This is an optimization exercise on Yosys and OpenROAD, whose aim is a short achievable clock period and few clock cycles, not a production implementation.
In this exercise RTL edits were held to simulation tests only and were not proved equivalent to the original.
Not every run is shown, and edits may drop behaviour that the tests do not exercise.
Power and IR drop assume default switching activity.

Figure 1. Clock routing (run 1).
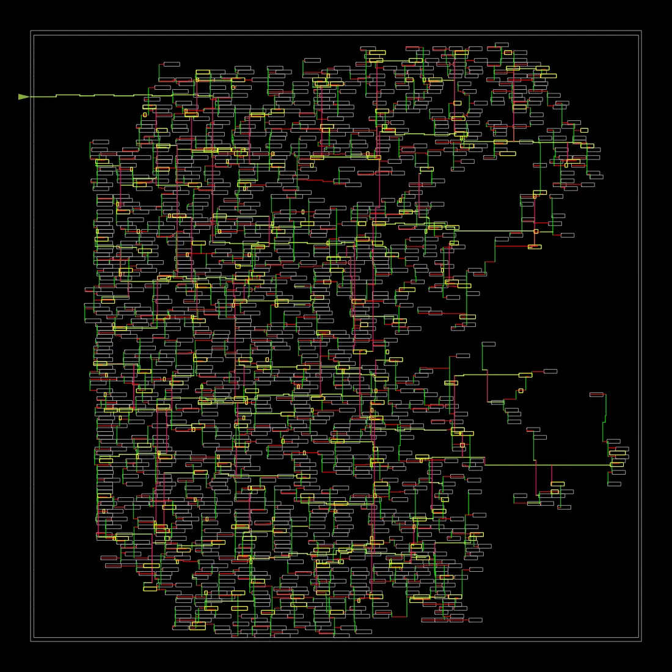
Figure 2. Metal 4 (run 1).
(1 px per µm)
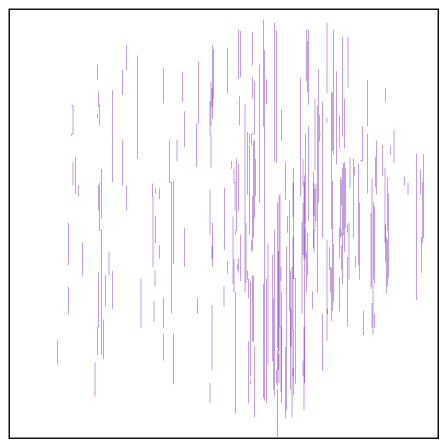
Figure 3. M2 wires (run 1).
(1 px per µm)
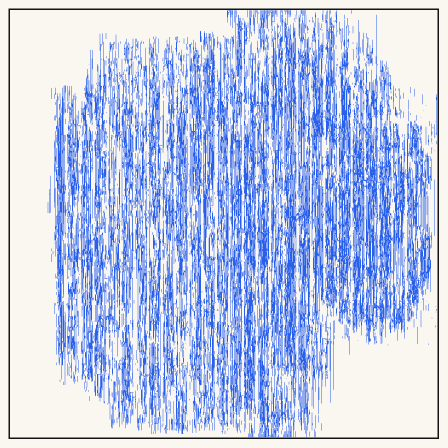
File: flow/run.sh
#!/bin/bash
# synth_recipe.tcl (not shown) runs the flow's synth.tcl, then flattens the netlist and writes it again
# the make line also repeats each setting of config.mk as NAME=value (left out here)
make -C /OpenROAD-flow-scripts/flow DESIGN_CONFIG=/design/flow/config.mk WORK_HOME=/design/flow/orfs CLKGATE_MAP_FILE= SYNTH_SCRIPT=/design/flow/synth_recipe.tcl finish
File: flow/config.mk
export PLATFORM = sky130hd
export DESIGN_NAME = rv32i
export DESIGN_NICKNAME = rv32i
export VERILOG_FILES = /design/flow/design.v
export SDC_FILE = /design/flow/constraint.sdc
export NUM_CORES = 4
export LEC_CHECK = 0
export CAP_MARGIN = 20
export CORE_MARGIN = 2
export CORE_UTILIZATION = 40
export SLEW_MARGIN = 20
File: flow/constraint.sdc
create_clock -name core_clock -period 8.0 [get_ports {clk}]
set_input_delay 1.6000 -clock core_clock [delete_from_list [all_inputs] [get_ports {clk}]]
set_output_delay 1.6000 -clock core_clock [all_outputs]
set_load 0.01 [all_outputs]
File: flow/design.v
module rfile #(
    parameter REG_W = -1,
    parameter REG_S = -1,
    parameter DATA_W = -1
)(
    input wire  clk,
    input wire [REG_W-1:0] a1,a2,a3,
    output wire [DATA_W-1:0] rd1,rd2,
    input wire [DATA_W-1:0] wd,
    input wire              we
);
    reg [DATA_W-1:0] rf [0:REG_S-1];
    wire [DATA_W-1:0] x1;
    assign x1 = rf[1];
    assign rd1 = (a1 == 0) ? {DATA_W{1'b0}} : rf[a1];
    assign rd2 = (a2 == 0) ? {DATA_W{1'b0}} : rf[a2];
    always @(posedge clk) begin
        if (we && (a3 != 0)) begin
            rf[a3] <= wd;
        end
    end
endmodule
module alu #(
    parameter DATA_W =32,
    parameter SHAMT_W = 5,
    parameter OP =3
)(
    input wire [DATA_W-1:0] a,
    input wire [DATA_W-1:0] b,
    input wire [OP-1:0]     s,
    input wire              ext,
    output reg [DATA_W-1:0] y
);
    wire [SHAMT_W-1:0] shamt = b[SHAMT_W-1:0];  
    always @(*) begin
        case (s)
        3'b000: y= ext ? (a-b) : (a+b);  
        3'b111: y= a & b;                
        3'b110: y= a | b;                
        3'b100: y= a ^ b;                
        3'b001: y= a << shamt;           
        3'b010: y= {{(DATA_W-1){1'b0}}, ($signed(a) < $signed(b))};  
        3'b011: y= {{(DATA_W-1){1'b0}}, (a < b)};                    
        3'b101:  begin
            if (ext)
                y = $signed(a) >>> shamt;  
            else
                y = a >> shamt;          
        end
        default: y=0;
     endcase
    end
endmodule
module rv32i #(
    parameter   MEMORY_S    =   2**8,
    parameter   OPCODE_W    =   7,
    parameter   SHAMT_W     =   5,
    parameter   OP          =   3,
    parameter   PC_W        =   10,
    parameter   REG_W       =   5,
    parameter   DATA_W      =   32,
    parameter   REG_S       =   32,
    parameter   FUNCT3      =   3,
    parameter   FUNCT7      =   7,
    parameter   IMM         =   32,
    parameter   BYTE        =   8,
    parameter   HALF        =   2*BYTE,
    parameter   WORD        =   4*BYTE,
    parameter   STORE_M     =   2
)(
    input wire                  clk,
    input wire                  n_rst,
    input wire  [DATA_W-1:0]    instruction,
    output wire [PC_W-1:0]      pc,
    input wire  [DATA_W-1:0]    d_in,
    output wire                 wr_en,
    output wire [STORE_M-1:0]   mode,
    output wire [PC_W-1:0]      wr_addr,
    output wire [PC_W-1:0]      rd_addr,
    output wire [DATA_W-1:0]    d_out
);
    reg [PC_W - 1:0]        pc_reg;
    reg [DATA_W - 1:0]      inst;
    reg [PC_W-1:0]          pc_D;     
    wire                    r_we;
    wire [PC_W-1:0]         pc_next;
    reg                     valid_D, valid_E, valid_M, valid_W;
    wire                    pc_write_en;
    wire                    ifid_write_en;
    wire                    stall_pipeline;
    wire                    flush_pipeline;
    assign pc    = pc_reg;
    always @(posedge clk or negedge n_rst) begin
        if (!n_rst) begin
            pc_reg <= 0;
        end else if (pc_write_en) begin
            pc_reg <= pc_next;
        end else begin
            pc_reg <= pc_reg;  
        end
    end
    always @(posedge clk or negedge n_rst) begin
        if (!n_rst) begin
            inst <= 0;
            valid_D <= 0;
            pc_D <= 0;
        end else if (flush_pipeline) begin
            valid_D <= 0;
            inst <= inst;  
            pc_D <= pc_D;  
        end else if (ifid_write_en) begin
            inst <= instruction;
            pc_D <= pc_reg;    
            valid_D <= 1;
        end else begin
            inst <= inst;  
            pc_D <= pc_D;  
            valid_D <= valid_D;
        end
    end
    wire    [REG_W-1:0]     rs1,rs2,rd;
    wire    [DATA_W-1:0]    rdata1,rdata2;
    wire                    aluop;
    wire    [OPCODE_W-1:0]  opcode;
    wire    [FUNCT3-1:0]    funct3;
    wire    [FUNCT7-1:0]    funct7;
    wire    [DATA_W-1:0]    imm_i, imm_s, imm_b, imm_j, imm_u;
    wire    [DATA_W-1:0]    imm_sel;
    reg     [REG_W-1:0]     rd_E;
    reg     [REG_W-1:0]     rs1_E, rs2_E;
    reg     [DATA_W-1:0]    rdata_E1,rdata_E2;
    reg                     aluop_E;
    reg     [OP-1:0]        funct3_E;
    reg     [IMM-1:0]       imm_E;
    reg     [OPCODE_W-1:0]  opcode_E;
    reg     [PC_W-1:0]      pc_E;
    assign funct7   = inst[31:25];
    assign rs2      = inst[24:20];
    assign rs1      = inst[19:15];
    assign funct3   = inst[14:12];
    assign rd       = inst[11:7];
    assign opcode   = inst[6:0];
    assign aluop    = inst[30] && ((opcode == 7'b0110011) ||
                                   (opcode == 7'b0010011 && funct3 == 3'b101));
    assign imm_i = {{20{inst[31]}}, inst[31:20]};
    assign imm_s = {{20{inst[31]}}, inst[31:25], inst[11:7]};
    assign imm_b = {{19{inst[31]}}, inst[31], inst[7], inst[30:25], inst[11:8], 1'b0};
    assign imm_j = {{11{inst[31]}}, inst[31], inst[19:12], inst[20], inst[30:21], 1'b0};
    assign imm_u = {inst[31:12], 12'b0};
    assign imm_sel = (opcode == 7'b0000011   || opcode == 7'b0010011   || opcode == 7'b1100111) ? imm_i :
                     (opcode == 7'b0100011)   ? imm_s :
                     (opcode == 7'b1100011)  ? imm_b :
                     (opcode == 7'b1101111)     ? imm_j :
                     (opcode == 7'b0110111 || opcode == 7'b0010111) ? imm_u :
                     imm_i;
    wire                    id_rs2_used;
    assign id_rs2_used = (opcode == 7'b0110011) || (opcode == 7'b0100011) || (opcode == 7'b1100011);
    wire                    id_writes_rd;
    assign id_writes_rd = (opcode == 7'b0000011) || (opcode == 7'b0110011)  ||
                          (opcode == 7'b0010011)  || (opcode == 7'b1101111) ||
                          (opcode == 7'b1100111) || (opcode == 7'b0110111) ||
                          (opcode == 7'b0010111);
    wire    [DATA_W-1:0]    rdata1_byp, rdata2_byp;
    assign rdata1_byp = (r_we && rd_W != 0 && rd_W == rs1) ? wd : rdata1;
    assign rdata2_byp = (r_we && rd_W != 0 && rd_W == rs2) ? wd : rdata2;
    rfile #(
        .REG_W(REG_W),
        .DATA_W(DATA_W),
        .REG_S(REG_S)
    )rfile(
        .clk(clk),
        .a1(rs1),        
        .a2(rs2),        
        .a3(rd_W),       
        .rd1(rdata1),    
        .rd2(rdata2),    
        .wd(wd),         
        .we(r_we)        
    );
    always @(posedge clk or negedge n_rst) begin
        if (!n_rst) begin
            rdata_E1    <= 0;
            rdata_E2    <= 0;
            rd_E        <= 0;
            rs1_E       <= 0;
            rs2_E       <= 0;
            funct3_E    <= 0;
            aluop_E     <= 0;
            opcode_E    <= 0;
            imm_E       <= 0;
            pc_E        <= 0;
            valid_E     <= 0;
        end else if (flush_pipeline) begin
            rdata_E1    <= 0;
            rdata_E2    <= 0;
            rd_E        <= 0;
            rs1_E       <= 0;
            rs2_E       <= 0;
            funct3_E    <= 0;
            aluop_E     <= 0;
            opcode_E    <= 0;
            imm_E       <= 0;
            pc_E        <= 0;
            valid_E     <= 0;
        end else if (stall_pipeline) begin
            rdata_E1    <= 0;
            rdata_E2    <= 0;
            rd_E        <= 0;
            rs1_E       <= 0;
            rs2_E       <= 0;
            funct3_E    <= 0;
            aluop_E     <= 0;
            opcode_E    <= 0;
            imm_E       <= 0;
            pc_E        <= pc_E;  
            valid_E     <= 0;
        end else begin
            rdata_E1    <= rdata1_byp;
            rdata_E2    <= rdata2_byp;
            rd_E        <= (valid_D && id_writes_rd) ? rd : {REG_W{1'b0}};
            rs1_E       <= rs1;
            rs2_E       <= rs2;
            funct3_E    <= funct3;
            aluop_E     <= aluop;
            opcode_E    <= valid_D ? opcode : {OPCODE_W{1'b0}};
            imm_E       <= imm_sel;
            pc_E        <= pc_D;    
            valid_E     <= valid_D;
        end
    end
    reg     [DATA_W-1:0]    alu_res_M;
    reg     [REG_W-1:0]     rd_M;
    reg     [FUNCT3-1:0]    funct3_M;
    reg     [DATA_W-1:0]    rdata_M1,rdata_M2;
    reg     [OPCODE_W-1:0]  opcode_M;
    reg     [PC_W-1:0]      pc_M;
    wire    [DATA_W-1:0]    alu_res;
    wire    [DATA_W-1:0]    in_a, in_b;
    wire    [DATA_W-1:0]    rs1_fwd, rs2_fwd;
    wire    [FUNCT3-1:0]    s;
    wire                    branch_taken_E;
    wire    [PC_W-1:0]      pc_plus4;
    wire    [PC_W-1:0]      branch_target;
    wire    [PC_W-1:0]      jal_target;
    wire    [PC_W-1:0]      jalr_target;
    wire                    use_imm_E;
    reg     [PC_W-1:0]      pc_next_r;
    wire    [DATA_W-1:0]    branch_sum;
    wire    [DATA_W-1:0]    jal_sum;
    wire    [DATA_W-1:0]    jalr_sum;
    wire                    is_jal_E, is_jalr_E;
    assign s        = (opcode_E == 7'b0110011 || opcode_E == 7'b0010011) ? funct3_E : 0;
    assign use_imm_E= (opcode_E == 7'b0000011)  || (opcode_E == 7'b0100011) ||
                      (opcode_E == 7'b0010011)   || (opcode_E == 7'b1101111)   ||
                      (opcode_E == 7'b1100111)  || (opcode_E == 7'b0110111)   ||
                      (opcode_E == 7'b0010111);
    wire [DATA_W-1:0] wb_result = (opcode_W == 7'b0000011) ? rd_data_W : alu_res_W;
    assign rs1_fwd = (rd_M != 0 && rd_M == rs1_E) ? alu_res_M :
                     (rd_W != 0 && rd_W == rs1_E) ? wb_result : rdata_E1;
    assign rs2_fwd = (rd_M != 0 && rd_M == rs2_E) ? alu_res_M :
                     (rd_W != 0 && rd_W == rs2_E) ? wb_result : rdata_E2;
    assign in_a     = (opcode_E == 7'b0010111) ? pc_E : (opcode_E == 7'b0110111 ? {DATA_W{1'b0}} : rs1_fwd);
    assign in_b     = use_imm_E ? imm_E : rs2_fwd;
    reg                     br_cond_E;
    always @(*) begin
        case (funct3_E)
            3'b000 : br_cond_E = (rs1_fwd == rs2_fwd);
            3'b001 : br_cond_E = (rs1_fwd != rs2_fwd);
            3'b100 : br_cond_E = ($signed(rs1_fwd) <  $signed(rs2_fwd));
            3'b101 : br_cond_E = ($signed(rs1_fwd) >= $signed(rs2_fwd));
            3'b110: br_cond_E = (rs1_fwd <  rs2_fwd);
            3'b111: br_cond_E = (rs1_fwd >= rs2_fwd);
            default : br_cond_E = 1'b0;
        endcase
    end
    assign branch_taken_E = (opcode_E == 7'b1100011) && br_cond_E;
    assign pc_plus4       = pc_reg + 4;
    assign branch_sum     = pc_E + imm_E;
    assign branch_target  = branch_sum[PC_W-1:0];
    assign is_jal_E       = (opcode_E == 7'b1101111);
    assign is_jalr_E      = (opcode_E == 7'b1100111);
    assign jal_sum        = pc_E + imm_E;
    assign jalr_sum       = rs1_fwd + imm_E;
    assign jal_target     = jal_sum[PC_W-1:0];
    assign jalr_target    = {jalr_sum[PC_W-1:1], 1'b0};
    always @(*) begin
        pc_next_r = pc_plus4;
        if (branch_taken_E)  pc_next_r = branch_target;
        else if (is_jal_E)   pc_next_r = jal_target;
        else if (is_jalr_E)  pc_next_r = jalr_target;
    end
    assign pc_next = pc_next_r;
    alu #(
        .DATA_W(DATA_W),
        .SHAMT_W(SHAMT_W),
        .OP(OP)
    )alu(
        .a(in_a),
        .b(in_b),
        .s(s),  
        .ext(aluop_E),
        .y(alu_res)
    );
    wire [DATA_W-1:0] link_E = {{(DATA_W-PC_W){1'b0}}, pc_E} + 4;
    reg [DATA_W-1:0] store_data_M;
    always @(posedge clk or negedge n_rst)begin
        if (!n_rst) begin
            alu_res_M   <= 0;
            rd_M        <= 0;
            funct3_M    <= 0;
            opcode_M    <= 0;
            rdata_M1    <= 0;
            rdata_M2    <= 0;
            pc_M        <= 0;
            valid_M     <= 0;
            store_data_M<= 0;
        end else begin
            alu_res_M   <= (is_jal_E || is_jalr_E) ? link_E : alu_res;
            rd_M        <= rd_E;
            funct3_M    <= funct3_E;
            opcode_M    <= opcode_E;
            rdata_M1    <= rdata_E1;
            rdata_M2    <= rdata_E2;
            pc_M        <= pc_E;
            valid_M     <= valid_E;
            store_data_M<= rs2_fwd;
        end
    end
    wire    [DATA_W-1:0]    rd_data;
    reg     [OPCODE_W-1:0]  opcode_W;
    reg     [DATA_W-1:0]    rd_data_W;
    reg     [DATA_W-1:0]    alu_res_W;
    reg     [REG_W-1:0]     rd_W;
    reg     [PC_W-1:0]      pc_W;
    assign rd_addr  = alu_res_M;
    assign rd_data  = rd_data_sel(funct3_M,d_in);
    function [DATA_W-1:0] rd_data_sel(
        input [FUNCT3-1:0] funct,
        input [DATA_W-1:0] data
    );
        case(funct)
            3'b000 : rd_data_sel = (data[7]) ? {24'hFFFFFF,data[7:0]}:{24'h0,data[7:0]};
            3'b001 : rd_data_sel = (data[15]) ? {16'hFFFF,data[15:0]}:{16'h0,data[15:0]};
            3'b010 : rd_data_sel = data;
            3'b100 : rd_data_sel = {24'h0,data[7:0]};
            3'b101 : rd_data_sel = {16'h0,data[15:0]};
            default: rd_data_sel = 32'h0;
        endcase
    endfunction
    always @(posedge clk or negedge n_rst) begin
        if (!n_rst) begin
            opcode_W    <= 0;
            rd_data_W   <= 0;
            rd_W        <= 0;
            alu_res_W   <= 0;
            pc_W        <= 0;
            valid_W     <= 0;
        end else begin
            opcode_W    <= opcode_M;
            rd_data_W   <= rd_data;
            rd_W        <= rd_M;
            alu_res_W   <= alu_res_M;
            pc_W        <= pc_M;
            valid_W     <= valid_M;
        end
    end
    wire [DATA_W-1:0]   wd;
    wire [DATA_W-1:0]   jal_link;
    assign jal_link  = alu_res_W;
    assign wd        = (opcode_W == 7'b0000011) ? rd_data_W : alu_res_W;
    assign r_we     = valid_W && (
                      (opcode_W == 7'b0000011)  || (opcode_W == 7'b0110011)   ||
                      (opcode_W == 7'b0010011)   || (opcode_W == 7'b1101111)  ||
                      (opcode_W == 7'b1100111)  || (opcode_W == 7'b0110111)  ||
                      (opcode_W == 7'b0010111));
    assign wr_en    = valid_M && (opcode_M == 7'b0100011);
    assign mode     = funct3_M[1:0];
    assign wr_addr  = alu_res_M;
    assign d_out    = store_data_M;
    wire ex_is_load = (opcode_E == 7'b0000011);
    assign stall_pipeline = ex_is_load && (rd_E != 0) &&
                            ( (rd_E == rs1) || (id_rs2_used && (rd_E == rs2)) ) && valid_D;
    assign flush_pipeline = branch_taken_E || is_jal_E || is_jalr_E;
    assign pc_write_en    = ~stall_pipeline;
    assign ifid_write_en  = ~stall_pipeline;
endmodule
==> out/metrics.yaml, run 1 <==
portBuffers: 130
cts_max_path_buffers: 3
utilization_pct: 45.5
clk_share_pct: 5.91
crit_path_max_fanout: 75
worstSetupEndpointType: "flip-flop"
rows: 155
pwr-share-clk_pct: 31.2
final_max_slew_viol_count: 0
yosysWarnings: 3
drive_above_1_share_pct: 20.8
fin_crit_ns: 7.55
final_nets: 5298
internal-power_w: 0.0149
worst_ir_drop_vdd_v: 0.000242
routed_wl_um: 246000
p_comb_w: 0.00572
sw_frac_of_total_pct: 32.4
cts_tree: "yes"
worstPathArrival_ns: 8.25
antennaDiodeCount: 1
htreeDepth: 4
drt_pass1_iterations: 6
power_leakage_nw: 29.1
multiInputGateArea_mm2: 0.0306
path_clk_slew_ns: 0.06
synth-xor-area-share_pct: 1.12
synth_fa_ha_area_share_pct: 2.69
status: "complete, no violations"
ys_types: 98
n_all_inverters: 183
largest-register: "rfile.rf"
core_mm2: 0.178
synthArstFlopShare_pct: 25.1
hold_ws_ns: 0.347
power_clock_w: 0.00689
dominant_cells: "registers"
root_buffer: "clkbuf_16"
antenna_found_initial: 5
fmax_mhz: 132
Testbench counts for the RTL of run 1, summed over its fixed seeds: cycles 87,957.
## Picture notes: Figure 1
number of sequential cells: 1367
worst skew pair latency: 0.81 ns
TritonCTS Buffers: 146

## Picture notes: Figure 2
The wires run mostly vertical. The layer carries 13500 µm of wire.

## Picture notes: Figure 3
The wires run mostly vertical. The layer holds 48% of the routed length. The longest straight run is 158 µm. 4577 nets have wire on it.

==> run 1: layout by cell type, fill, tap and decap left out, types with 26 or more instances in the layout <==
cell type	instances
a211oi_1	79
a21o_1	58
a21oi_1	199
a221oi_1	57
a31oi_1	27
and3_1	38
buf_4	135
clkbuf_1	34
clkbuf_16	150
clkdlybuf4s50_1	129
conb_1	32
dfrtp_1	333
edfxtp_1	1024
ha_1	148
inv_1	170
mux2_2	26
mux2i_1	354
mux4_2	583
nand2_1	352
nand3_1	50
nor2_1	279
nor2_4	34
nor2b_1	26
nor3_1	62
o21ai_0	173
o221ai_1	32
o22a_1	50
o22ai_1	26
xnor2_1	57
xor2_1	32
==> run 1: layer usage <==
layer / up-vias / wire (µm) / part of all wire, % / global-route usage (%)
li1: 19800 / - / - / -
met2: 2362 / 117000 / 48 / 43.3
met5: - / 13 / 0.0053 / 0
met3: 500 / 19500 / 7.9 / 4.77
met1: 24800 / 95900 / 39 / 35.1
met4: 2 / 13500 / 5.5 / 13.2
==> run 1: stage by stage <==
| stage | power, W | instance area, µm² |
|---|---|---|
| after floorplan | 0.0128 | 71900 |
| after global placement | 0.0151 | 76000 |
| after detailed placement | 0.0151 | 76200 |
| after CTS | 0.0220 | 81000 |
| after global routing | 0.0229 | 81100 |
| final | 0.0221 | 81100 |
==> run 1: critical path, cell delays in order (launching register included) <==
cell and delay (ns):
dfrtp_1 0.37, and4bb_2 0.31, nand3b_2 0.62, mux2i_1 0.66, clkinvlp_4 0.67, mux2i_1 0.45, o21ai_0 0.19, ha_1 0.34
a21o_1 0.18, a21o_1 0.17, a21oi_1 0.39, nor3_1 0.09, o31ai_1 0.41, a32o_1 0.26, nor4_1 0.08, or3_1 0.32
buf_4 0.22, inv_1 0.67, nand2_8 0.36, buf_12 0.36, nor2_1 0.19
==> run 1: path summary, 6_finish.rpt <==
| path | start | endpoint | slack [ns] | depth (start not counted) |
|---|---|---|---|---|
| worst max-delay path | opcode_W[5] | rdata_E1[17] | 0.45 | 20 |
| worst min-delay path | valid_E | valid_M | 0.35 | 0 |
| worst max register to register | opcode_W[5] | rdata_E1[17] | 0.45 | 20 |
| worst min register to register | valid_E | valid_M | 0.35 | 0 |
| max in group asynchronous | n_rst | inst[16] | 5.70 | 3 |
| min in group asynchronous | n_rst | store_data_M[19] | 0.75 | 1 |
Figure 4. Signal wires on met1 (run 1).
(1 px per µm)
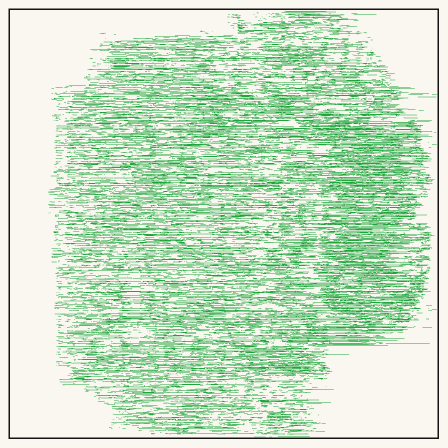

## Run 2: files that changed since run 1, shown whole
==> flow/design.v <==
module rfile (
    input  wire        clk,
    input  wire [4:0]  a1, a2,
    output wire [31:0] rd1, rd2,
    input  wire [4:0]  a3,
    input  wire [31:0] wd,
    input  wire        we
);
    reg [31:0] rf [1:31];
    assign rd1 = (a1 == 5'd0) ? 32'd0 : rf[a1];
    assign rd2 = (a2 == 5'd0) ? 32'd0 : rf[a2];
    integer k;
    always @(posedge clk) begin
        for (k = 1; k < 32; k = k + 1)
            if (we && a3 == k[4:0]) rf[k] <= wd;
    end
endmodule
module alu (
    input  wire [31:0] a,
    input  wire [31:0] b,
    input  wire        r_add, r_sub, r_sll, r_slt, r_sltu,
    input  wire        r_xor, r_srl, r_sra, r_or, r_and,
    output wire [31:0] y,
    output wire        eq, lt, ltu
);
    wire [31:0] sum  = a + b;
    wire [32:0] diff = {1'b0, a} - {1'b0, b};
    wire [4:0]  sh   = b[4:0];
    assign eq  = (a == b);
    assign ltu = diff[32];
    assign lt  = (a[31] ^ b[31]) ? a[31] : diff[31];
    wire [31:0] y_sll = a << sh;
    wire [31:0] y_srl = a >> sh;
    wire [31:0] y_sra = $signed(a) >>> sh;
    assign y = ({32{r_add}}  & sum)
             | ({32{r_sub}}  & diff[31:0])
             | ({32{r_sll}}  & y_sll)
             | ({32{r_slt}}  & {31'd0, lt})
             | ({32{r_sltu}} & {31'd0, ltu})
             | ({32{r_xor}}  & (a ^ b))
             | ({32{r_srl}}  & y_srl)
             | ({32{r_sra}}  & y_sra)
             | ({32{r_or}}   & (a | b))
             | ({32{r_and}}  & (a & b));
endmodule
module rv32i (
    input  wire        clk,
    input  wire        n_rst,
    input  wire [31:0] instruction,
    output wire [9:0]  pc,
    input  wire [31:0] d_in,
    output wire        wr_en,
    output wire [1:0]  mode,
    output wire [9:0]  wr_addr,
    output wire [9:0]  rd_addr,
    output wire [31:0] d_out
);
    reg  [9:0]  pc_r;
    reg         br_E, jalrnf_E, auipc_E, load_E, store_E, wr_E, pred_E;
    reg         beq_E, bne_E, blt_E, bge_E, bltu_E, bgeu_E;
    reg         r_add_E, r_sub_E, r_sll_E, r_slt_E, r_sltu_E;
    reg         r_xor_E, r_srl_E, r_sra_E, r_or_E, r_and_E, r_pass_E;
    reg         faM_E, faW_E, faR_E;
    reg         fbM_E, fbW_E, fbR_E, fbI_E;
    reg         fsM_E, fsW_E, fsR_E;
    reg  [4:0]  rd_E;
    reg  [2:0]  f3_E;
    reg  [9:0]  alt_E;
    reg  [31:0] pass_E, rfa_E, rfb_E, imm_E;
    reg         wr_M, load_M;
    reg         ldb_M, ldh_M, ldw_M, lds_M;
    reg  [4:0]  rd_M;
    reg  [31:0] res_M;
    reg  [9:0]  rd_addr_r, wr_addr_r;
    reg  [1:0]  mode_r;
    reg         wr_en_r;
    reg  [31:0] d_out_r;
    reg  [31:0] res_W;
    assign pc      = pc_r;
    assign rd_addr = rd_addr_r;
    assign wr_addr = wr_addr_r;
    assign mode    = mode_r;
    assign wr_en   = wr_en_r;
    assign d_out   = d_out_r;
    wire [31:0] i   = instruction;
    wire [4:0]  opc = i[6:2];
    wire [4:0]  rs1 = i[19:15];
    wire [4:0]  rs2 = i[24:20];
    wire [4:0]  rd  = i[11:7];
    wire [2:0]  f3  = i[14:12];
    wire is_lui   = (opc == 5'b01101);
    wire is_auipc = (opc == 5'b00101);
    wire is_jal   = (opc == 5'b11011);
    wire is_jalr  = (opc == 5'b11001);
    wire is_br    = (opc == 5'b11000);
    wire is_load  = (opc == 5'b00000);
    wire is_store = (opc == 5'b01000);
    wire is_opimm = (opc == 5'b00100);
    wire is_op    = (opc == 5'b01100);
    wire use_rs1  = ~(is_lui | is_auipc | is_jal);
    wire use_rs2  = is_op | is_store | is_br;
    wire writes   = (is_lui | is_auipc | is_jal | is_jalr | is_load | is_opimm | is_op)
                    & (rd != 5'd0);
    wire [31:0] imm_i = {{20{i[31]}}, i[31:20]};
    wire [31:0] imm_s = {{20{i[31]}}, i[31:25], i[11:7]};
    wire [31:0] imm_u = {i[31:12], 12'd0};
    wire [31:0] rf_a, rf_b;
    wire [31:0] wd;
    rfile rfile (
        .clk(clk),
        .a1(rs1), .a2(rs2),
        .rd1(rf_a), .rd2(rf_b),
        .a3(rd_M), .wd(wd), .we(wr_M)
    );
    wire a_hitE = wr_E & (rd_E == rs1);
    wire a_hitM = wr_M & (rd_M == rs1);
    wire b_hitE = wr_E & (rd_E == rs2);
    wire b_hitM = wr_M & (rd_M == rs2);
    wire stall = load_E & wr_E & ((use_rs1 & (rd_E == rs1)) | (use_rs2 & (rd_E == rs2)));
    wire is_alu  = is_op | is_opimm;
    wire sub_sra = i[30] & (is_op | (f3 == 3'b101));
    wire f_add   = (is_alu & (f3 == 3'b000) & ~(is_op & i[30])) | is_load | is_store;
    wire f_sub   = is_op & (f3 == 3'b000) & i[30];
    wire f_sll   = is_alu & (f3 == 3'b001);
    wire f_slt   = is_alu & (f3 == 3'b010);
    wire f_sltu  = is_alu & (f3 == 3'b011);
    wire f_xor   = is_alu & (f3 == 3'b100);
    wire f_srl   = is_alu & (f3 == 3'b101) & ~sub_sra;
    wire f_sra   = is_alu & (f3 == 3'b101) & sub_sra;
    wire f_or    = is_alu & (f3 == 3'b110);
    wire f_and   = is_alu & (f3 == 3'b111);
    wire f_pass  = is_lui | is_auipc | is_jal | is_jalr;
    wire [9:0]  pc_plus4 = pc_r + 10'd4;
    wire [10:0] link     = {1'b0, pc_r} + 11'd4;
    wire [9:0]  imm_jb   = is_jal ? {i[29:21], 1'b0} : {i[29:25], i[11:8], 1'b0};
    wire [9:0]  t_jb     = pc_r + imm_jb;
    wire        fuse     = is_jalr & auipc_E & (rd_E == rs1);
    wire [9:0]  t_jr_sum = pass_E[9:0] + i[29:20];
    wire [9:0]  t_jr     = {t_jr_sum[9:1], 1'b0};
    wire        pred_tk  = is_br & i[31];
    wire        jump     = is_jal | pred_tk | fuse;
    wire [31:0] a = ({32{faM_E}} & res_M) | ({32{faW_E}} & res_W) | ({32{faR_E}} & rfa_E);
    wire [31:0] b = ({32{fbM_E}} & res_M) | ({32{fbW_E}} & res_W) | ({32{fbR_E}} & rfb_E)
                  | ({32{fbI_E}} & imm_E);
    wire [31:0] sdata = ({32{fsM_E}} & res_M) | ({32{fsW_E}} & res_W) | ({32{fsR_E}} & rfb_E);
    wire [31:0] alu_y;
    wire        eq, lt, ltu;
    alu alu (
        .a(a), .b(b),
        .r_add(r_add_E), .r_sub(r_sub_E), .r_sll(r_sll_E), .r_slt(r_slt_E), .r_sltu(r_sltu_E),
        .r_xor(r_xor_E), .r_srl(r_srl_E), .r_sra(r_sra_E), .r_or(r_or_E), .r_and(r_and_E),
        .y(alu_y), .eq(eq), .lt(lt), .ltu(ltu)
    );
    wire [31:0] res_E = alu_y | ({32{r_pass_E}} & pass_E);
    wire [9:0]  addr_E = a[9:0] + b[9:0];
    wire taken = (beq_E & eq) | (bne_E & ~eq) | (blt_E & lt) | (bge_E & ~lt)
               | (bltu_E & ltu) | (bgeu_E & ~ltu);
    wire mis   = (br_E & (taken ^ pred_E)) | jalrnf_E;
    wire [9:0] fix = jalrnf_E ? {addr_E[9:1], 1'b0} : alt_E;
    wire [31:0] ld_val = ({32{ldb_M}} & {{24{lds_M & d_in[7]}},  d_in[7:0]})
                       | ({32{ldh_M}} & {{16{lds_M & d_in[15]}}, d_in[15:0]})
                       | ({32{ldw_M}} & d_in);
    assign wd = load_M ? ld_val : res_M;
    wire go = ~mis & ~stall;    
    always @(posedge clk or negedge n_rst) begin
        if (!n_rst) begin
            pc_r <= 10'd0;
        end else if (mis) begin
            pc_r <= fix;
        end else if (!stall) begin
            pc_r <= jump ? (fuse ? t_jr : t_jb) : pc_plus4;
        end
    end
    always @(posedge clk or negedge n_rst) begin
        if (!n_rst) begin
            br_E <= 1'b0; jalrnf_E <= 1'b0; auipc_E <= 1'b0; load_E <= 1'b0;
            store_E <= 1'b0; wr_E <= 1'b0; pred_E <= 1'b0;
            beq_E <= 1'b0; bne_E <= 1'b0; blt_E <= 1'b0; bge_E <= 1'b0;
            bltu_E <= 1'b0; bgeu_E <= 1'b0;
            r_add_E <= 1'b0; r_sub_E <= 1'b0; r_sll_E <= 1'b0; r_slt_E <= 1'b0;
            r_sltu_E <= 1'b0; r_xor_E <= 1'b0; r_srl_E <= 1'b0; r_sra_E <= 1'b0;
            r_or_E <= 1'b0; r_and_E <= 1'b0; r_pass_E <= 1'b0;
            faM_E <= 1'b0; faW_E <= 1'b0; faR_E <= 1'b0;
            fbM_E <= 1'b0; fbW_E <= 1'b0; fbR_E <= 1'b0; fbI_E <= 1'b0;
            fsM_E <= 1'b0; fsW_E <= 1'b0; fsR_E <= 1'b0;
        end else begin
            br_E     <= go & is_br;
            jalrnf_E <= go & is_jalr & ~fuse;
            auipc_E  <= go & is_auipc & (rd != 5'd0);
            load_E   <= go & is_load;
            store_E  <= go & is_store;
            wr_E     <= go & writes;
            pred_E   <= pred_tk;
            beq_E    <= go & is_br & (f3 == 3'b000);
            bne_E    <= go & is_br & (f3 == 3'b001);
            blt_E    <= go & is_br & (f3 == 3'b100);
            bge_E    <= go & is_br & (f3 == 3'b101);
            bltu_E   <= go & is_br & (f3 == 3'b110);
            bgeu_E   <= go & is_br & (f3 == 3'b111);
            r_add_E  <= f_add;
            r_sub_E  <= f_sub;
            r_sll_E  <= f_sll;
            r_slt_E  <= f_slt;
            r_sltu_E <= f_sltu;
            r_xor_E  <= f_xor;
            r_srl_E  <= f_srl;
            r_sra_E  <= f_sra;
            r_or_E   <= f_or;
            r_and_E  <= f_and;
            r_pass_E <= f_pass;
            faM_E    <= a_hitE;
            faW_E    <= ~a_hitE & a_hitM;
            faR_E    <= ~a_hitE & ~a_hitM;
            fbM_E    <= ~(is_opimm | is_load | is_store | is_jalr) & b_hitE;
            fbW_E    <= ~(is_opimm | is_load | is_store | is_jalr) & ~b_hitE & b_hitM;
            fbR_E    <= ~(is_opimm | is_load | is_store | is_jalr) & ~b_hitE & ~b_hitM;
            fbI_E    <= is_opimm | is_load | is_store;
            fsM_E    <= b_hitE;
            fsW_E    <= ~b_hitE & b_hitM;
            fsR_E    <= ~b_hitE & ~b_hitM;
        end
    end
    always @(posedge clk) begin
        rd_E   <= rd;
        f3_E   <= f3;
        alt_E  <= pred_tk ? pc_plus4 : t_jb;
        pass_E <= is_lui   ? imm_u :
                  is_auipc ? {i[31:12], 2'b00, pc_r} :
                             {21'd0, link};
        rfa_E  <= rf_a;
        rfb_E  <= rf_b;
        imm_E  <= is_store ? imm_s : imm_i;
    end
    always @(posedge clk or negedge n_rst) begin
        if (!n_rst) begin
            wr_M    <= 1'b0;
            load_M  <= 1'b0;
            wr_en_r <= 1'b0;
        end else begin
            wr_M    <= wr_E;
            load_M  <= load_E;
            wr_en_r <= store_E;
        end
    end
    always @(posedge clk) begin
        rd_M      <= rd_E;
        res_M     <= res_E;
        ldb_M     <= (f3_E[1:0] == 2'b00);
        ldh_M     <= (f3_E[1:0] == 2'b01);
        ldw_M     <= (f3_E[1:0] == 2'b10);
        lds_M     <= ~f3_E[2];
        rd_addr_r <= addr_E;
        wr_addr_r <= addr_E;
        mode_r    <= f3_E[1:0];
        d_out_r   <= sdata;
        res_W     <= wd;
    end
endmodule
Figure 5. Signal wires on met1 (run 2).
(1 px per µm)
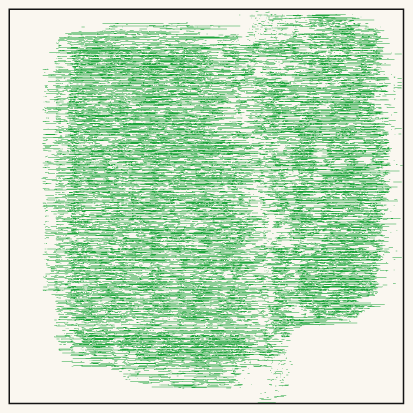
5053 nets have wire on it. The wires run mostly horizontal. The longest straight run is 120 µm.

Figure 6. Path with the least slack (run 2).
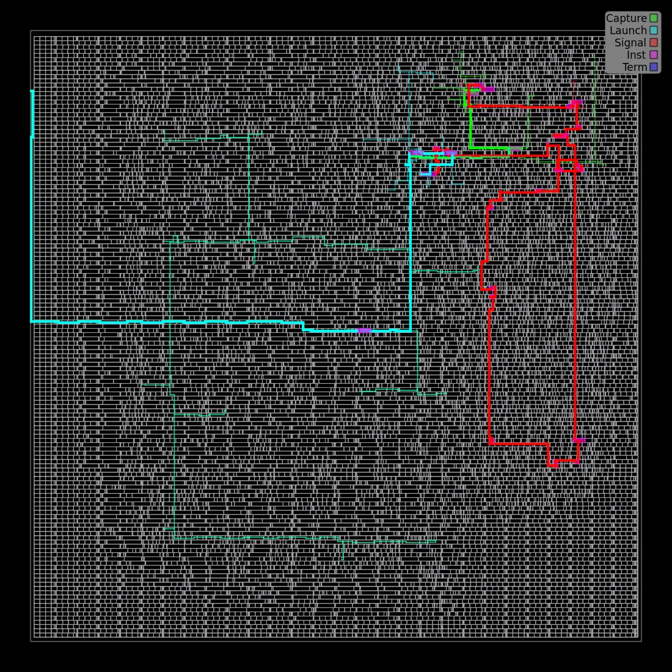
final core utilization: 46.5%
clock period minus worst slack: 6.72 ns
fin cells: 7335

==> run 2 against run 1 <==
Compared with the run above: flip-flop and latch count decreased by 86; highest routed layer unchanged; final cell count fell by 2.9%; critical path depth did not move; largest cell class unchanged; still clean; critical endpoint is now jalrnf_E; worst setup slack better by 0.83 ns; synthesized area decreased by 16%.
==> out/metrics.yaml, run 2 <==
mostFrequentLayoutCells: "edfxtp_1, a22oi_1, nand2_1, a221oi_1, a21oi_1"
power_leakage_nw: 24.1
final_nets: 5383
drt_pass1_iterations: 10
core_mm2: 0.150
synthArstFlopShare_pct: 3.67
pwr-share-clk_pct: 34.7
final_max_slew_viol_count: 0
dr_wl_met2_um: 122000
ys_types: 96
seqPwrFrac_pct: 43.3
top_layer_used: "met5"
htreeDepth: 4
critPathMaxStageDelay_ns: 0.73
grt_pass1_wl_um: 399000
sw_frac_of_total_pct: 31.6
met1_length_um: 100000
dp_hpwl_um: 176000
worst_ir_drop_vdd_v: 0.000209
antenna_found_initial: 18
fmax_mhz: 149
drive_above_1_share_pct: 12.1
cts_buffers: 136
worstSetupEndpointType: "flip-flop"
path_cells: "a222oi_1 > inv_1 > ha_1 > or2_2 > a221oi_1 > o41ai_1 > a21oi_2 > a211oi_1 > buf_4 > o221ai_1 > a21oi_1 > o21bai_1 > a31oi_1 > fa_1 > mux2_2 > a211oi_2 > o31a_2 > a21boi_4 > o31ai_2 > a2111oi_2"
rows: 142
largest-register: "rfile.rf"
yosysWarnings: 35
crit_family: "compound AO/OA/AOI/OAI gates"
routed_wl_um: 295000
status: "complete, no violations"
timing.critical_path.buf_inv: 2
setup_tns_ns: 0
crit_required_ns: 8.65
crit_slowest_cell: "a222oi_1"
internal-power_w: 0.0125
cts_tree: "yes"
cts_max_path_buffers: 3
portBuffers: 128
crit_path_max_fanout: 6
ys_seq_elements: 1281
final_common_cell: "edfxtp_1"
seq_area_frac_synth_pct: 59.2
setup_viol: 0
worstPathArrival_ns: 7.37
path_clk_slew_ns: 0.06
Testbench counts for the RTL of run 2, summed over its fixed seeds: cycles 70,019.
Figure 7. M2 wires (run 2).
(1 px per µm)
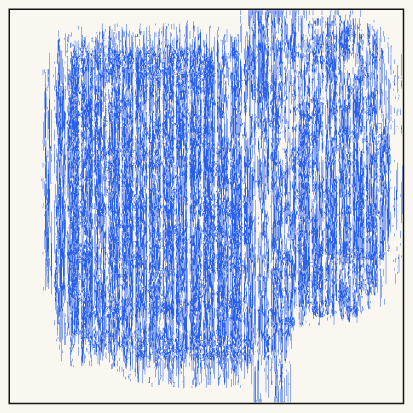
The layer holds 41% of the routed length. The layer carries 122 mm of wire. 4564 nets have wire on it.

## run 2: cell types whose count changed after synthesis, moves of 58 or more
cell / delta
a22oi_1: +366
dfxtp_1: +242
a222oi_1: +123
mux4_2: -582
nand4_1: +135
dfrtp_1: -296
a22o_1: +248
nand3_1: +114
nor2_1: -64
a21oi_1: +86
a221oi_1: +207
clkbuf_1: +58
mux2i_1: -296
## run 2: layout make-up
cell class	count	area, µm²
sequential	1281	35800
antenna	13	32.5
fill	13600	80200
clock buffer	163	3620
tap	2016	2520
multi-input combinational	3286	23400
clock inverter	84	782
timing repair buffer	341	3000
inverter	151	567
## run 2: per-layer routing
metal / vias up / track usage, %
li1: 20800 / -
met1: 26300 / 45.4
met2: 5639 / 53.6
met3: 1560 / 16.0
met4: 24 / 22.5
met5: - / 0.861
## run 2: cells by family after synthesis
family                   after synthesis  share of synthesized area [%]
AO/OA/AOI/OAI                       1832                           22.9
flip-flops                          1281                           59.2
AND/OR/NAND/NOR                     1179                           9.26
buffers and inverters                538                           3.52
adder cells (fa/ha/maj)              120                           2.55
multiplexers                          84                           1.47
XOR/XNOR                              71                           1.03
## run 2: final timing paths
check,startpoint,to,slack (ns),depth (start not counted)
max,faW_E,jalrnf_E,1.28,20
min,store_E,wr_en_r,0.37,0
min reg2reg,store_E,wr_en_r,0.37,0
max reg2reg,faW_E,jalrnf_E,1.28,20
min in group asynchronous,n_rst,r_or_E,0.92,2
max in group asynchronous,n_rst,fsM_E,6.62,2
## run 2: power by group through the flow
| stage | Clock, W | Sequential, W | Combinational (W) |
|---|---|---|---|
| detailed placement | 0 | 0.00806 | 0.00384 |
| floorplan | 0 | 0.00800 | 0.00234 |
| finish | 0.00635 | 0.00794 | 0.00403 |
| global placement | 0 | 0.00806 | 0.00383 |
| global route | 0.00662 | 0.00796 | 0.00423 |
| CTS | 0.00635 | 0.00793 | 0.00385 |
## run 2: through the flow
stage	hold WS [ns]	instance area [µm²]	worst slack [ns]
after global routing	0.376	69700	0.965
after floorplan	0.331	60500	2.45
after detailed placement	0.355	65200	1.54
after CTS	0.369	69600	1.52
after global placement	0.352	65200	1.54
final	0.365	69800	1.28
==> inputs of run 3 (changes only) <==
--- a/flow/config.mk
+++ b/flow/config.mk
@@ -6,6 +6,8 @@
 export NUM_CORES = 4
 export LEC_CHECK = 0
+export ABC_CLOCK_PERIOD_IN_PS = 2500
 export CAP_MARGIN = 20
 export CORE_MARGIN = 2
 export CORE_UTILIZATION = 40
+export SETUP_SLACK_MARGIN = 5.0
 export SLEW_MARGIN = 20
Figure 8. Path with the least slack (run 3).
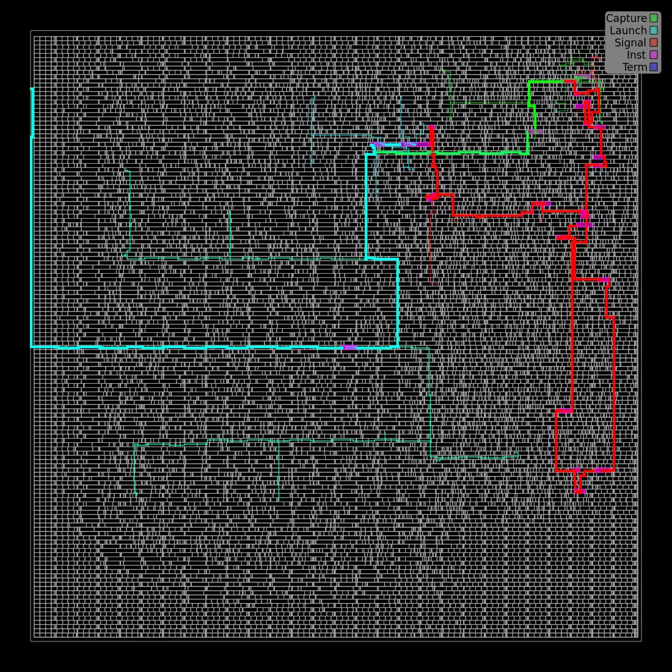
slack of the critical path: 2.61 ns
final core utilization: 53.1%
fin cells: 7841
Setup TNS: 0 ns

Figure 9. Metal 3 (run 3).
(1.5 px per µm)
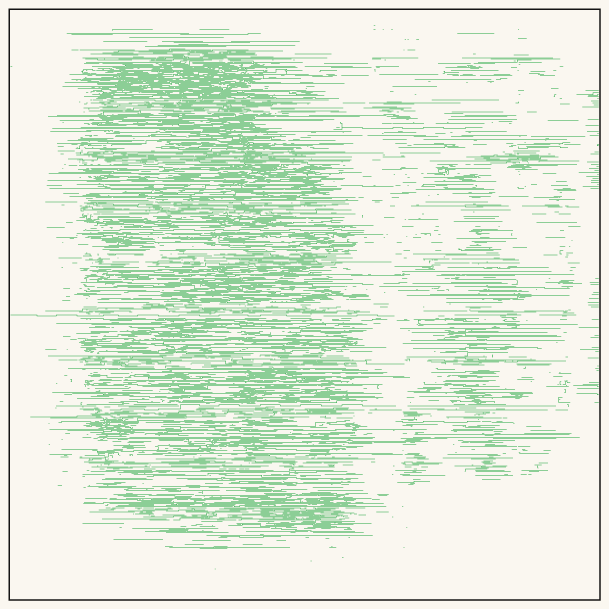
The longest straight run is 169 µm. 1381 nets have wire on it.

==> run 3 against run 2 <==
Compared with the run above: still clean on timing, DRC and antenna; first-iteration DRC count decreased by 2.9%; die area unchanged; sequential share of layout area decreased by 6.3 points; routed wire length increased by 11%.
==> out/metrics.yaml, run 3 <==
status: "complete, no violations"
worstSetupEndpointType: "flip-flop"
antenna_found_initial: 15
fin_crit_ns: 5.39
drt_pass1_iterations: 14
final_max_slew_viol_count: 0
insertion_delay_ns: 0.81
use_met1_pct: 47.2
rrSetupSlack_ns: 2.61
worst_ir_drop_vdd_v: 0.000223
root_buffer: "clkbuf_16"
grt_pass1_wl_um: 431000
synthArstFlopShare_pct: 3.67
hold_start: "store_E"
cts_tree: "yes"
mostFrequentLayoutCells: "edfxtp_1, buf_4, a22oi_1, nand2_1, a22o_1"
setup_viol: 0
p_total_w: 0.0200
portBuffers: 128
worstPathArrival_ns: 6.07
core_mm2: 0.150
ys_seq_elements: 1281
internal-power_w: 0.0135
timing.rr.start: "faM_E"
final_nets: 5883
Figure 10. Signal wires on met1 (run 3).
(1 px per µm)
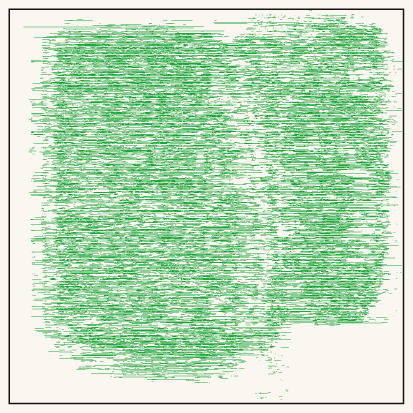
The wires run mostly horizontal. The longest straight run is 135 µm.

[run 3: cell count changes in the layout (fill, tap and decap cells not counted), moves of 54 or more]
cell             before  now
buf_4               200  489
a221oi_1            264   88
a221oi_2              2  172
buf_12               11   99
buf_6                 0   82
clkdlybuf4s50_1     125   45
nor3_1               86   32
[run 3: area by class of cell]
type	instances	area (µm²)	area share, %
antenna	15	37.5	0.0472
inverter	151	593	0.745
tap	2016	2520	3.17
clock inverter	83	1060	1.34
clock buffer	170	3640	4.57
timing repair buffer	833	8680	10.9
sequential	1281	35800	45.0
multi-input combinational	3292	27200	34.2
[run 3: per-stage QoR]
step	cells	hold slack, ns	instance area (µm²)	worst slack, ns	utilization (%)
3_3_place_gp	7086	0.342	66500	1.64	44.3
2_1_floorplan	5105	0.331	63100	3.04	-
6_report	7841	0.355	79600	2.61	53.1
4_1_cts	7630	0.357	75700	2.71	50.5
5_1_grt	7827	0.370	79600	2.48	53.1
3_5_place_dp	7086	0.338	66500	1.60	44.4
[run 3: worst max path at each step]
stage          depth (start not counted)  slack [ns]       end
3_5_place_dp                          19        1.60   pc_r[7]
3_3_place_gp                          19        1.64   pc_r[7]
5_1_grt                               22        2.48   pc_r[1]
4_1_cts                               20        2.71   pc_r[9]
2_1_floorplan                         19        3.04  jalrnf_E
6_report                              22        2.61   pc_r[1]
[run 3: cells by family after synthesis]
group                    Yosys count  share of synthesized area [%]
multiplexers                      84                           1.47
XOR/XNOR                          71                           1.03
adder cells (fa/ha/maj)          120                           2.55
flip-flops                      1281                           59.2
AO/OA/AOI/OAI                   1832                           22.9
buffers and inverters            538                           3.52
AND/OR/NAND/NOR                 1179                           9.26
[run 3: timing repair]
item | in CTS | in global routing
gates resized for setup | 600 | 425
endpoints found under the setup margin | 990 | 317
pin swaps | 156 | 241
cloned | 15 | 11
setup buffers | 276 | 185
[run 3: worst max-delay path, stage by stage (launching register included)]
cell and delay [ns]:
dfrtp_4 0.51, buf_6 0.15, a222oi_1 0.34, buf_4 0.21
inv_2 0.06, ha_4 0.28, nand2b_4 0.13, a21oi_4 0.07
o41ai_4 0.40, a21oi_4 0.09, a211oi_4 0.43, o221ai_4 0.17
a21oi_2 0.15, o21bai_1 0.09, a31oi_2 0.32, fa_2 0.39
mux2_4 0.34, a211oi_4 0.20, o31a_4 0.22, and3b_4 0.26
o31ai_4 0.07, buf_6 0.16, o211a_1 0.21
--- run 4 (changed files replaced; the others as in run 3) ---
==> flow/design.v <==
module rfile (
    input  wire        clk,
    input  wire [4:0]  a1, a2,
    output wire [31:0] rd1, rd2,
    input  wire [4:0]  a3,
    input  wire [31:0] wd,
    input  wire        we
);
    reg [31:0] rf [1:31];
    assign rd1 = (a1 == 5'd0) ? 32'd0 : rf[a1];
    assign rd2 = (a2 == 5'd0) ? 32'd0 : rf[a2];
    integer k;
    always @(posedge clk) begin
        for (k = 1; k < 32; k = k + 1)
            if (we && a3 == k[4:0]) rf[k] <= wd;
    end
endmodule
module alu (
    input  wire [31:0] a,
    input  wire [31:0] b,
    input  wire        sub,       
    input  wire        sgn,       
    input  wire        r_sll, r_srl, r_sra,
    input  wire        r_xor, r_or, r_and, r_pass,
    input  wire [31:0] pass,
    output wire [31:0] ar,        
    output wire        ltx,       
    output wire        eq,        
    output wire [31:0] ot         
);
    wire [31:0] bx  = b ^ {32{sub}};
    wire [32:0] d33 = {1'b0, a[31] ^ sgn, a[30:0]} + {1'b0, bx[31] ^ sgn, bx[30:0]}
                    + {32'd0, sub};
    assign ar  = d33[31:0];
    assign ltx = ~d33[32];
    assign eq  = (a == b);
    wire [4:0]  s     = b[4:0];
    wire [31:0] y_sll = a << s;
    wire [31:0] y_srl = a >> s;
    wire [31:0] y_sra = $signed(a) >>> s;
    assign ot = ({32{r_sll}}  & y_sll)
              | ({32{r_srl}}  & y_srl)
              | ({32{r_sra}}  & y_sra)
              | ({32{r_xor}}  & (a ^ b))
              | ({32{r_or}}   & (a | b))
              | ({32{r_and}}  & (a & b))
              | ({32{r_pass}} & pass);
endmodule
module rv32i (
    input  wire        clk,
    input  wire        n_rst,
    input  wire [31:0] instruction,
    output wire [9:0]  pc,
    input  wire [31:0] d_in,
    output wire        wr_en,
    output wire [1:0]  mode,
    output wire [9:0]  wr_addr,
    output wire [9:0]  rd_addr,
    output wire [31:0] d_out
);
    reg  [9:0]  pc_r;
    reg  [63:0] flip;        
    reg         br_E, jalrnf_E, auipc_E, load_E, store_E, wr_E;
    reg         pred_E, back_E;
    reg  [5:0]  idx_E;
    reg         beq_E, bne_E, blt_E, bge_E, bltu_E, bgeu_E;
    reg         r_sll_E, r_slt_E, r_sltu_E;
    reg         r_xor_E, r_srl_E, r_sra_E, r_or_E, r_and_E, r_pass_E;
    reg         g_ar_E, g_ot_E, g_slt_E;
    reg  [2:0]  fa_E, fb_E, fs_E;    
    reg         sub_E, sgn_E;
    reg  [4:0]  rd_E;
    reg  [2:0]  f3_E;
    reg  [9:0]  alt_E;
    reg  [31:0] pass_E, a_E, b_E, s_E;
    reg         wr_M, load_M, br_M, jalrnf_M;
    reg         pred_M, back_M, eq_M, ltx_M;
    reg         beq_M, bne_M, blt_M, bge_M;    
    reg  [5:0]  idx_M;
    reg  [9:0]  alt_M, addr_M;
    reg         ldb_M, ldh_M, ldw_M, lds_M;
    reg  [4:0]  rd_M;
    reg         g_ar_M, g_ot_M, g_slt_M;
    reg  [31:0] ar_M, ot_M;
    reg  [9:0]  rd_addr_r, wr_addr_r;
    reg  [1:0]  mode_r;
    reg         wr_en_r;
    reg  [31:0] d_out_r;
    assign pc      = pc_r;
    assign rd_addr = rd_addr_r;
    assign wr_addr = wr_addr_r;
    assign mode    = mode_r;
    assign wr_en   = wr_en_r;
    assign d_out   = d_out_r;
    wire [31:0] ld_val = ({32{ldb_M}} & {{24{lds_M & d_in[7]}},  d_in[7:0]})
                       | ({32{ldh_M}} & {{16{lds_M & d_in[15]}}, d_in[15:0]})
                       | ({32{ldw_M}} & d_in);
    wire [31:0] res_M = ({32{g_ar_M}} & ar_M)
                      | ({32{g_ot_M}} & ot_M)
                      | {31'd0, g_slt_M & ltx_M};
    wire [31:0] wd = load_M ? ld_val : res_M;
    wire taken = (beq_M & eq_M) | (bne_M & ~eq_M) | (blt_M & ltx_M) | (bge_M & ~ltx_M);
    wire mis   = (br_M & (taken ^ pred_M)) | jalrnf_M;
    wire [9:0] fix = jalrnf_M ? {addr_M[9:1], 1'b0} : alt_M;
    wire [31:0] i   = instruction;
    wire [4:0]  opc = i[6:2];
    wire [4:0]  rs1 = i[19:15];
    wire [4:0]  rs2 = i[24:20];
    wire [4:0]  rd  = i[11:7];
    wire [2:0]  f3  = i[14:12];
    wire is_lui   = (opc == 5'b01101);
    wire is_auipc = (opc == 5'b00101);
    wire is_jal   = (opc == 5'b11011);
    wire is_jalr  = (opc == 5'b11001);
    wire is_br    = (opc == 5'b11000);
    wire is_load  = (opc == 5'b00000);
    wire is_store = (opc == 5'b01000);
    wire is_opimm = (opc == 5'b00100);
    wire is_op    = (opc == 5'b01100);
    wire use_rs1  = ~(is_lui | is_auipc | is_jal);
    wire use_rs2  = is_op | is_store | is_br;
    wire use_imm  = is_opimm | is_load | is_store | is_jalr;
    wire writes   = (is_lui | is_auipc | is_jal | is_jalr | is_load | is_opimm | is_op)
                    & (rd != 5'd0);
    wire [31:0] imm_i = {{20{i[31]}}, i[31:20]};
    wire [31:0] imm_s = {{20{i[31]}}, i[31:25], i[11:7]};
    wire [31:0] imm_u = {i[31:12], 12'd0};
    wire [31:0] rf_a, rf_b;
    rfile rfile (
        .clk(clk),
        .a1(rs1), .a2(rs2),
        .rd1(rf_a), .rd2(rf_b),
        .a3(rd_M), .wd(wd), .we(wr_M)
    );
    wire a_hitE = wr_E & (rd_E == rs1);
    wire a_hitM = wr_M & (rd_M == rs1);
    wire b_hitE = wr_E & (rd_E == rs2);
    wire b_hitM = wr_M & (rd_M == rs2);
    wire [31:0] a_val = a_hitE ? 32'd0 : a_hitM ? wd : rf_a;
    wire [31:0] s_val = b_hitE ? 32'd0 : b_hitM ? wd : rf_b;
    wire stall = load_E & wr_E & ((use_rs1 & (rd_E == rs1)) | (use_rs2 & (rd_E == rs2)));
    wire is_alu  = is_op | is_opimm;
    wire sub_sra = i[30] & (is_op | (f3 == 3'b101));
    wire f_add   = is_alu & (f3 == 3'b000) & ~(is_op & i[30]);
    wire f_sub   = is_op & (f3 == 3'b000) & i[30];
    wire f_sll   = is_alu & (f3 == 3'b001);
    wire f_slt   = is_alu & (f3 == 3'b010);
    wire f_sltu  = is_alu & (f3 == 3'b011);
    wire f_xor   = is_alu & (f3 == 3'b100);
    wire f_srl   = is_alu & (f3 == 3'b101) & ~sub_sra;
    wire f_sra   = is_alu & (f3 == 3'b101) & sub_sra;
    wire f_or    = is_alu & (f3 == 3'b110);
    wire f_and   = is_alu & (f3 == 3'b111);
    wire f_pass  = is_lui | is_auipc | is_jal | is_jalr;
    wire [2:0] g_E = {g_slt_E, g_ot_E, g_ar_E};
    wire [9:0]  pc_plus4 = pc_r + 10'd4;
    wire [10:0] link     = {1'b0, pc_r} + 11'd4;
    wire [9:0]  t_j      = pc_r + {i[29:21], 1'b0};
    wire [9:0]  t_b      = pc_r + {i[29:25], i[11:8], 1'b0};
    wire        fuse     = is_jalr & auipc_E & (rd_E == rs1);
    wire [9:0]  t_jr_sum = pass_E[9:0] + i[29:20];
    wire [9:0]  t_jr     = {t_jr_sum[9:1], 1'b0};
    wire        flip_f   = flip[pc_r[7:2]];
    wire        pred_tk  = is_br & (i[31] ^ flip_f);
    wire        jump     = is_jal | pred_tk | fuse;
    wire [31:0] a     = ({32{fa_E[0]}} & ar_M) | ({32{fa_E[1]}} & ot_M)
                      | {31'd0, fa_E[2] & ltx_M} | a_E;
    wire [31:0] b     = ({32{fb_E[0]}} & ar_M) | ({32{fb_E[1]}} & ot_M)
                      | {31'd0, fb_E[2] & ltx_M} | b_E;
    wire [31:0] sdata = ({32{fs_E[0]}} & ar_M) | ({32{fs_E[1]}} & ot_M)
                      | {31'd0, fs_E[2] & ltx_M} | s_E;
    wire [31:0] ar_E, ot_E;
    wire        eq, ltx;
    alu alu (
        .a(a), .b(b), .sub(sub_E), .sgn(sgn_E),
        .r_sll(r_sll_E), .r_srl(r_srl_E), .r_sra(r_sra_E),
        .r_xor(r_xor_E), .r_or(r_or_E), .r_and(r_and_E), .r_pass(r_pass_E),
        .pass(pass_E),
        .ar(ar_E), .ltx(ltx), .eq(eq), .ot(ot_E)
    );
    wire [9:0]  addr_E = a[9:0] + b[9:0];
    wire go = ~mis & ~stall;      
    wire ok = ~mis;               
    always @(posedge clk or negedge n_rst) begin
        if (!n_rst) begin
            pc_r <= 10'd0;
        end else if (mis) begin
            pc_r <= fix;
        end else if (!stall) begin
            pc_r <= ({10{is_jal}}  & t_j)
                  | ({10{pred_tk}} & t_b)
                  | ({10{fuse}}    & t_jr)
                  | ({10{~jump}}   & pc_plus4);
        end
    end
    always @(posedge clk or negedge n_rst) begin
        if (!n_rst) begin
            br_E <= 1'b0; jalrnf_E <= 1'b0; auipc_E <= 1'b0; load_E <= 1'b0;
            store_E <= 1'b0; wr_E <= 1'b0;
        end else begin
            br_E     <= go & is_br;
            jalrnf_E <= go & is_jalr & ~fuse;
            auipc_E  <= go & is_auipc & (rd != 5'd0);
            load_E   <= go & is_load;
            store_E  <= go & is_store;
            wr_E     <= go & writes;
        end
    end
    always @(posedge clk) begin
        pred_E   <= pred_tk;
        back_E   <= i[31];
        idx_E    <= pc_r[7:2];
        beq_E    <= (f3 == 3'b000);
        bne_E    <= (f3 == 3'b001);
        blt_E    <= (f3 == 3'b100);
        bge_E    <= (f3 == 3'b101);
        bltu_E   <= (f3 == 3'b110);
        bgeu_E   <= (f3 == 3'b111);
        r_sll_E  <= f_sll;
        r_slt_E  <= f_slt;
        r_sltu_E <= f_sltu;
        r_xor_E  <= f_xor;
        r_srl_E  <= f_srl;
        r_sra_E  <= f_sra;
        r_or_E   <= f_or;
        r_and_E  <= f_and;
        r_pass_E <= f_pass;
        g_ar_E   <= f_add | f_sub;
        g_ot_E   <= f_sll | f_srl | f_sra | f_xor | f_or | f_and | f_pass;
        g_slt_E  <= f_slt | f_sltu;
        sub_E    <= f_sub | f_slt | f_sltu | is_br;
        sgn_E    <= f_slt | (is_br & ~f3[1]);
        fa_E     <= {3{a_hitE}} & g_E;
        fb_E     <= {3{~use_imm & b_hitE}} & g_E;
        fs_E     <= {3{b_hitE}} & g_E;
        rd_E     <= rd;
        f3_E     <= f3;
        alt_E    <= pred_tk ? pc_plus4 : t_b;
        pass_E   <= is_lui   ? imm_u :
                    is_auipc ? {i[31:12], 2'b00, pc_r} :
                               {21'd0, link};
        a_E      <= a_val;
        b_E      <= use_imm ? (is_store ? imm_s : imm_i) : s_val;
        s_E      <= s_val;
    end
    always @(posedge clk or negedge n_rst) begin
        if (!n_rst) begin
            wr_M     <= 1'b0;
            load_M   <= 1'b0;
            br_M     <= 1'b0;
            jalrnf_M <= 1'b0;
            wr_en_r  <= 1'b0;
        end else begin
            wr_M     <= ok & wr_E;
            load_M   <= ok & load_E;
            br_M     <= ok & br_E;
            jalrnf_M <= ok & jalrnf_E;
            wr_en_r  <= ok & store_E;
        end
    end
    always @(posedge clk) begin
        pred_M    <= pred_E;
        back_M    <= back_E;
        idx_M     <= idx_E;
        eq_M      <= eq;
        ltx_M     <= ltx;
        beq_M     <= beq_E;
        bne_M     <= bne_E;
        blt_M     <= blt_E | bltu_E;
        bge_M     <= bge_E | bgeu_E;
        alt_M     <= alt_E;
        addr_M    <= addr_E;
        rd_M      <= rd_E;
        g_ar_M    <= g_ar_E;
        g_ot_M    <= g_ot_E;
        g_slt_M   <= g_slt_E;
        ar_M      <= ar_E;
        ot_M      <= ot_E;
        ldb_M     <= (f3_E[1:0] == 2'b00);
        ldh_M     <= (f3_E[1:0] == 2'b01);
        ldw_M     <= (f3_E[1:0] == 2'b10);
        lds_M     <= ~f3_E[2];
        rd_addr_r <= addr_E;
        wr_addr_r <= addr_E;
        mode_r    <= f3_E[1:0];
        d_out_r   <= sdata;
    end
    always @(posedge clk or negedge n_rst) begin
        if (!n_rst) begin
            flip <= 64'd0;
        end else if (br_M) begin
            flip[idx_M] <= taken ^ back_M;
        end
    end
endmodule
Figure 11. M2 wires (run 4).
(1 px per µm)
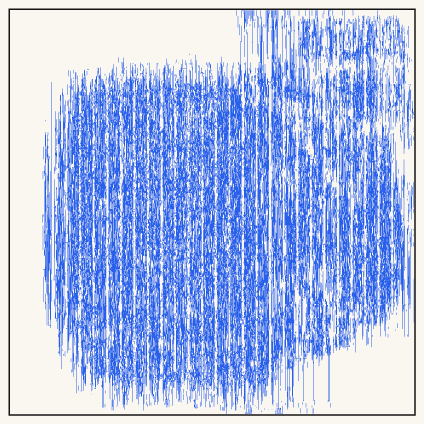
The longest straight run is 148 µm. 5561 nets have wire on it.
met2 Use GR: 55.5%
Via Count: 62800
DRT Wirelength: 354000 µm

Figure 12. Metal 4 (run 4).
(1 px per µm)
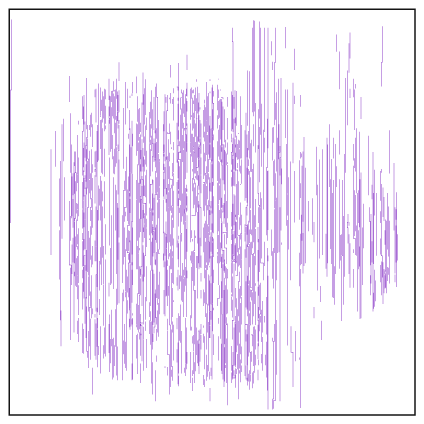
The wires run mostly vertical. The layer holds 11% of the routed length.

==> run 4 against run 3 <==
Compared with the run above: sequential power rose by 8.4%; first-iteration DRC count increased by 19%; fmax is 45% higher; combinational power hardly changed; flip-flop and latch count up 120; largest power group unchanged; routed wire length up 7.8%; die area increased by 6.0%; non-clock buffer count increased by 139; synthesized area is 6.1% higher; highest routed layer unchanged.
==> out/metrics.yaml, run 4 <==
antenna_found_initial: 29
htreeDepth: 4
worst_ir_drop_vdd_v: 0.000213
path_cells: "buf_6 > a221oi_1 > inv_1 > ha_1 > a21o_1 > o32ai_1 > a21oi_2 > a221oi_2 > o211ai_1 > o211ai_1"
pwr-share-clk_pct: 34.4
critPathMaxStageDelay_ns: 0.75
ys_types: 76
mostFrequentLayoutCells: "edfxtp_1, buf_4, nand2_1, a22oi_1, dfxtp_1"
seqPwrFrac_pct: 40.6
crit_path_max_fanout: 32
path_clk_slew_ns: 0.06
final_nets: 6255
core_mm2: 0.159
largest-register: "rfile.rf"
worstSetupEndpointType: "flip-flop"
setup_viol: 0
portBuffers: 128
cts_max_path_buffers: 3
cp-endpoint: "ltx_M"
insertion_delay_ns: 0.86
reg2reg_depth: 10
stdcell_area_mm2: 0.0876
rrSetupSlack_ns: 4.28
cts_tree: "yes"
synthArstFlopShare_pct: 6.07
status: "complete, no violations"
seq_area_frac_synth_pct: 59.9
holdPathStages: 0
fin_crit_ns: 3.72
root_buffer: "clkbuf_16"
drt_pass1_iterations: 22
sw_frac_of_total_pct: 31.5
dp_hpwl_um: 176000
crit_required_ns: 8.65
crit_family: "compound AO/OA/AOI/OAI gates"
drive_above_1_share_pct: 32.5
nFillCells: 12400
power_leakage_nw: 31.8
postPlaceCellArea_mm2: 0.0696
crit_top_cell: "o211ai_1"
timing.critical_path.buf_inv: 2
rows: 146
grt_pass1_wl_um: 459000
utilization_pct: 55.2
fmax_mhz: 269
reg2reg_to: "ltx_M"
cts_buffers: 151
crit_slowest_cell: "a221oi_1"
final_common_cell: "edfxtp_1"
internal-power_w: 0.0144
critPathLaunch: "fa_E[0]"
worstPathArrival_ns: 4.37
Testbench counts for the RTL of run 4, summed over its fixed seeds: cycles 70,183.
Figure 13. Signal wires on met1 (run 4).
(1 px per µm)
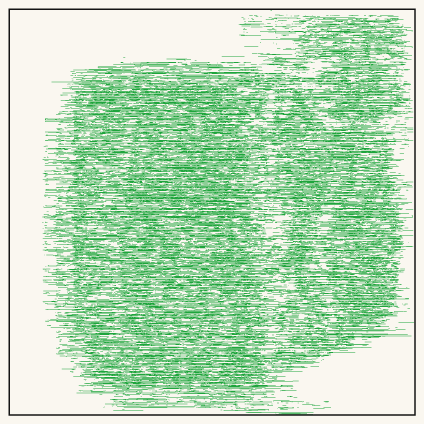
The layer carries 113 mm of wire. The longest straight run is 104 µm. The layer holds 32% of the routed length. 5903 nets have wire on it. The wires run mostly horizontal.
GR Util met1: 47.4%

[run 4: worst min path at each step]
stage,slack (ns),start,end
after detailed placement,0.31,alt_E[9],alt_M[9]
final,0.32,beq_E,beq_M
after global routing,0.33,idx_E[3],idx_M[3]
after global placement,0.31,beq_E,beq_M
after CTS,0.32,alt_E[3],alt_M[3]
after floorplan,0.31,alt_E[0],alt_M[0]
[run 4: kinds of logic after synthesis]
| family | after synthesis | synth area share, % |
|---|---|---|
| buf+inv | 512 | 3.13 |
| fa+ha+maj | 126 | 2.52 |
| xor+xnor | 125 | 1.71 |
| simple gates | 1154 | 8.43 |
| compound gates | 1828 | 21.0 |
| mux | 181 | 3.29 |
| flops | 1401 | 59.9 |
[run 4: timing repair]
action                     4_1_cts  5_1_grt
pin swaps                      337      361
gates cloned                    55       13
buffers inserted               445      158
hold buffers                     0        0
setup endpoints to repair      758      247
resized for setup             1025      514
[run 4: final cells by class]
class | count | area [µm²] | share of cell area, %
Clock inverter | 85 | 918 | 1.05
Sequential cell | 1401 | 38400 | 43.9
Clock buffer | 193 | 4080 | 4.65
Tap cell | 2072 | 2590 | 2.96
Timing Repair inverter | 4 | 50.0 | 0.0571
Multi-Input combinational cell | 3429 | 29100 | 33.2
Antenna cell | 25 | 62.6 | 0.0714
Inverter | 104 | 432 | 0.493
Timing Repair Buffer | 972 | 11900 | 13.6
[run 4: metal layers]
metal | routed length (µm) | global-route usage [%]
met1 | 113000 | 47.4
met3 | 63500 | 20.8
met5 | 1500 | 3.78
met4 | 39300 | 31.2
met2 | 136000 | 55.5
[run 4: stage by stage]
stage / power [W] / worst slack, ns / hold WS [ns] / instances
2_1_floorplan: 0.0110 / 4.28 / 0.310 / 5327
3_3_place_gp: 0.0123 / 1.92 / 0.311 / 7304
3_5_place_dp: 0.0123 / 1.97 / 0.312 / 7307
4_1_cts: 0.0203 / 4.32 / 0.323 / 8085
5_1_grt: 0.0215 / 4.23 / 0.332 / 8268
6_report: 0.0211 / 4.28 / 0.325 / 8285
[run 4: power by group through the flow]
stage | registers (W) | logic [W] | clock network [W]
after global routing | 0.00859 | 0.00547 | 0.00748
final | 0.00855 | 0.00529 | 0.00724
after detailed placement | 0.00869 | 0.00365 | 0
after floorplan | 0.00856 | 0.00243 | 0
after global placement | 0.00868 | 0.00363 | 0
after CTS | 0.00853 | 0.00456 | 0.00717
==> inputs of run 5 (changes only) <==
--- a/flow/design.v
+++ b/flow/design.v
@@ -60,13 +60,13 @@
 );
     reg  [9:0]  pc_r;
-    reg  [63:0] flip;        
+    reg  [9:0]  pc_o;        
+    reg  [15:0] flip;        
     reg         br_E, jalrnf_E, auipc_E, load_E, store_E, wr_E;
     reg         pred_E, back_E;
-    reg  [5:0]  idx_E;
+    reg  [3:0]  idx_E;
     reg         beq_E, bne_E, blt_E, bge_E, bltu_E, bgeu_E;
     reg         r_sll_E, r_slt_E, r_sltu_E;
     reg         r_xor_E, r_srl_E, r_sra_E, r_or_E, r_and_E, r_pass_E;
     reg         g_ar_E, g_ot_E, g_slt_E;
-    reg  [2:0]  fa_E, fb_E, fs_E;    
     reg         sub_E, sgn_E;
     reg  [4:0]  rd_E;
@@ -77,5 +77,5 @@
     reg         pred_M, back_M, eq_M, ltx_M;
     reg         beq_M, bne_M, blt_M, bge_M;    
-    reg  [5:0]  idx_M;
+    reg  [3:0]  idx_M;
     reg  [9:0]  alt_M, addr_M;
     reg         ldb_M, ldh_M, ldw_M, lds_M;
@@ -87,5 +87,5 @@
     reg         wr_en_r;
     reg  [31:0] d_out_r;
-    assign pc      = pc_r;
+    assign pc      = pc_o;
     assign rd_addr = rd_addr_r;
     assign wr_addr = wr_addr_r;
@@ -137,6 +137,6 @@
     wire b_hitE = wr_E & (rd_E == rs2);
     wire b_hitM = wr_M & (rd_M == rs2);
-    wire [31:0] a_val = a_hitE ? 32'd0 : a_hitM ? wd : rf_a;
-    wire [31:0] s_val = b_hitE ? 32'd0 : b_hitM ? wd : rf_b;
+    wire [31:0] a_val = a_hitM ? wd : rf_a;
+    wire [31:0] s_val = b_hitM ? wd : rf_b;
     wire stall = load_E & wr_E & ((use_rs1 & (rd_E == rs1)) | (use_rs2 & (rd_E == rs2)));
     wire is_alu  = is_op | is_opimm;
@@ -154,4 +154,7 @@
     wire f_pass  = is_lui | is_auipc | is_jal | is_jalr;
     wire [2:0] g_E = {g_slt_E, g_ot_E, g_ar_E};
+    wire [3:0] ca = {~a_hitE, {3{a_hitE}} & g_E};
+    wire [3:0] cb = {~use_imm & ~b_hitE, {3{~use_imm & b_hitE}} & g_E};
+    wire [3:0] cs = {~b_hitE, {3{b_hitE}} & g_E};
     wire [9:0]  pc_plus4 = pc_r + 10'd4;
     wire [10:0] link     = {1'b0, pc_r} + 11'd4;
@@ -161,13 +164,10 @@
     wire [9:0]  t_jr_sum = pass_E[9:0] + i[29:20];
     wire [9:0]  t_jr     = {t_jr_sum[9:1], 1'b0};
-    wire        flip_f   = flip[pc_r[7:2]];
+    wire        flip_f   = flip[pc_r[5:2]];
     wire        pred_tk  = is_br & (i[31] ^ flip_f);
     wire        jump     = is_jal | pred_tk | fuse;
-    wire [31:0] a     = ({32{fa_E[0]}} & ar_M) | ({32{fa_E[1]}} & ot_M)
-                      | {31'd0, fa_E[2] & ltx_M} | a_E;
-    wire [31:0] b     = ({32{fb_E[0]}} & ar_M) | ({32{fb_E[1]}} & ot_M)
-                      | {31'd0, fb_E[2] & ltx_M} | b_E;
-    wire [31:0] sdata = ({32{fs_E[0]}} & ar_M) | ({32{fs_E[1]}} & ot_M)
-                      | {31'd0, fs_E[2] & ltx_M} | s_E;
+    wire [31:0] a     = a_E;
+    wire [31:0] b     = b_E;
+    wire [31:0] sdata = s_E;
     wire [31:0] ar_E, ot_E;
     wire        eq, ltx;
@@ -182,15 +182,28 @@
     wire go = ~mis & ~stall;      
     wire ok = ~mis;               
+    wire [9:0] pc_next = mis   ? fix :
+                         stall ? pc_r :
+                                 ({10{is_jal}}  & t_j)
+                               | ({10{pred_tk}} & t_b)
+                               | ({10{fuse}}    & t_jr)
+                               | ({10{~jump}}   & pc_plus4);
     always @(posedge clk or negedge n_rst) begin
         if (!n_rst) begin
             pc_r <= 10'd0;
-        end else if (mis) begin
-            pc_r <= fix;
-        end else if (!stall) begin
-            pc_r <= ({10{is_jal}}  & t_j)
-                  | ({10{pred_tk}} & t_b)
-                  | ({10{fuse}}    & t_jr)
-                  | ({10{~jump}}   & pc_plus4);
-        end
+        end else begin
+            pc_r <= pc_next;
+        end
+    end
+    always @(posedge clk) begin
+        pc_o <= n_rst ? pc_next : 10'd0;
+    end
+    always @(posedge clk) begin
+        if (load_E) rd_addr_r <= addr_E;
+        if (store_E) begin
+            wr_addr_r <= addr_E;
+            mode_r    <= f3_E[1:0];
+            d_out_r   <= sdata;
+        end
+        if (jalrnf_E) addr_M <= addr_E;
     end
     always @(posedge clk or negedge n_rst) begin
@@ -210,5 +223,5 @@
         pred_E   <= pred_tk;
         back_E   <= i[31];
-        idx_E    <= pc_r[7:2];
+        idx_E    <= pc_r[5:2];
         beq_E    <= (f3 == 3'b000);
         bne_E    <= (f3 == 3'b001);
@@ -231,7 +244,4 @@
         sub_E    <= f_sub | f_slt | f_sltu | is_br;
         sgn_E    <= f_slt | (is_br & ~f3[1]);
-        fa_E     <= {3{a_hitE}} & g_E;
-        fb_E     <= {3{~use_imm & b_hitE}} & g_E;
-        fs_E     <= {3{b_hitE}} & g_E;
         rd_E     <= rd;
         f3_E     <= f3;
@@ -240,7 +250,11 @@
                     is_auipc ? {i[31:12], 2'b00, pc_r} :
                                {21'd0, link};
-        a_E      <= a_val;
-        b_E      <= use_imm ? (is_store ? imm_s : imm_i) : s_val;
-        s_E      <= s_val;
+        a_E      <= ({32{ca[0]}} & ar_E) | ({32{ca[1]}} & ot_E)
+                  | {31'd0, ca[2] & ltx} | ({32{ca[3]}} & a_val);
+        b_E      <= ({32{cb[0]}} & ar_E) | ({32{cb[1]}} & ot_E)
+                  | {31'd0, cb[2] & ltx} | ({32{cb[3]}} & s_val)
+                  | ({32{use_imm}} & (is_store ? imm_s : imm_i));
+        s_E      <= ({32{cs[0]}} & ar_E) | ({32{cs[1]}} & ot_E)
+                  | {31'd0, cs[2] & ltx} | ({32{cs[3]}} & s_val);
     end
     always @(posedge clk or negedge n_rst) begin
@@ -270,5 +284,4 @@
         bge_M     <= bge_E | bgeu_E;
         alt_M     <= alt_E;
-        addr_M    <= addr_E;
         rd_M      <= rd_E;
         g_ar_M    <= g_ar_E;
@@ -281,12 +294,8 @@
         ldw_M     <= (f3_E[1:0] == 2'b10);
         lds_M     <= ~f3_E[2];
-        rd_addr_r <= addr_E;
-        wr_addr_r <= addr_E;
-        mode_r    <= f3_E[1:0];
-        d_out_r   <= sdata;
     end
     always @(posedge clk or negedge n_rst) begin
         if (!n_rst) begin
-            flip <= 64'd0;
+            flip <= 16'd0;
         end else if (br_M) begin
             flip[idx_M] <= taken ^ back_M;
==> run 5 against run 4 <==
Compared with the run above: sequential share of layout area fell by 0.63 points; flip-flop and latch count fell by 32; clock power rose by 0.6%; critical path depth rose by 2; design area rose by 0.81%; first-iteration DRC count rose by 0.80%; sequential power barely moved; still clean on timing, DRC and antenna; final cell count rose by 3.0%.
==> out/metrics.yaml, run 5 <==
cts-resized-gates: 1169
core_mm2: 0.161
fmax_mhz: 272
largest-register: "rfile.rf"
crit_path_max_fanout: 9
drt_pass1_iterations: 19
synth_top_family_by_area: "compound AO/OA/AOI/OAI gates"
hold_buffers: 0
status: "complete, no violations"
synth-xor-area-share_pct: 1.56
synthMuxAreaShare_pct: 3.87
num_vias: 64200
portBuffers: 128
root_buffer: "clkbuf_16"
final_nets: 6424
grt_pass1_wl_um: 482000
crit_slowest_cell: "nor4_4"
critPathMaxStageDelay_ns: 0.80
worstSetupEndpointType: "flip-flop"
cts_buffers: 148
ys_types: 91
final_common_cell: "edfxtp_1"
path_cells: "buf_16 > nand3b_1 > buf_12 > buf_4 > nor2_4 > buf_8 > a22oi_1 > nand4_1 > nor4_4 > nor3_2 > a211o_4 > a21o_1"
power_leakage_nw: 31.8
cts_tree: "yes"
crit_required_ns: 8.72
path_clk_slew_ns: 0.06
routed_wl_um: 372000
yosys.area_share.simple_pct: 10.7
worstPathArrival_ns: 4.40
mostFrequentLayoutCells: "edfxtp_1, a22oi_1, buf_4, nand2_1, dfxtp_1"
worst_ir_drop_vdd_v: 0.000234
seq_area_frac_synth_pct: 59.0
cts_setup_buffers: 428
hold_ws_ns: 0.320
synthArstFlopShare_pct: 2.70
ys_seq_elements: 1369
yosysWarnings: 35
rsz0062_at_grt: "yes"
dp_slack_ns: 1.84
insertion_delay_ns: 0.84
setup_viol: 0
dp.cells: 7544
antenna_found_initial: 31
synth_fa_ha_area_share_pct: 2.52
drive_above_1_share_pct: 34.1
dp_hpwl_um: 207000
final_max_slew_viol_count: 0
setup_tns_ns: 0
timing.critical_path.buf_inv: 4
Testbench counts for the RTL of run 5, summed over its fixed seeds: cycles 70,661.
## run 5: cell types whose count changed in the layout (fill, tap and decap cells not counted), sizes merged, moves of 63 or more
| cell | before | now |
|---|---|---|
| mux2i | 130 | 62 |
| o21ai | 243 | 109 |
| a22o | 203 | 48 |
| a22oi | 435 | 789 |
| nand3 | 80 | 163 |
| a221oi | 307 | 88 |
| buf | 867 | 954 |
| edfxtp | 992 | 1055 |
## run 5: metal layers
metal / global-route usage, % / vias to the layer above / part of all wire (%)
met5: 1.78 / - / 0.39
li1: - / 23300 / -
met4: 37.5 / 51 / 12
met3: 22.0 / 2760 / 17
met2: 58.9 / 7462 / 39
met1: 48.1 / 30700 / 31
## run 5: final cells by class
class / instances / area (µm²)
diodes: 23 / 57.6
clock buffers: 190 / 4050
clock inverters: 81 / 1020
fillers: 13000 / 72200
inverters: 131 / 546
multi-input cells: 3537 / 30300
flip-flops and latches: 1369 / 38200
well taps: 2160 / 2700
repair buffers: 1039 / 11500
repair inverters: 5 / 37.5
## run 5: report_power, final
group          switching, W  total, W  internal [W]  leakage [nW]
Sequential         0.000465   0.00852       0.00806          12.6
Combinational       0.00289   0.00490       0.00201          16.8
Clock               0.00312   0.00728       0.00417          2.47
## run 5: worst register-to-register path, stage by stage (launching register included)
cell      delay [ns]
dfxtp_4         0.42
buf_12          0.16
xor2_2          0.18
inv_1           0.11
fa_2            0.40
nor2b_4         0.16
o21bai_4        0.09
a2111o_1        0.53
a21oi_4         0.19
buf_12          0.14
o211ai_1        0.29
a22oi_2         0.37
o21ai_2         0.12
o21a_1          0.21
## run 5: metrics by stage
step | power [W] | instance area (µm²) | util (%)
after floorplan | 0.0107 | 67200 | -
after global placement | 0.0121 | 70500 | 43.9
after detailed placement | 0.0121 | 70500 | 43.9
after CTS | 0.0200 | 84200 | 52.4
after global routing | 0.0211 | 88300 | 55.0
final | 0.0207 | 88400 | 55.0
## run 5: final timing paths
path	to	startpoint	cells past startpoint
max	b_E[4]	instruction[24]	12
min	idx_M[0]	idx_E[0]	0
max reg2reg	b_E[0]	sub_E	13
min reg2reg	idx_M[0]	idx_E[0]	0
max in group asynchronous	pc_r[2]	n_rst	2
min in group asynchronous	flip[10]	n_rst	2
Figure 14. Clock routing (run 5).
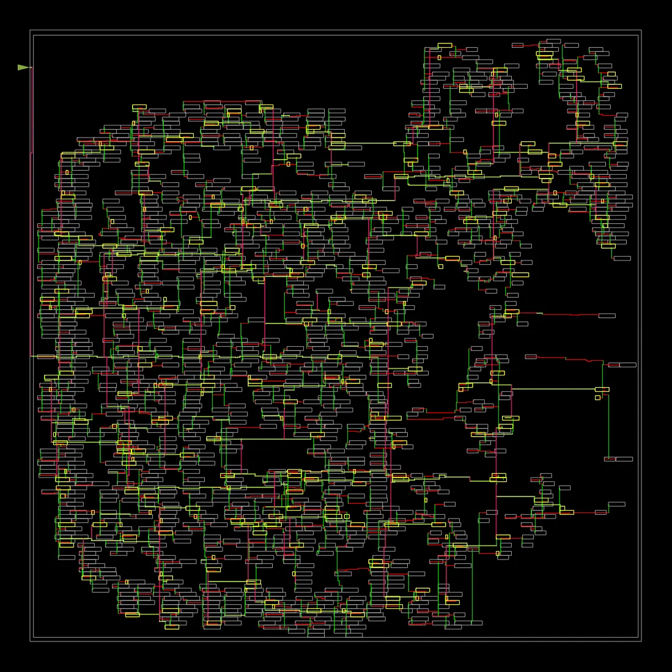
number of sequential cells: 1369
number of clock buffers in the layout: 190
clock network power: 0.00728 W
clk sinks: 1369

Figure 15. Path with the least slack (run 5).
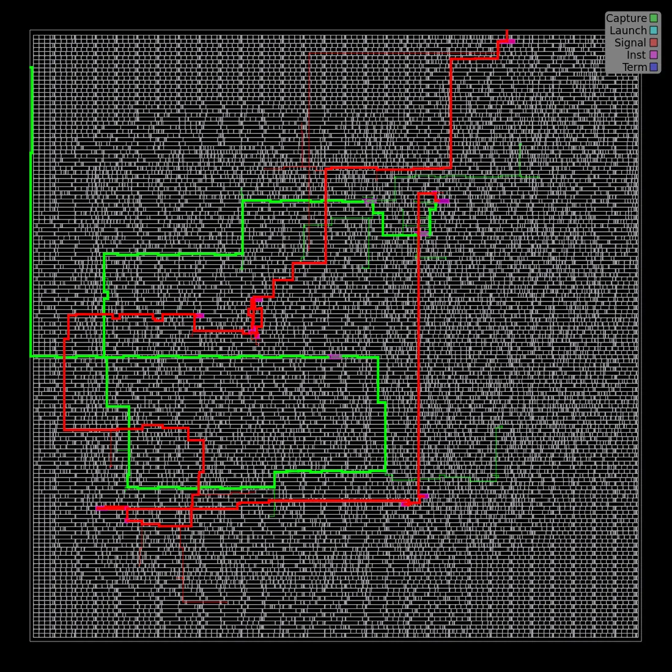
final core utilization: 55.0%
slack of the critical path: 4.32 ns
fin cells: 8535
clock period minus worst slack: 3.68 ns

Figure 16. Signal wires on met1 (run 5).
(1 px per µm)
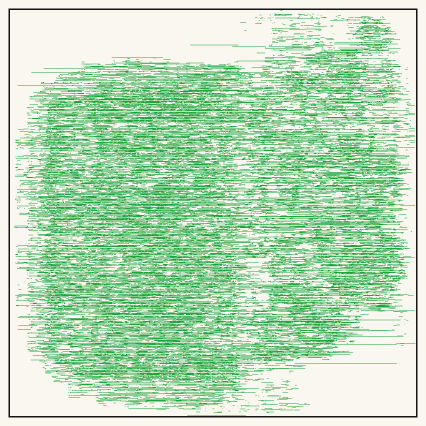
The layer holds 31% of the routed length. The layer carries 116 mm of wire. The wires run mostly horizontal. The longest straight run is 120 µm.

Figure 17. Metal 3 (run 5).
(1.5 px per µm)
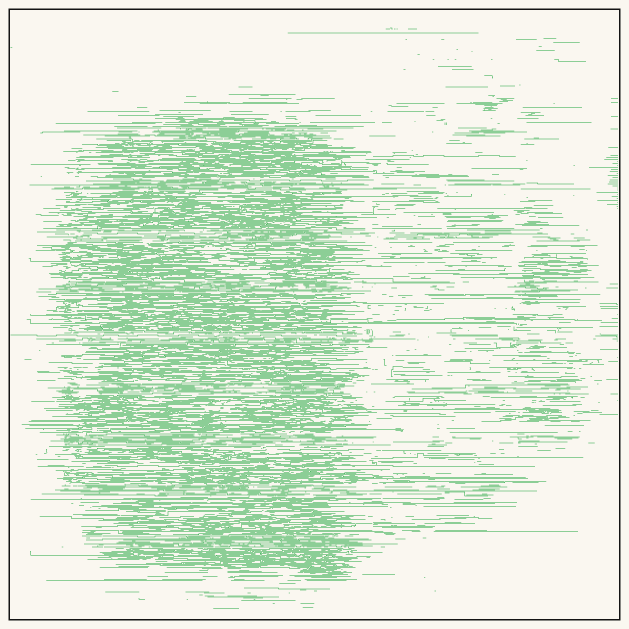

==> inputs of run 6 (changes only) <==
--- a/flow/design.v
+++ b/flow/design.v
@@ -73,5 +73,6 @@
     reg  [2:0]  f3_E;
     reg  [9:0]  alt_E;
-    reg  [31:0] pass_E, a_E, b_E, s_E;
+    reg  [31:0] pass_E;
+    reg  [31:0] a_rf_E, b_rf_E, s_rf_E, a_o_E, b_o_E, s_o_E;
     reg         wr_M, load_M, br_M, jalrnf_M;
     reg         pred_M, back_M, eq_M, ltx_M;
@@ -137,6 +138,4 @@
     wire b_hitE = wr_E & (rd_E == rs2);
     wire b_hitM = wr_M & (rd_M == rs2);
-    wire [31:0] a_val = a_hitM ? wd : rf_a;
-    wire [31:0] s_val = b_hitM ? wd : rf_b;
     wire stall = load_E & wr_E & ((use_rs1 & (rd_E == rs1)) | (use_rs2 & (rd_E == rs2)));
     wire is_alu  = is_op | is_opimm;
@@ -154,7 +153,10 @@
     wire f_pass  = is_lui | is_auipc | is_jal | is_jalr;
     wire [2:0] g_E = {g_slt_E, g_ot_E, g_ar_E};
-    wire [3:0] ca = {~a_hitE, {3{a_hitE}} & g_E};
-    wire [3:0] cb = {~use_imm & ~b_hitE, {3{~use_imm & b_hitE}} & g_E};
-    wire [3:0] cs = {~b_hitE, {3{b_hitE}} & g_E};
+    wire [3:0] ca = {~a_hitE & a_hitM, {3{a_hitE}} & g_E};
+    wire [3:0] cb = {~use_imm & ~b_hitE & b_hitM, {3{~use_imm & b_hitE}} & g_E};
+    wire [3:0] cs = {~b_hitE & b_hitM, {3{b_hitE}} & g_E};
+    wire       ca_rf = ~a_hitE & ~a_hitM;
+    wire       cb_rf = ~use_imm & ~b_hitE & ~b_hitM;
+    wire       cs_rf = ~b_hitE & ~b_hitM;
     wire [9:0]  pc_plus4 = pc_r + 10'd4;
     wire [10:0] link     = {1'b0, pc_r} + 11'd4;
@@ -167,7 +169,7 @@
     wire        pred_tk  = is_br & (i[31] ^ flip_f);
     wire        jump     = is_jal | pred_tk | fuse;
-    wire [31:0] a     = a_E;
-    wire [31:0] b     = b_E;
-    wire [31:0] sdata = s_E;
+    wire [31:0] a     = a_rf_E | a_o_E;
+    wire [31:0] b     = b_rf_E | b_o_E;
+    wire [31:0] sdata = s_rf_E | s_o_E;
     wire [31:0] ar_E, ot_E;
     wire        eq, ltx;
@@ -250,11 +252,14 @@
                     is_auipc ? {i[31:12], 2'b00, pc_r} :
                                {21'd0, link};
-        a_E      <= ({32{ca[0]}} & ar_E) | ({32{ca[1]}} & ot_E)
-                  | {31'd0, ca[2] & ltx} | ({32{ca[3]}} & a_val);
-        b_E      <= ({32{cb[0]}} & ar_E) | ({32{cb[1]}} & ot_E)
-                  | {31'd0, cb[2] & ltx} | ({32{cb[3]}} & s_val)
+        a_rf_E   <= {32{ca_rf}} & rf_a;
+        b_rf_E   <= {32{cb_rf}} & rf_b;
+        s_rf_E   <= {32{cs_rf}} & rf_b;
+        a_o_E    <= ({32{ca[0]}} & ar_E) | ({32{ca[1]}} & ot_E)
+                  | {31'd0, ca[2] & ltx} | ({32{ca[3]}} & wd);
+        b_o_E    <= ({32{cb[0]}} & ar_E) | ({32{cb[1]}} & ot_E)
+                  | {31'd0, cb[2] & ltx} | ({32{cb[3]}} & wd)
                   | ({32{use_imm}} & (is_store ? imm_s : imm_i));
-        s_E      <= ({32{cs[0]}} & ar_E) | ({32{cs[1]}} & ot_E)
-                  | {31'd0, cs[2] & ltx} | ({32{cs[3]}} & s_val);
+        s_o_E    <= ({32{cs[0]}} & ar_E) | ({32{cs[1]}} & ot_E)
+                  | {31'd0, cs[2] & ltx} | ({32{cs[3]}} & wd);
     end
     always @(posedge clk or negedge n_rst) begin
Figure 18. Metal 3 (run 6).
(1.5 px per µm)
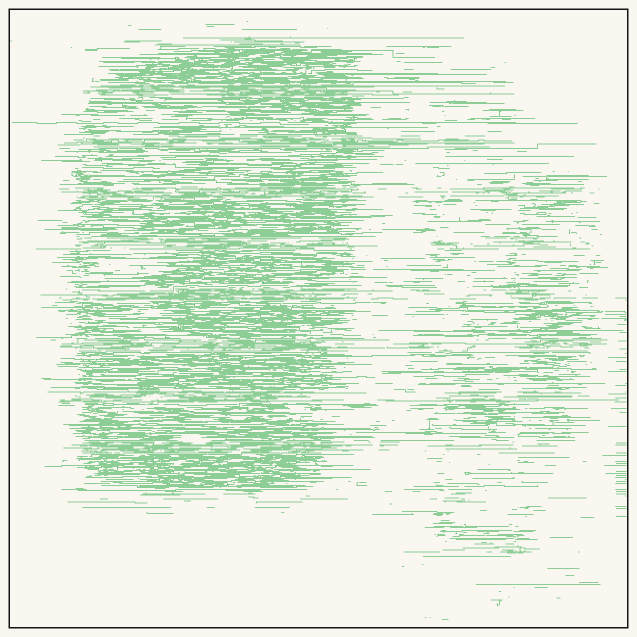
The layer holds 18% of the routed length. 1315 nets have wire on it. The layer carries 60.1 mm of wire.

Figure 19. Clock routing (run 6).
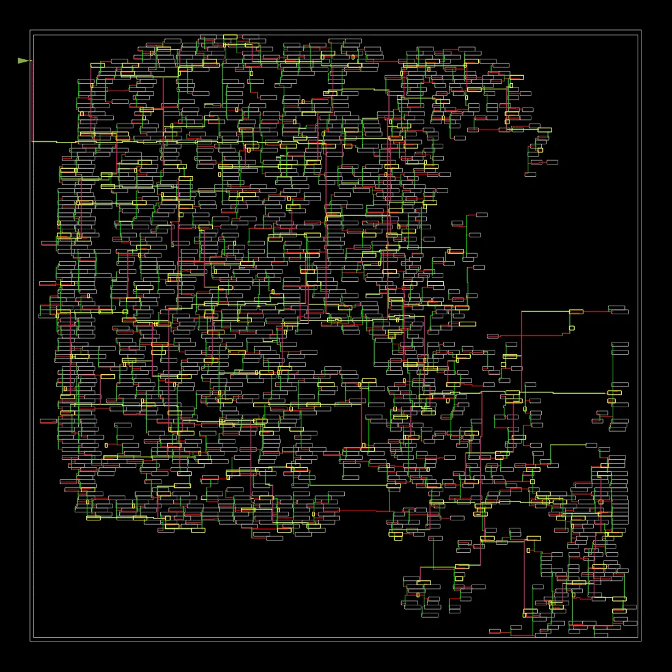
TritonCTS Buffers: 157
number of clock buffers in the layout: 197
clk sinks: 1465
clock network power: 0.00747 W
number of sequential cells: 1465

Figure 20. M2 wires (run 6).
(1 px per µm)
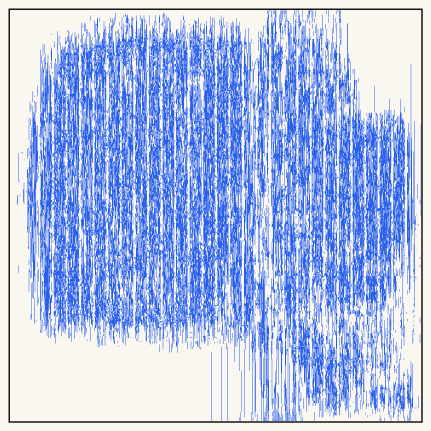
The layer carries 137 mm of wire. The wires run mostly vertical. The longest straight run is 186 µm.
Via Count: 61400
met2 Use GR: 54.6%

==> run 6 against run 5 <==
Compared with the run above: still clean on timing, DRC and antenna; worst setup slack gained 0.38 ns; flip-flop and latch count rose by 96; synthesized cell count decreased by 0.13%; fmax up 12%; sequential power increased by 3.8%.
==> out/metrics.yaml, run 6 <==
worstPathArrival_ns: 4.07
final_common_cell: "edfxtp_1"
cts_tree: "yes"
drt_pass1_iterations: 14
cts-resized-gates: 834
critPathMaxStageDelay_ns: 0.79
rsz0062_at_grt: "yes"
yosysWarnings: 35
final_max_slew_viol_count: 0
htreeDepth: 4
final_nets: 6141
hold_end: "beq_M"
path_cells: "clkdlybuf4s50_1 > a31oi_4 > buf_12 > a21oi_4 > and2_1 > a221o_1 > o21ba_2"
status: "complete, no violations"
ys_seq_elements: 1465
hold_start: "beq_E"
mostFrequentLayoutCells: "edfxtp_1, a22oi_1, buf_4, dfxtp_1, nand2_1"
insertion_delay_ns: 0.84
utilization_pct: 52.3
seq_area_frac_synth_pct: 60.4
portBuffers: 128
worstSetupEndpointType: "flip-flop"
reg2reg_depth: 14
root_buffer: "clkbuf_16"
crit_family: "compound AO/OA/AOI/OAI gates"
hold_buffers: 0
holdPathStages: 0
setup_tns_ns: 0
routed_wl_um: 343000
fmax_mhz: 303
power_leakage_nw: 30.6
ys_types: 90
synthArstFlopShare_pct: 2.53
antenna_found_initial: 15
cts_setup_buffers: 221
dp_hpwl_um: 190000
crit_required_ns: 8.77
reg2reg_to: "b_o_E[20]"
Testbench counts for the RTL of run 6, summed over its fixed seeds: cycles 70,661.
-- run 6: changes by cell type in the layout (fill, tap and decap cells not counted), moves of 88 or more --
cell      before  now
a22o_1        47  235
nand2_1      338  248
a22oi_2      129   10
dfxtp_1      259  358
a221oi_2      31  131
buf_4        524  413
a22oi_1      660  438
a221oi_1      54  142
-- run 6: final cells by class --
cell class | instances | area [µm²]
antenna | 15 | 37.5
clock buffer | 197 | 4240
clock inverter | 91 | 1010
fill | 13900 | 78600
inverter | 121 | 538
multi-input combinational | 3451 | 29700
sequential | 1465 | 40100
tap | 2189 | 2740
timing repair buffer | 749 | 7800
timing repair inverter | 5 | 43.8
-- run 6: kinds of logic after synthesis --
kind of cell | synth area share (%)
AOI/OAI and AO/OA | 19.7
muxes | 3.10
and+or+nand+nor | 9.92
DFF | 60.4
adders and majority gates | 2.40
buffers and inverters | 2.96
xor gates and xnor gates | 1.50
-- run 6: how the worst max path moves through the flow --
stage / startpoint / end / slack [ns] / cells past startpoint
after floorplan: instruction[20] / pc_o[8] / 4.25 / 13
after global placement: instruction[22] / s_rf_E[28] / 2.15 / 10
after detailed placement: instruction[22] / b_rf_E[28] / 2.12 / 10
after CTS: b_rf_E[2] / b_o_E[20] / 4.76 / 14
after global routing: b_rf_E[2] / b_o_E[20] / 4.70 / 14
final: d_in[15] / b_o_E[20] / 4.70 / 7
-- run 6: metrics by stage --
stage,setup WS [ns],area [µm²],hold slack [ns],total power (W),std cells
4_1_cts,4.76,82200,0.317,0.0209,8081
2_1_floorplan,4.25,69200,0.310,0.0114,5412
5_1_grt,4.70,86200,0.331,0.0221,8268
6_report,4.70,86200,0.324,0.0216,8283
3_5_place_dp,2.12,72600,0.312,0.0128,7545
3_3_place_gp,2.15,72600,0.311,0.0128,7545
-- run 6: power by group --
| group | total, W | leakage [nW] | switching (W) | internal [W] |
|---|---|---|---|---|
| registers | 0.00884 | 13.3 | 0.000318 | 0.00852 |
| clock network | 0.00747 | 2.56 | 0.00325 | 0.00422 |
| logic | 0.00533 | 14.7 | 0.00313 | 0.00219 |
| total | 0.0216 | 30.6 | 0.00670 | 0.0149 |
-- run 6: routing by layer --
metal  vias to the layer above  wire length [µm]  global-route usage [%]
met5                         -               836                   0.876
met4                        25             32600                    25.2
met3                      2056             60100                    17.5
met2                      6665            137000                    54.6
met1                     29700            113000                    46.3
li1                      22900                 -                       -
==> inputs of run 7 (changes only) <==
--- a/flow/design.v
+++ b/flow/design.v
@@ -61,8 +61,8 @@
     reg  [9:0]  pc_r;
     reg  [9:0]  pc_o;        
-    reg  [15:0] flip;        
+    reg  [63:0] flip;        
     reg         br_E, jalrnf_E, auipc_E, load_E, store_E, wr_E;
     reg         pred_E, back_E;
-    reg  [3:0]  idx_E;
+    reg  [5:0]  idx_E;
     reg         beq_E, bne_E, blt_E, bge_E, bltu_E, bgeu_E;
     reg         r_sll_E, r_slt_E, r_sltu_E;
@@ -78,5 +78,5 @@
     reg         pred_M, back_M, eq_M, ltx_M;
     reg         beq_M, bne_M, blt_M, bge_M;    
-    reg  [3:0]  idx_M;
+    reg  [5:0]  idx_M;
     reg  [9:0]  alt_M, addr_M;
     reg         ldb_M, ldh_M, ldw_M, lds_M;
@@ -166,5 +166,5 @@
     wire [9:0]  t_jr_sum = pass_E[9:0] + i[29:20];
     wire [9:0]  t_jr     = {t_jr_sum[9:1], 1'b0};
-    wire        flip_f   = flip[pc_r[5:2]];
+    wire        flip_f   = flip[pc_r[7:2]];
     wire        pred_tk  = is_br & (i[31] ^ flip_f);
     wire        jump     = is_jal | pred_tk | fuse;
@@ -225,5 +225,5 @@
         pred_E   <= pred_tk;
         back_E   <= i[31];
-        idx_E    <= pc_r[5:2];
+        idx_E    <= pc_r[7:2];
         beq_E    <= (f3 == 3'b000);
         bne_E    <= (f3 == 3'b001);
@@ -302,5 +302,5 @@
     always @(posedge clk or negedge n_rst) begin
         if (!n_rst) begin
-            flip <= 16'd0;
+            flip <= 64'd0;
         end else if (br_M) begin
             flip[idx_M] <= taken ^ back_M;
Figure 21. Path with the least slack (run 7).
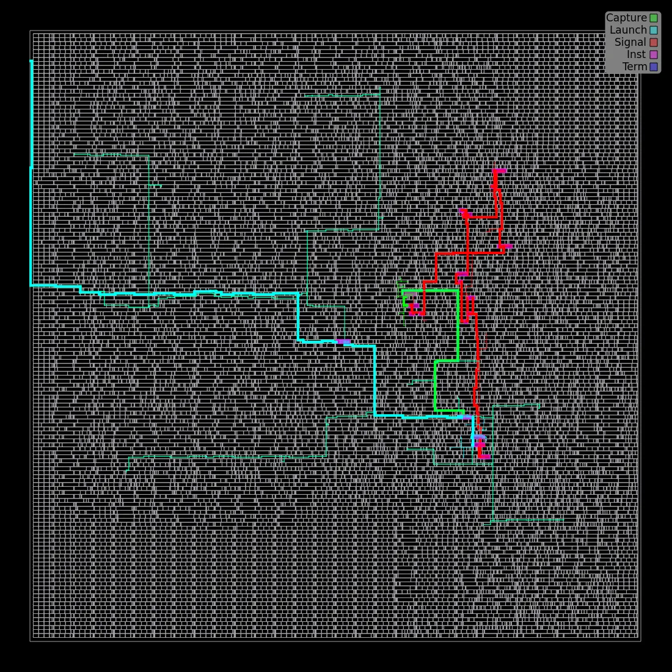
final core utilization: 51.7%
slack of the critical path: 4.60 ns
clock period minus worst slack: 3.40 ns

Figure 22. Signal wires on met1 (run 7).
(1 px per µm)
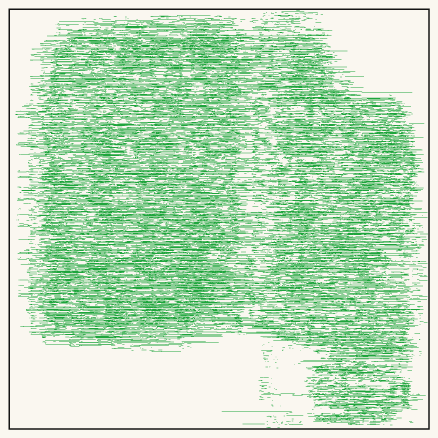
The wires run mostly horizontal. 5991 nets have wire on it. The layer holds 33% of the routed length. The layer carries 115 mm of wire. The longest straight run is 137 µm.
DRT Wirelength: 347000 µm
Via Count: 61600

==> run 7 against run 6 <==
Compared with the run above: now fails the layout checks on max-slew violations; synthesized cell count grew 2.8%; power is 2.0% higher; first-iteration DRC count down 3.4%; via count up 0.46%; combinational power grew 3%.
==> out/metrics.yaml, run 7 <==
htreeDepth: 4
ys_types: 107
use_met1_pct: 45.0
cts_max_path_buffers: 3
worst_ir_drop_vdd_v: 0.000212
crit_required_ns: 8.74
hold_ws_ns: 0.324
worstSetupEndpointType: "flip-flop"
p_total_w: 0.0221
status: "complete, but fails checks"
portBuffers: 128
setup_tns_ns: 0
cts_tree: "yes"
rsz0062_at_grt: "yes"
synthArstFlopShare_pct: 5.60
largest-register: "rfile.rf"
routed-wl-met3_um: 58300
setup_viol: 0
grt_pass1_wl_um: 456000
rows: 152
drive_above_1_share_pct: 30.7
grt.busiest_layer: "met2"
final_common_cell: "edfxtp_1"
cts_buffers: 161
final_max_slew_viol_count: 2
dp_slack_ns: 2.40
seq_area_frac_synth_pct: 60.2
final_nets: 6300
violations: "max-slew violations"
cts_sinks: 1517
Testbench counts for the RTL of run 7, summed over its fixed seeds: cycles 70,183.
Figure 23. Metal 4 (run 7).
(1 px per µm)
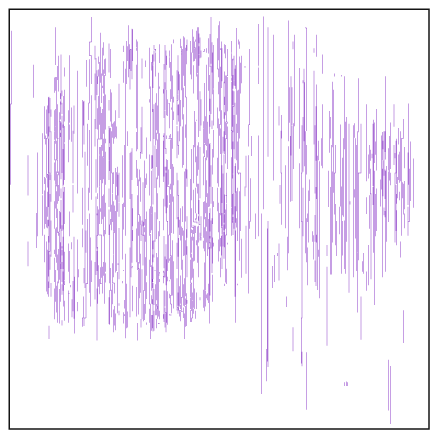
The longest straight run is 192 µm. The layer holds 9.5% of the routed length.

==> run 7: layout make-up <==
type	instances	area, µm²	share of cell area [%]
sequential	1517	41400	46.8
multi-input combinational	3529	30700	34.7
timing repair buffer	752	7660	8.66
clock buffer	211	4410	4.98
tap	2233	2790	3.16
clock inverter	79	753	0.852
inverter	137	616	0.696
timing repair inverter	10	109	0.123
antenna	14	35.0	0.0396
==> run 7: per-stage QoR <==
step           area [µm²]  util, %  instances
2_1_floorplan       72000        -       5565
3_3_place_gp        75000     43.8       7726
3_5_place_dp        75000     43.8       7726
4_1_cts             85300     49.8       8317
5_1_grt             88400     51.6       8470
6_report            88400     51.7       8482
==> run 7: worst max-delay path, stage by stage (launching register included) <==
cell      delay [ns]
dfxtp_4         0.38
buf_12          0.16
xnor2_1         0.14
ha_1            0.32
a21o_1          0.18
a21o_1          0.19
a211oi_4        0.31
nor3_2          0.09
a211o_4         0.35
a311oi_4        0.31
buf_6           0.18
xnor2_4         0.11
a221o_1         0.37
o21ba_1         0.18
==> run 7: kinds of logic (layout without fill, tap and decap cells) <==
family / after synthesis / after routing / share of synthesized area (%)
muxes: 180 / 180 / 3.95
xor gates and xnor gates: 122 / 122 / 1.56
buffers and inverters: 533 / 1189 / 3.21
other: 0 / 14 / 0
and+or+nand+nor: 1290 / 1294 / 9.12
DFF: 1517 / 1517 / 60.2
AOI/OAI and AO/OA: 1797 / 1807 / 19.6
adders and majority gates: 126 / 126 / 2.35
==> run 7: report_power, final <==
part / switching [W] / leakage (nW) / internal (W) / total, W
sequential: 0.000350 / 14.1 / 0.00881 / 0.00916
combinational: 0.00327 / 15.1 / 0.00221 / 0.00547
clock: 0.00331 / 2.50 / 0.00411 / 0.00743
==> run 7: timing repair <==
item	in CTS	in global routing
endpoints found under the setup margin	935	493
pin swaps	163	231
setup buffers	271	134
gates cloned	30	11
resized for setup	829	385
==> run 7: final timing paths <==
path	from	end	slack [ns]	cells after the start
max	sub_E	b_o_E[27]	4.60	13
min in group asynchronous	n_rst	pc_r[9]	0.62	1
max reg2reg	sub_E	b_o_E[27]	4.60	13
min reg2reg	idx_E[3]	idx_M[3]	0.32	0
min	idx_E[3]	idx_M[3]	0.32	0
max in group asynchronous	n_rst	store_E	6.09	2
==> inputs of run 8 (changes only) <==
--- a/flow/config.mk
+++ b/flow/config.mk
@@ -7,7 +7,7 @@
 export LEC_CHECK = 0
 export ABC_CLOCK_PERIOD_IN_PS = 2500
-export CAP_MARGIN = 20
+export CAP_MARGIN = 30
 export CORE_MARGIN = 2
 export CORE_UTILIZATION = 40
 export SETUP_SLACK_MARGIN = 5.0
-export SLEW_MARGIN = 20
+export SLEW_MARGIN = 30
Figure 24. Path with the least slack (run 8).
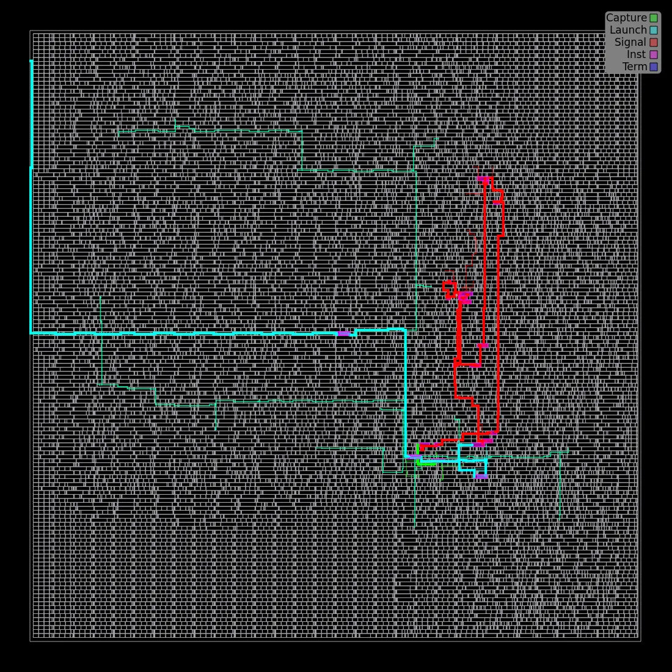
slack of the critical path: 4.50 ns
final core utilization: 52.2%
fin cells: 8526
clock period minus worst slack: 3.50 ns

Figure 25. Signal wires on met1 (run 8).
(1 px per µm)
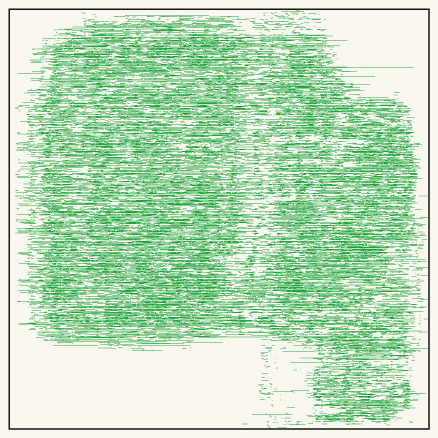
The layer holds 33% of the routed length. The wires run mostly horizontal. The layer carries 115 mm of wire. 6013 nets have wire on it.
Via Count: 62100
GR Util met1: 45.5%
DRT Wirelength: 349000 µm

Figure 26. Clock routing (run 8).
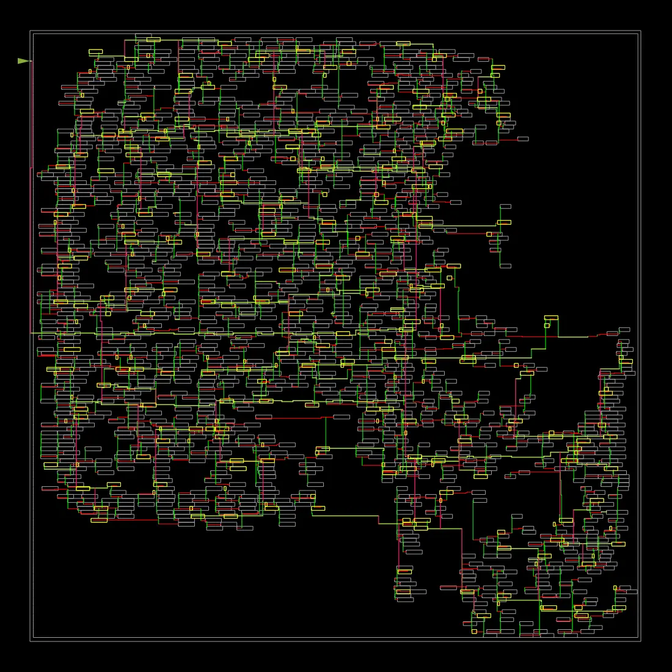
TritonCTS Buffers: 162
clk sinks: 1517
number of sequential cells: 1517
number of clock buffers in the layout: 204

==> run 8 against run 7 <==
Compared with the run above: still fails the layout checks on max-slew violations; global-route usage rose by 0.26 points; first-iteration DRC count rose by 1.2%; worst setup slack got worse by 0.095 ns; critical endpoint is now a_o_E[0]; utilization rose by 0.59 points; synthesized cell count did not move; largest power group unchanged.
==> out/metrics.yaml, run 8 <==
status: "complete, but fails checks"
violations: "max-slew violations"
synthArstFlopShare_pct: 5.60
worstSetupEndpointType: "flip-flop"
cp-endpoint: "a_o_E[0]"
drive_above_1_share_pct: 31.5
critPathLaunch: "sub_E"
final_common_cell: "edfxtp_1"
ys_types: 107
ys_seq_elements: 1517
crit_path_max_fanout: 7
final_nets: 6333
core_mm2: 0.171
final_max_slew_viol_count: 2
worstPathArrival_ns: 4.21
hold_start: "idx_E[3]"
portBuffers: 128
rrSetupSlack_ns: 4.50
reg2reg_depth: 15
setup_tns_ns: 0
yosysWarnings: 35
crit_required_ns: 8.71
dp_slack_ns: 2.45
power_leakage_nw: 32.1
rsz0062_at_grt: "yes"
grt_pass1_wl_um: 459000
insertion_delay_ns: 0.87
mostFrequentLayoutCells: "edfxtp_1, a22oi_1, buf_4, dfxtp_1, a22o_1"
timing.rr.start: "sub_E"
reg2reg_to: "a_o_E[0]"
hold_buffers: 0
worst_ir_drop_vdd_v: 0.000191
dp_hpwl_um: 191000
seq_area_frac_synth_pct: 60.2
p_total_w: 0.0225
setup_viol: 0
largest-register: "rfile.rf"
path_clk_slew_ns: 0.06
cts_max_path_buffers: 3
cts_tree: "yes"
## run 8: cell counts after synthesis
No cell type changed its count.
## run 8: critical path, cell delays in order (launching register included)
cell	delay (ns)
dfxtp_4	0.36
buf_12	0.15
buf_12	0.15
xnor2_2	0.14
ha_4	0.35
and3_1	0.27
and3_1	0.28
nand2b_1	0.13
a211oi_4	0.22
buf_12	0.17
buf_6	0.10
nor4_4	0.05
or4_4	0.51
a32o_2	0.32
a21oi_2	0.12
o21ai_1	0.06
## run 8: kinds of logic after synthesis
family,count (synthesis),share of synthesized area [%]
buf+inv,533,3.21
flops,1517,60.2
compound gates,1797,19.6
mux,180,3.95
fa+ha+maj,126,2.35
simple gates,1290,9.12
xor+xnor,122,1.56
## run 8: worst min-delay path by stage
stage,to,cells after the start,slack (ns)
2_1_floorplan,alt_M[0],0,0.31
3_3_place_gp,alt_M[0],0,0.31
3_5_place_dp,alt_M[9],0,0.31
4_1_cts,pred_M,0,0.32
5_1_grt,alt_M[0],0,0.33
6_report,idx_M[3],0,0.32
## run 8: timing repair
action,CTS,global route
pin swaps,177,260
hold endpoints to repair,0,0
setup endpoints to repair,904,355
gates resized for setup,826,428
gates cloned,33,16
setup buffers,274,150
## run 8: layout make-up
class | count | area (µm²)
Timing Repair inverter | 11 | 144
Tap cell | 2233 | 2790
Fill cell | 14200 | 81700
Antenna cell | 18 | 45.0
Inverter | 137 | 621
Clock inverter | 94 | 1140
Sequential cell | 1517 | 41400
Timing Repair Buffer | 781 | 8210
Clock buffer | 204 | 4310
Multi-Input combinational cell | 3531 | 30800
## run 8: through the flow
stage | cells | utilization [%] | instance area [µm²]
CTS | 8334 | 50.0 | 85600
detailed placement | 7729 | 43.9 | 75100
global placement | 7726 | 43.8 | 75000
global route | 8514 | 52.2 | 89400
floorplan | 5565 | - | 72000
finish | 8526 | 52.2 | 89400
## run 8: where the power goes
part / internal, W / switching (W)
Combinational: 0.00227 / 0.00330
Sequential: 0.00881 / 0.000352
Clock: 0.00436 / 0.00339
## run 8: routing by layer
layer	GRT usage [%]	up-vias	routed length (µm)
met4	25.6	30	31800
li1	-	23400	-
met1	45.5	30200	115000
met3	16.5	1985	58100
met5	1.03	-	875
met2	54.2	6430	143000

## Gallery

M2 wires.
(1 px per µm)
image #1
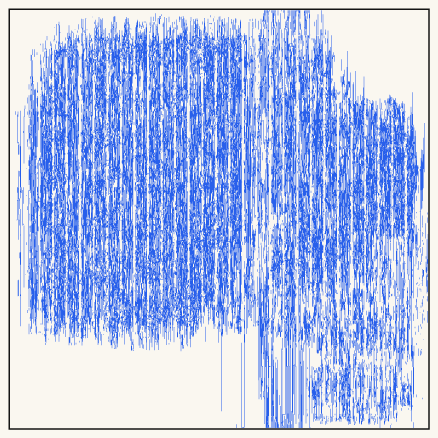
image #2
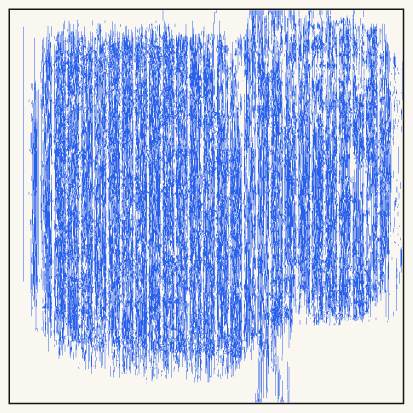
image #3
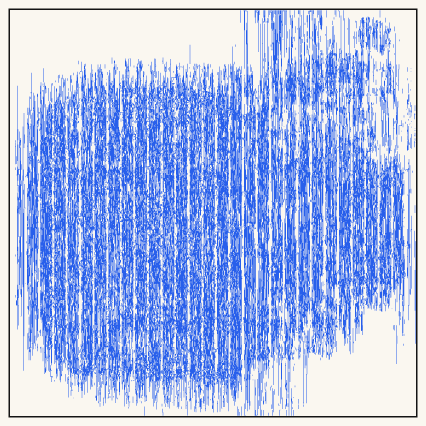
- image #3 = run 5
- image #2 = run 3
- image #1 = run 7

port drivers added, routing unchanged:
In the flow no input, the clock included, has a driving cell. The finished layouts below were timed again as built, in two steps. Step 1 (the two cells are an assumption about what drives the block):
set clk [get_ports {clk}]
set_driving_cell -lib_cell sky130_fd_sc_hd__clkbuf_16 $clk
set_driving_cell -lib_cell sky130_fd_sc_hd__buf_2 [delete_from_list [all_inputs] $clk]
Step 2, shift: input delay + t, output delay - t, t = (earliest + latest rising clock arrival at the registers) / 2. This alone moves slack from input paths to output paths. Three values: ideal ports, drivers, drivers and shift; two values: the first two.
| run | shift t [ns] | slack for setup (ns) | cell pins on the clock port's net |
|---|---|---|---|
| run 1 | 0.881 | 0.452 / 0.452 / 0.452 | 1 |
| run 2 | 0.879 | 1.283 / 1.283 / 1.283 | 1 |
| run 3 | 0.865 | 2.610 / 2.610 / 2.610 | 1 |
| run 4 | 0.927 | 4.282 / 4.282 / 3.468 | 1 |
| run 5 | 0.891 | 4.320 / 4.074 / 3.183 | 1 |
| run 6 | 0.901 | 4.700 / 4.712 / 3.848 | 1 |
| run 7 | 0.925 | 4.597 / 4.597 / 3.825 | 1 |
| run 8 | 0.908 | 4.502 / 4.502 / 3.843 | 1 |
The setup slack of run 5, which loses most, moves by -0.246 ns with the drivers and by -1.137 ns with both steps.
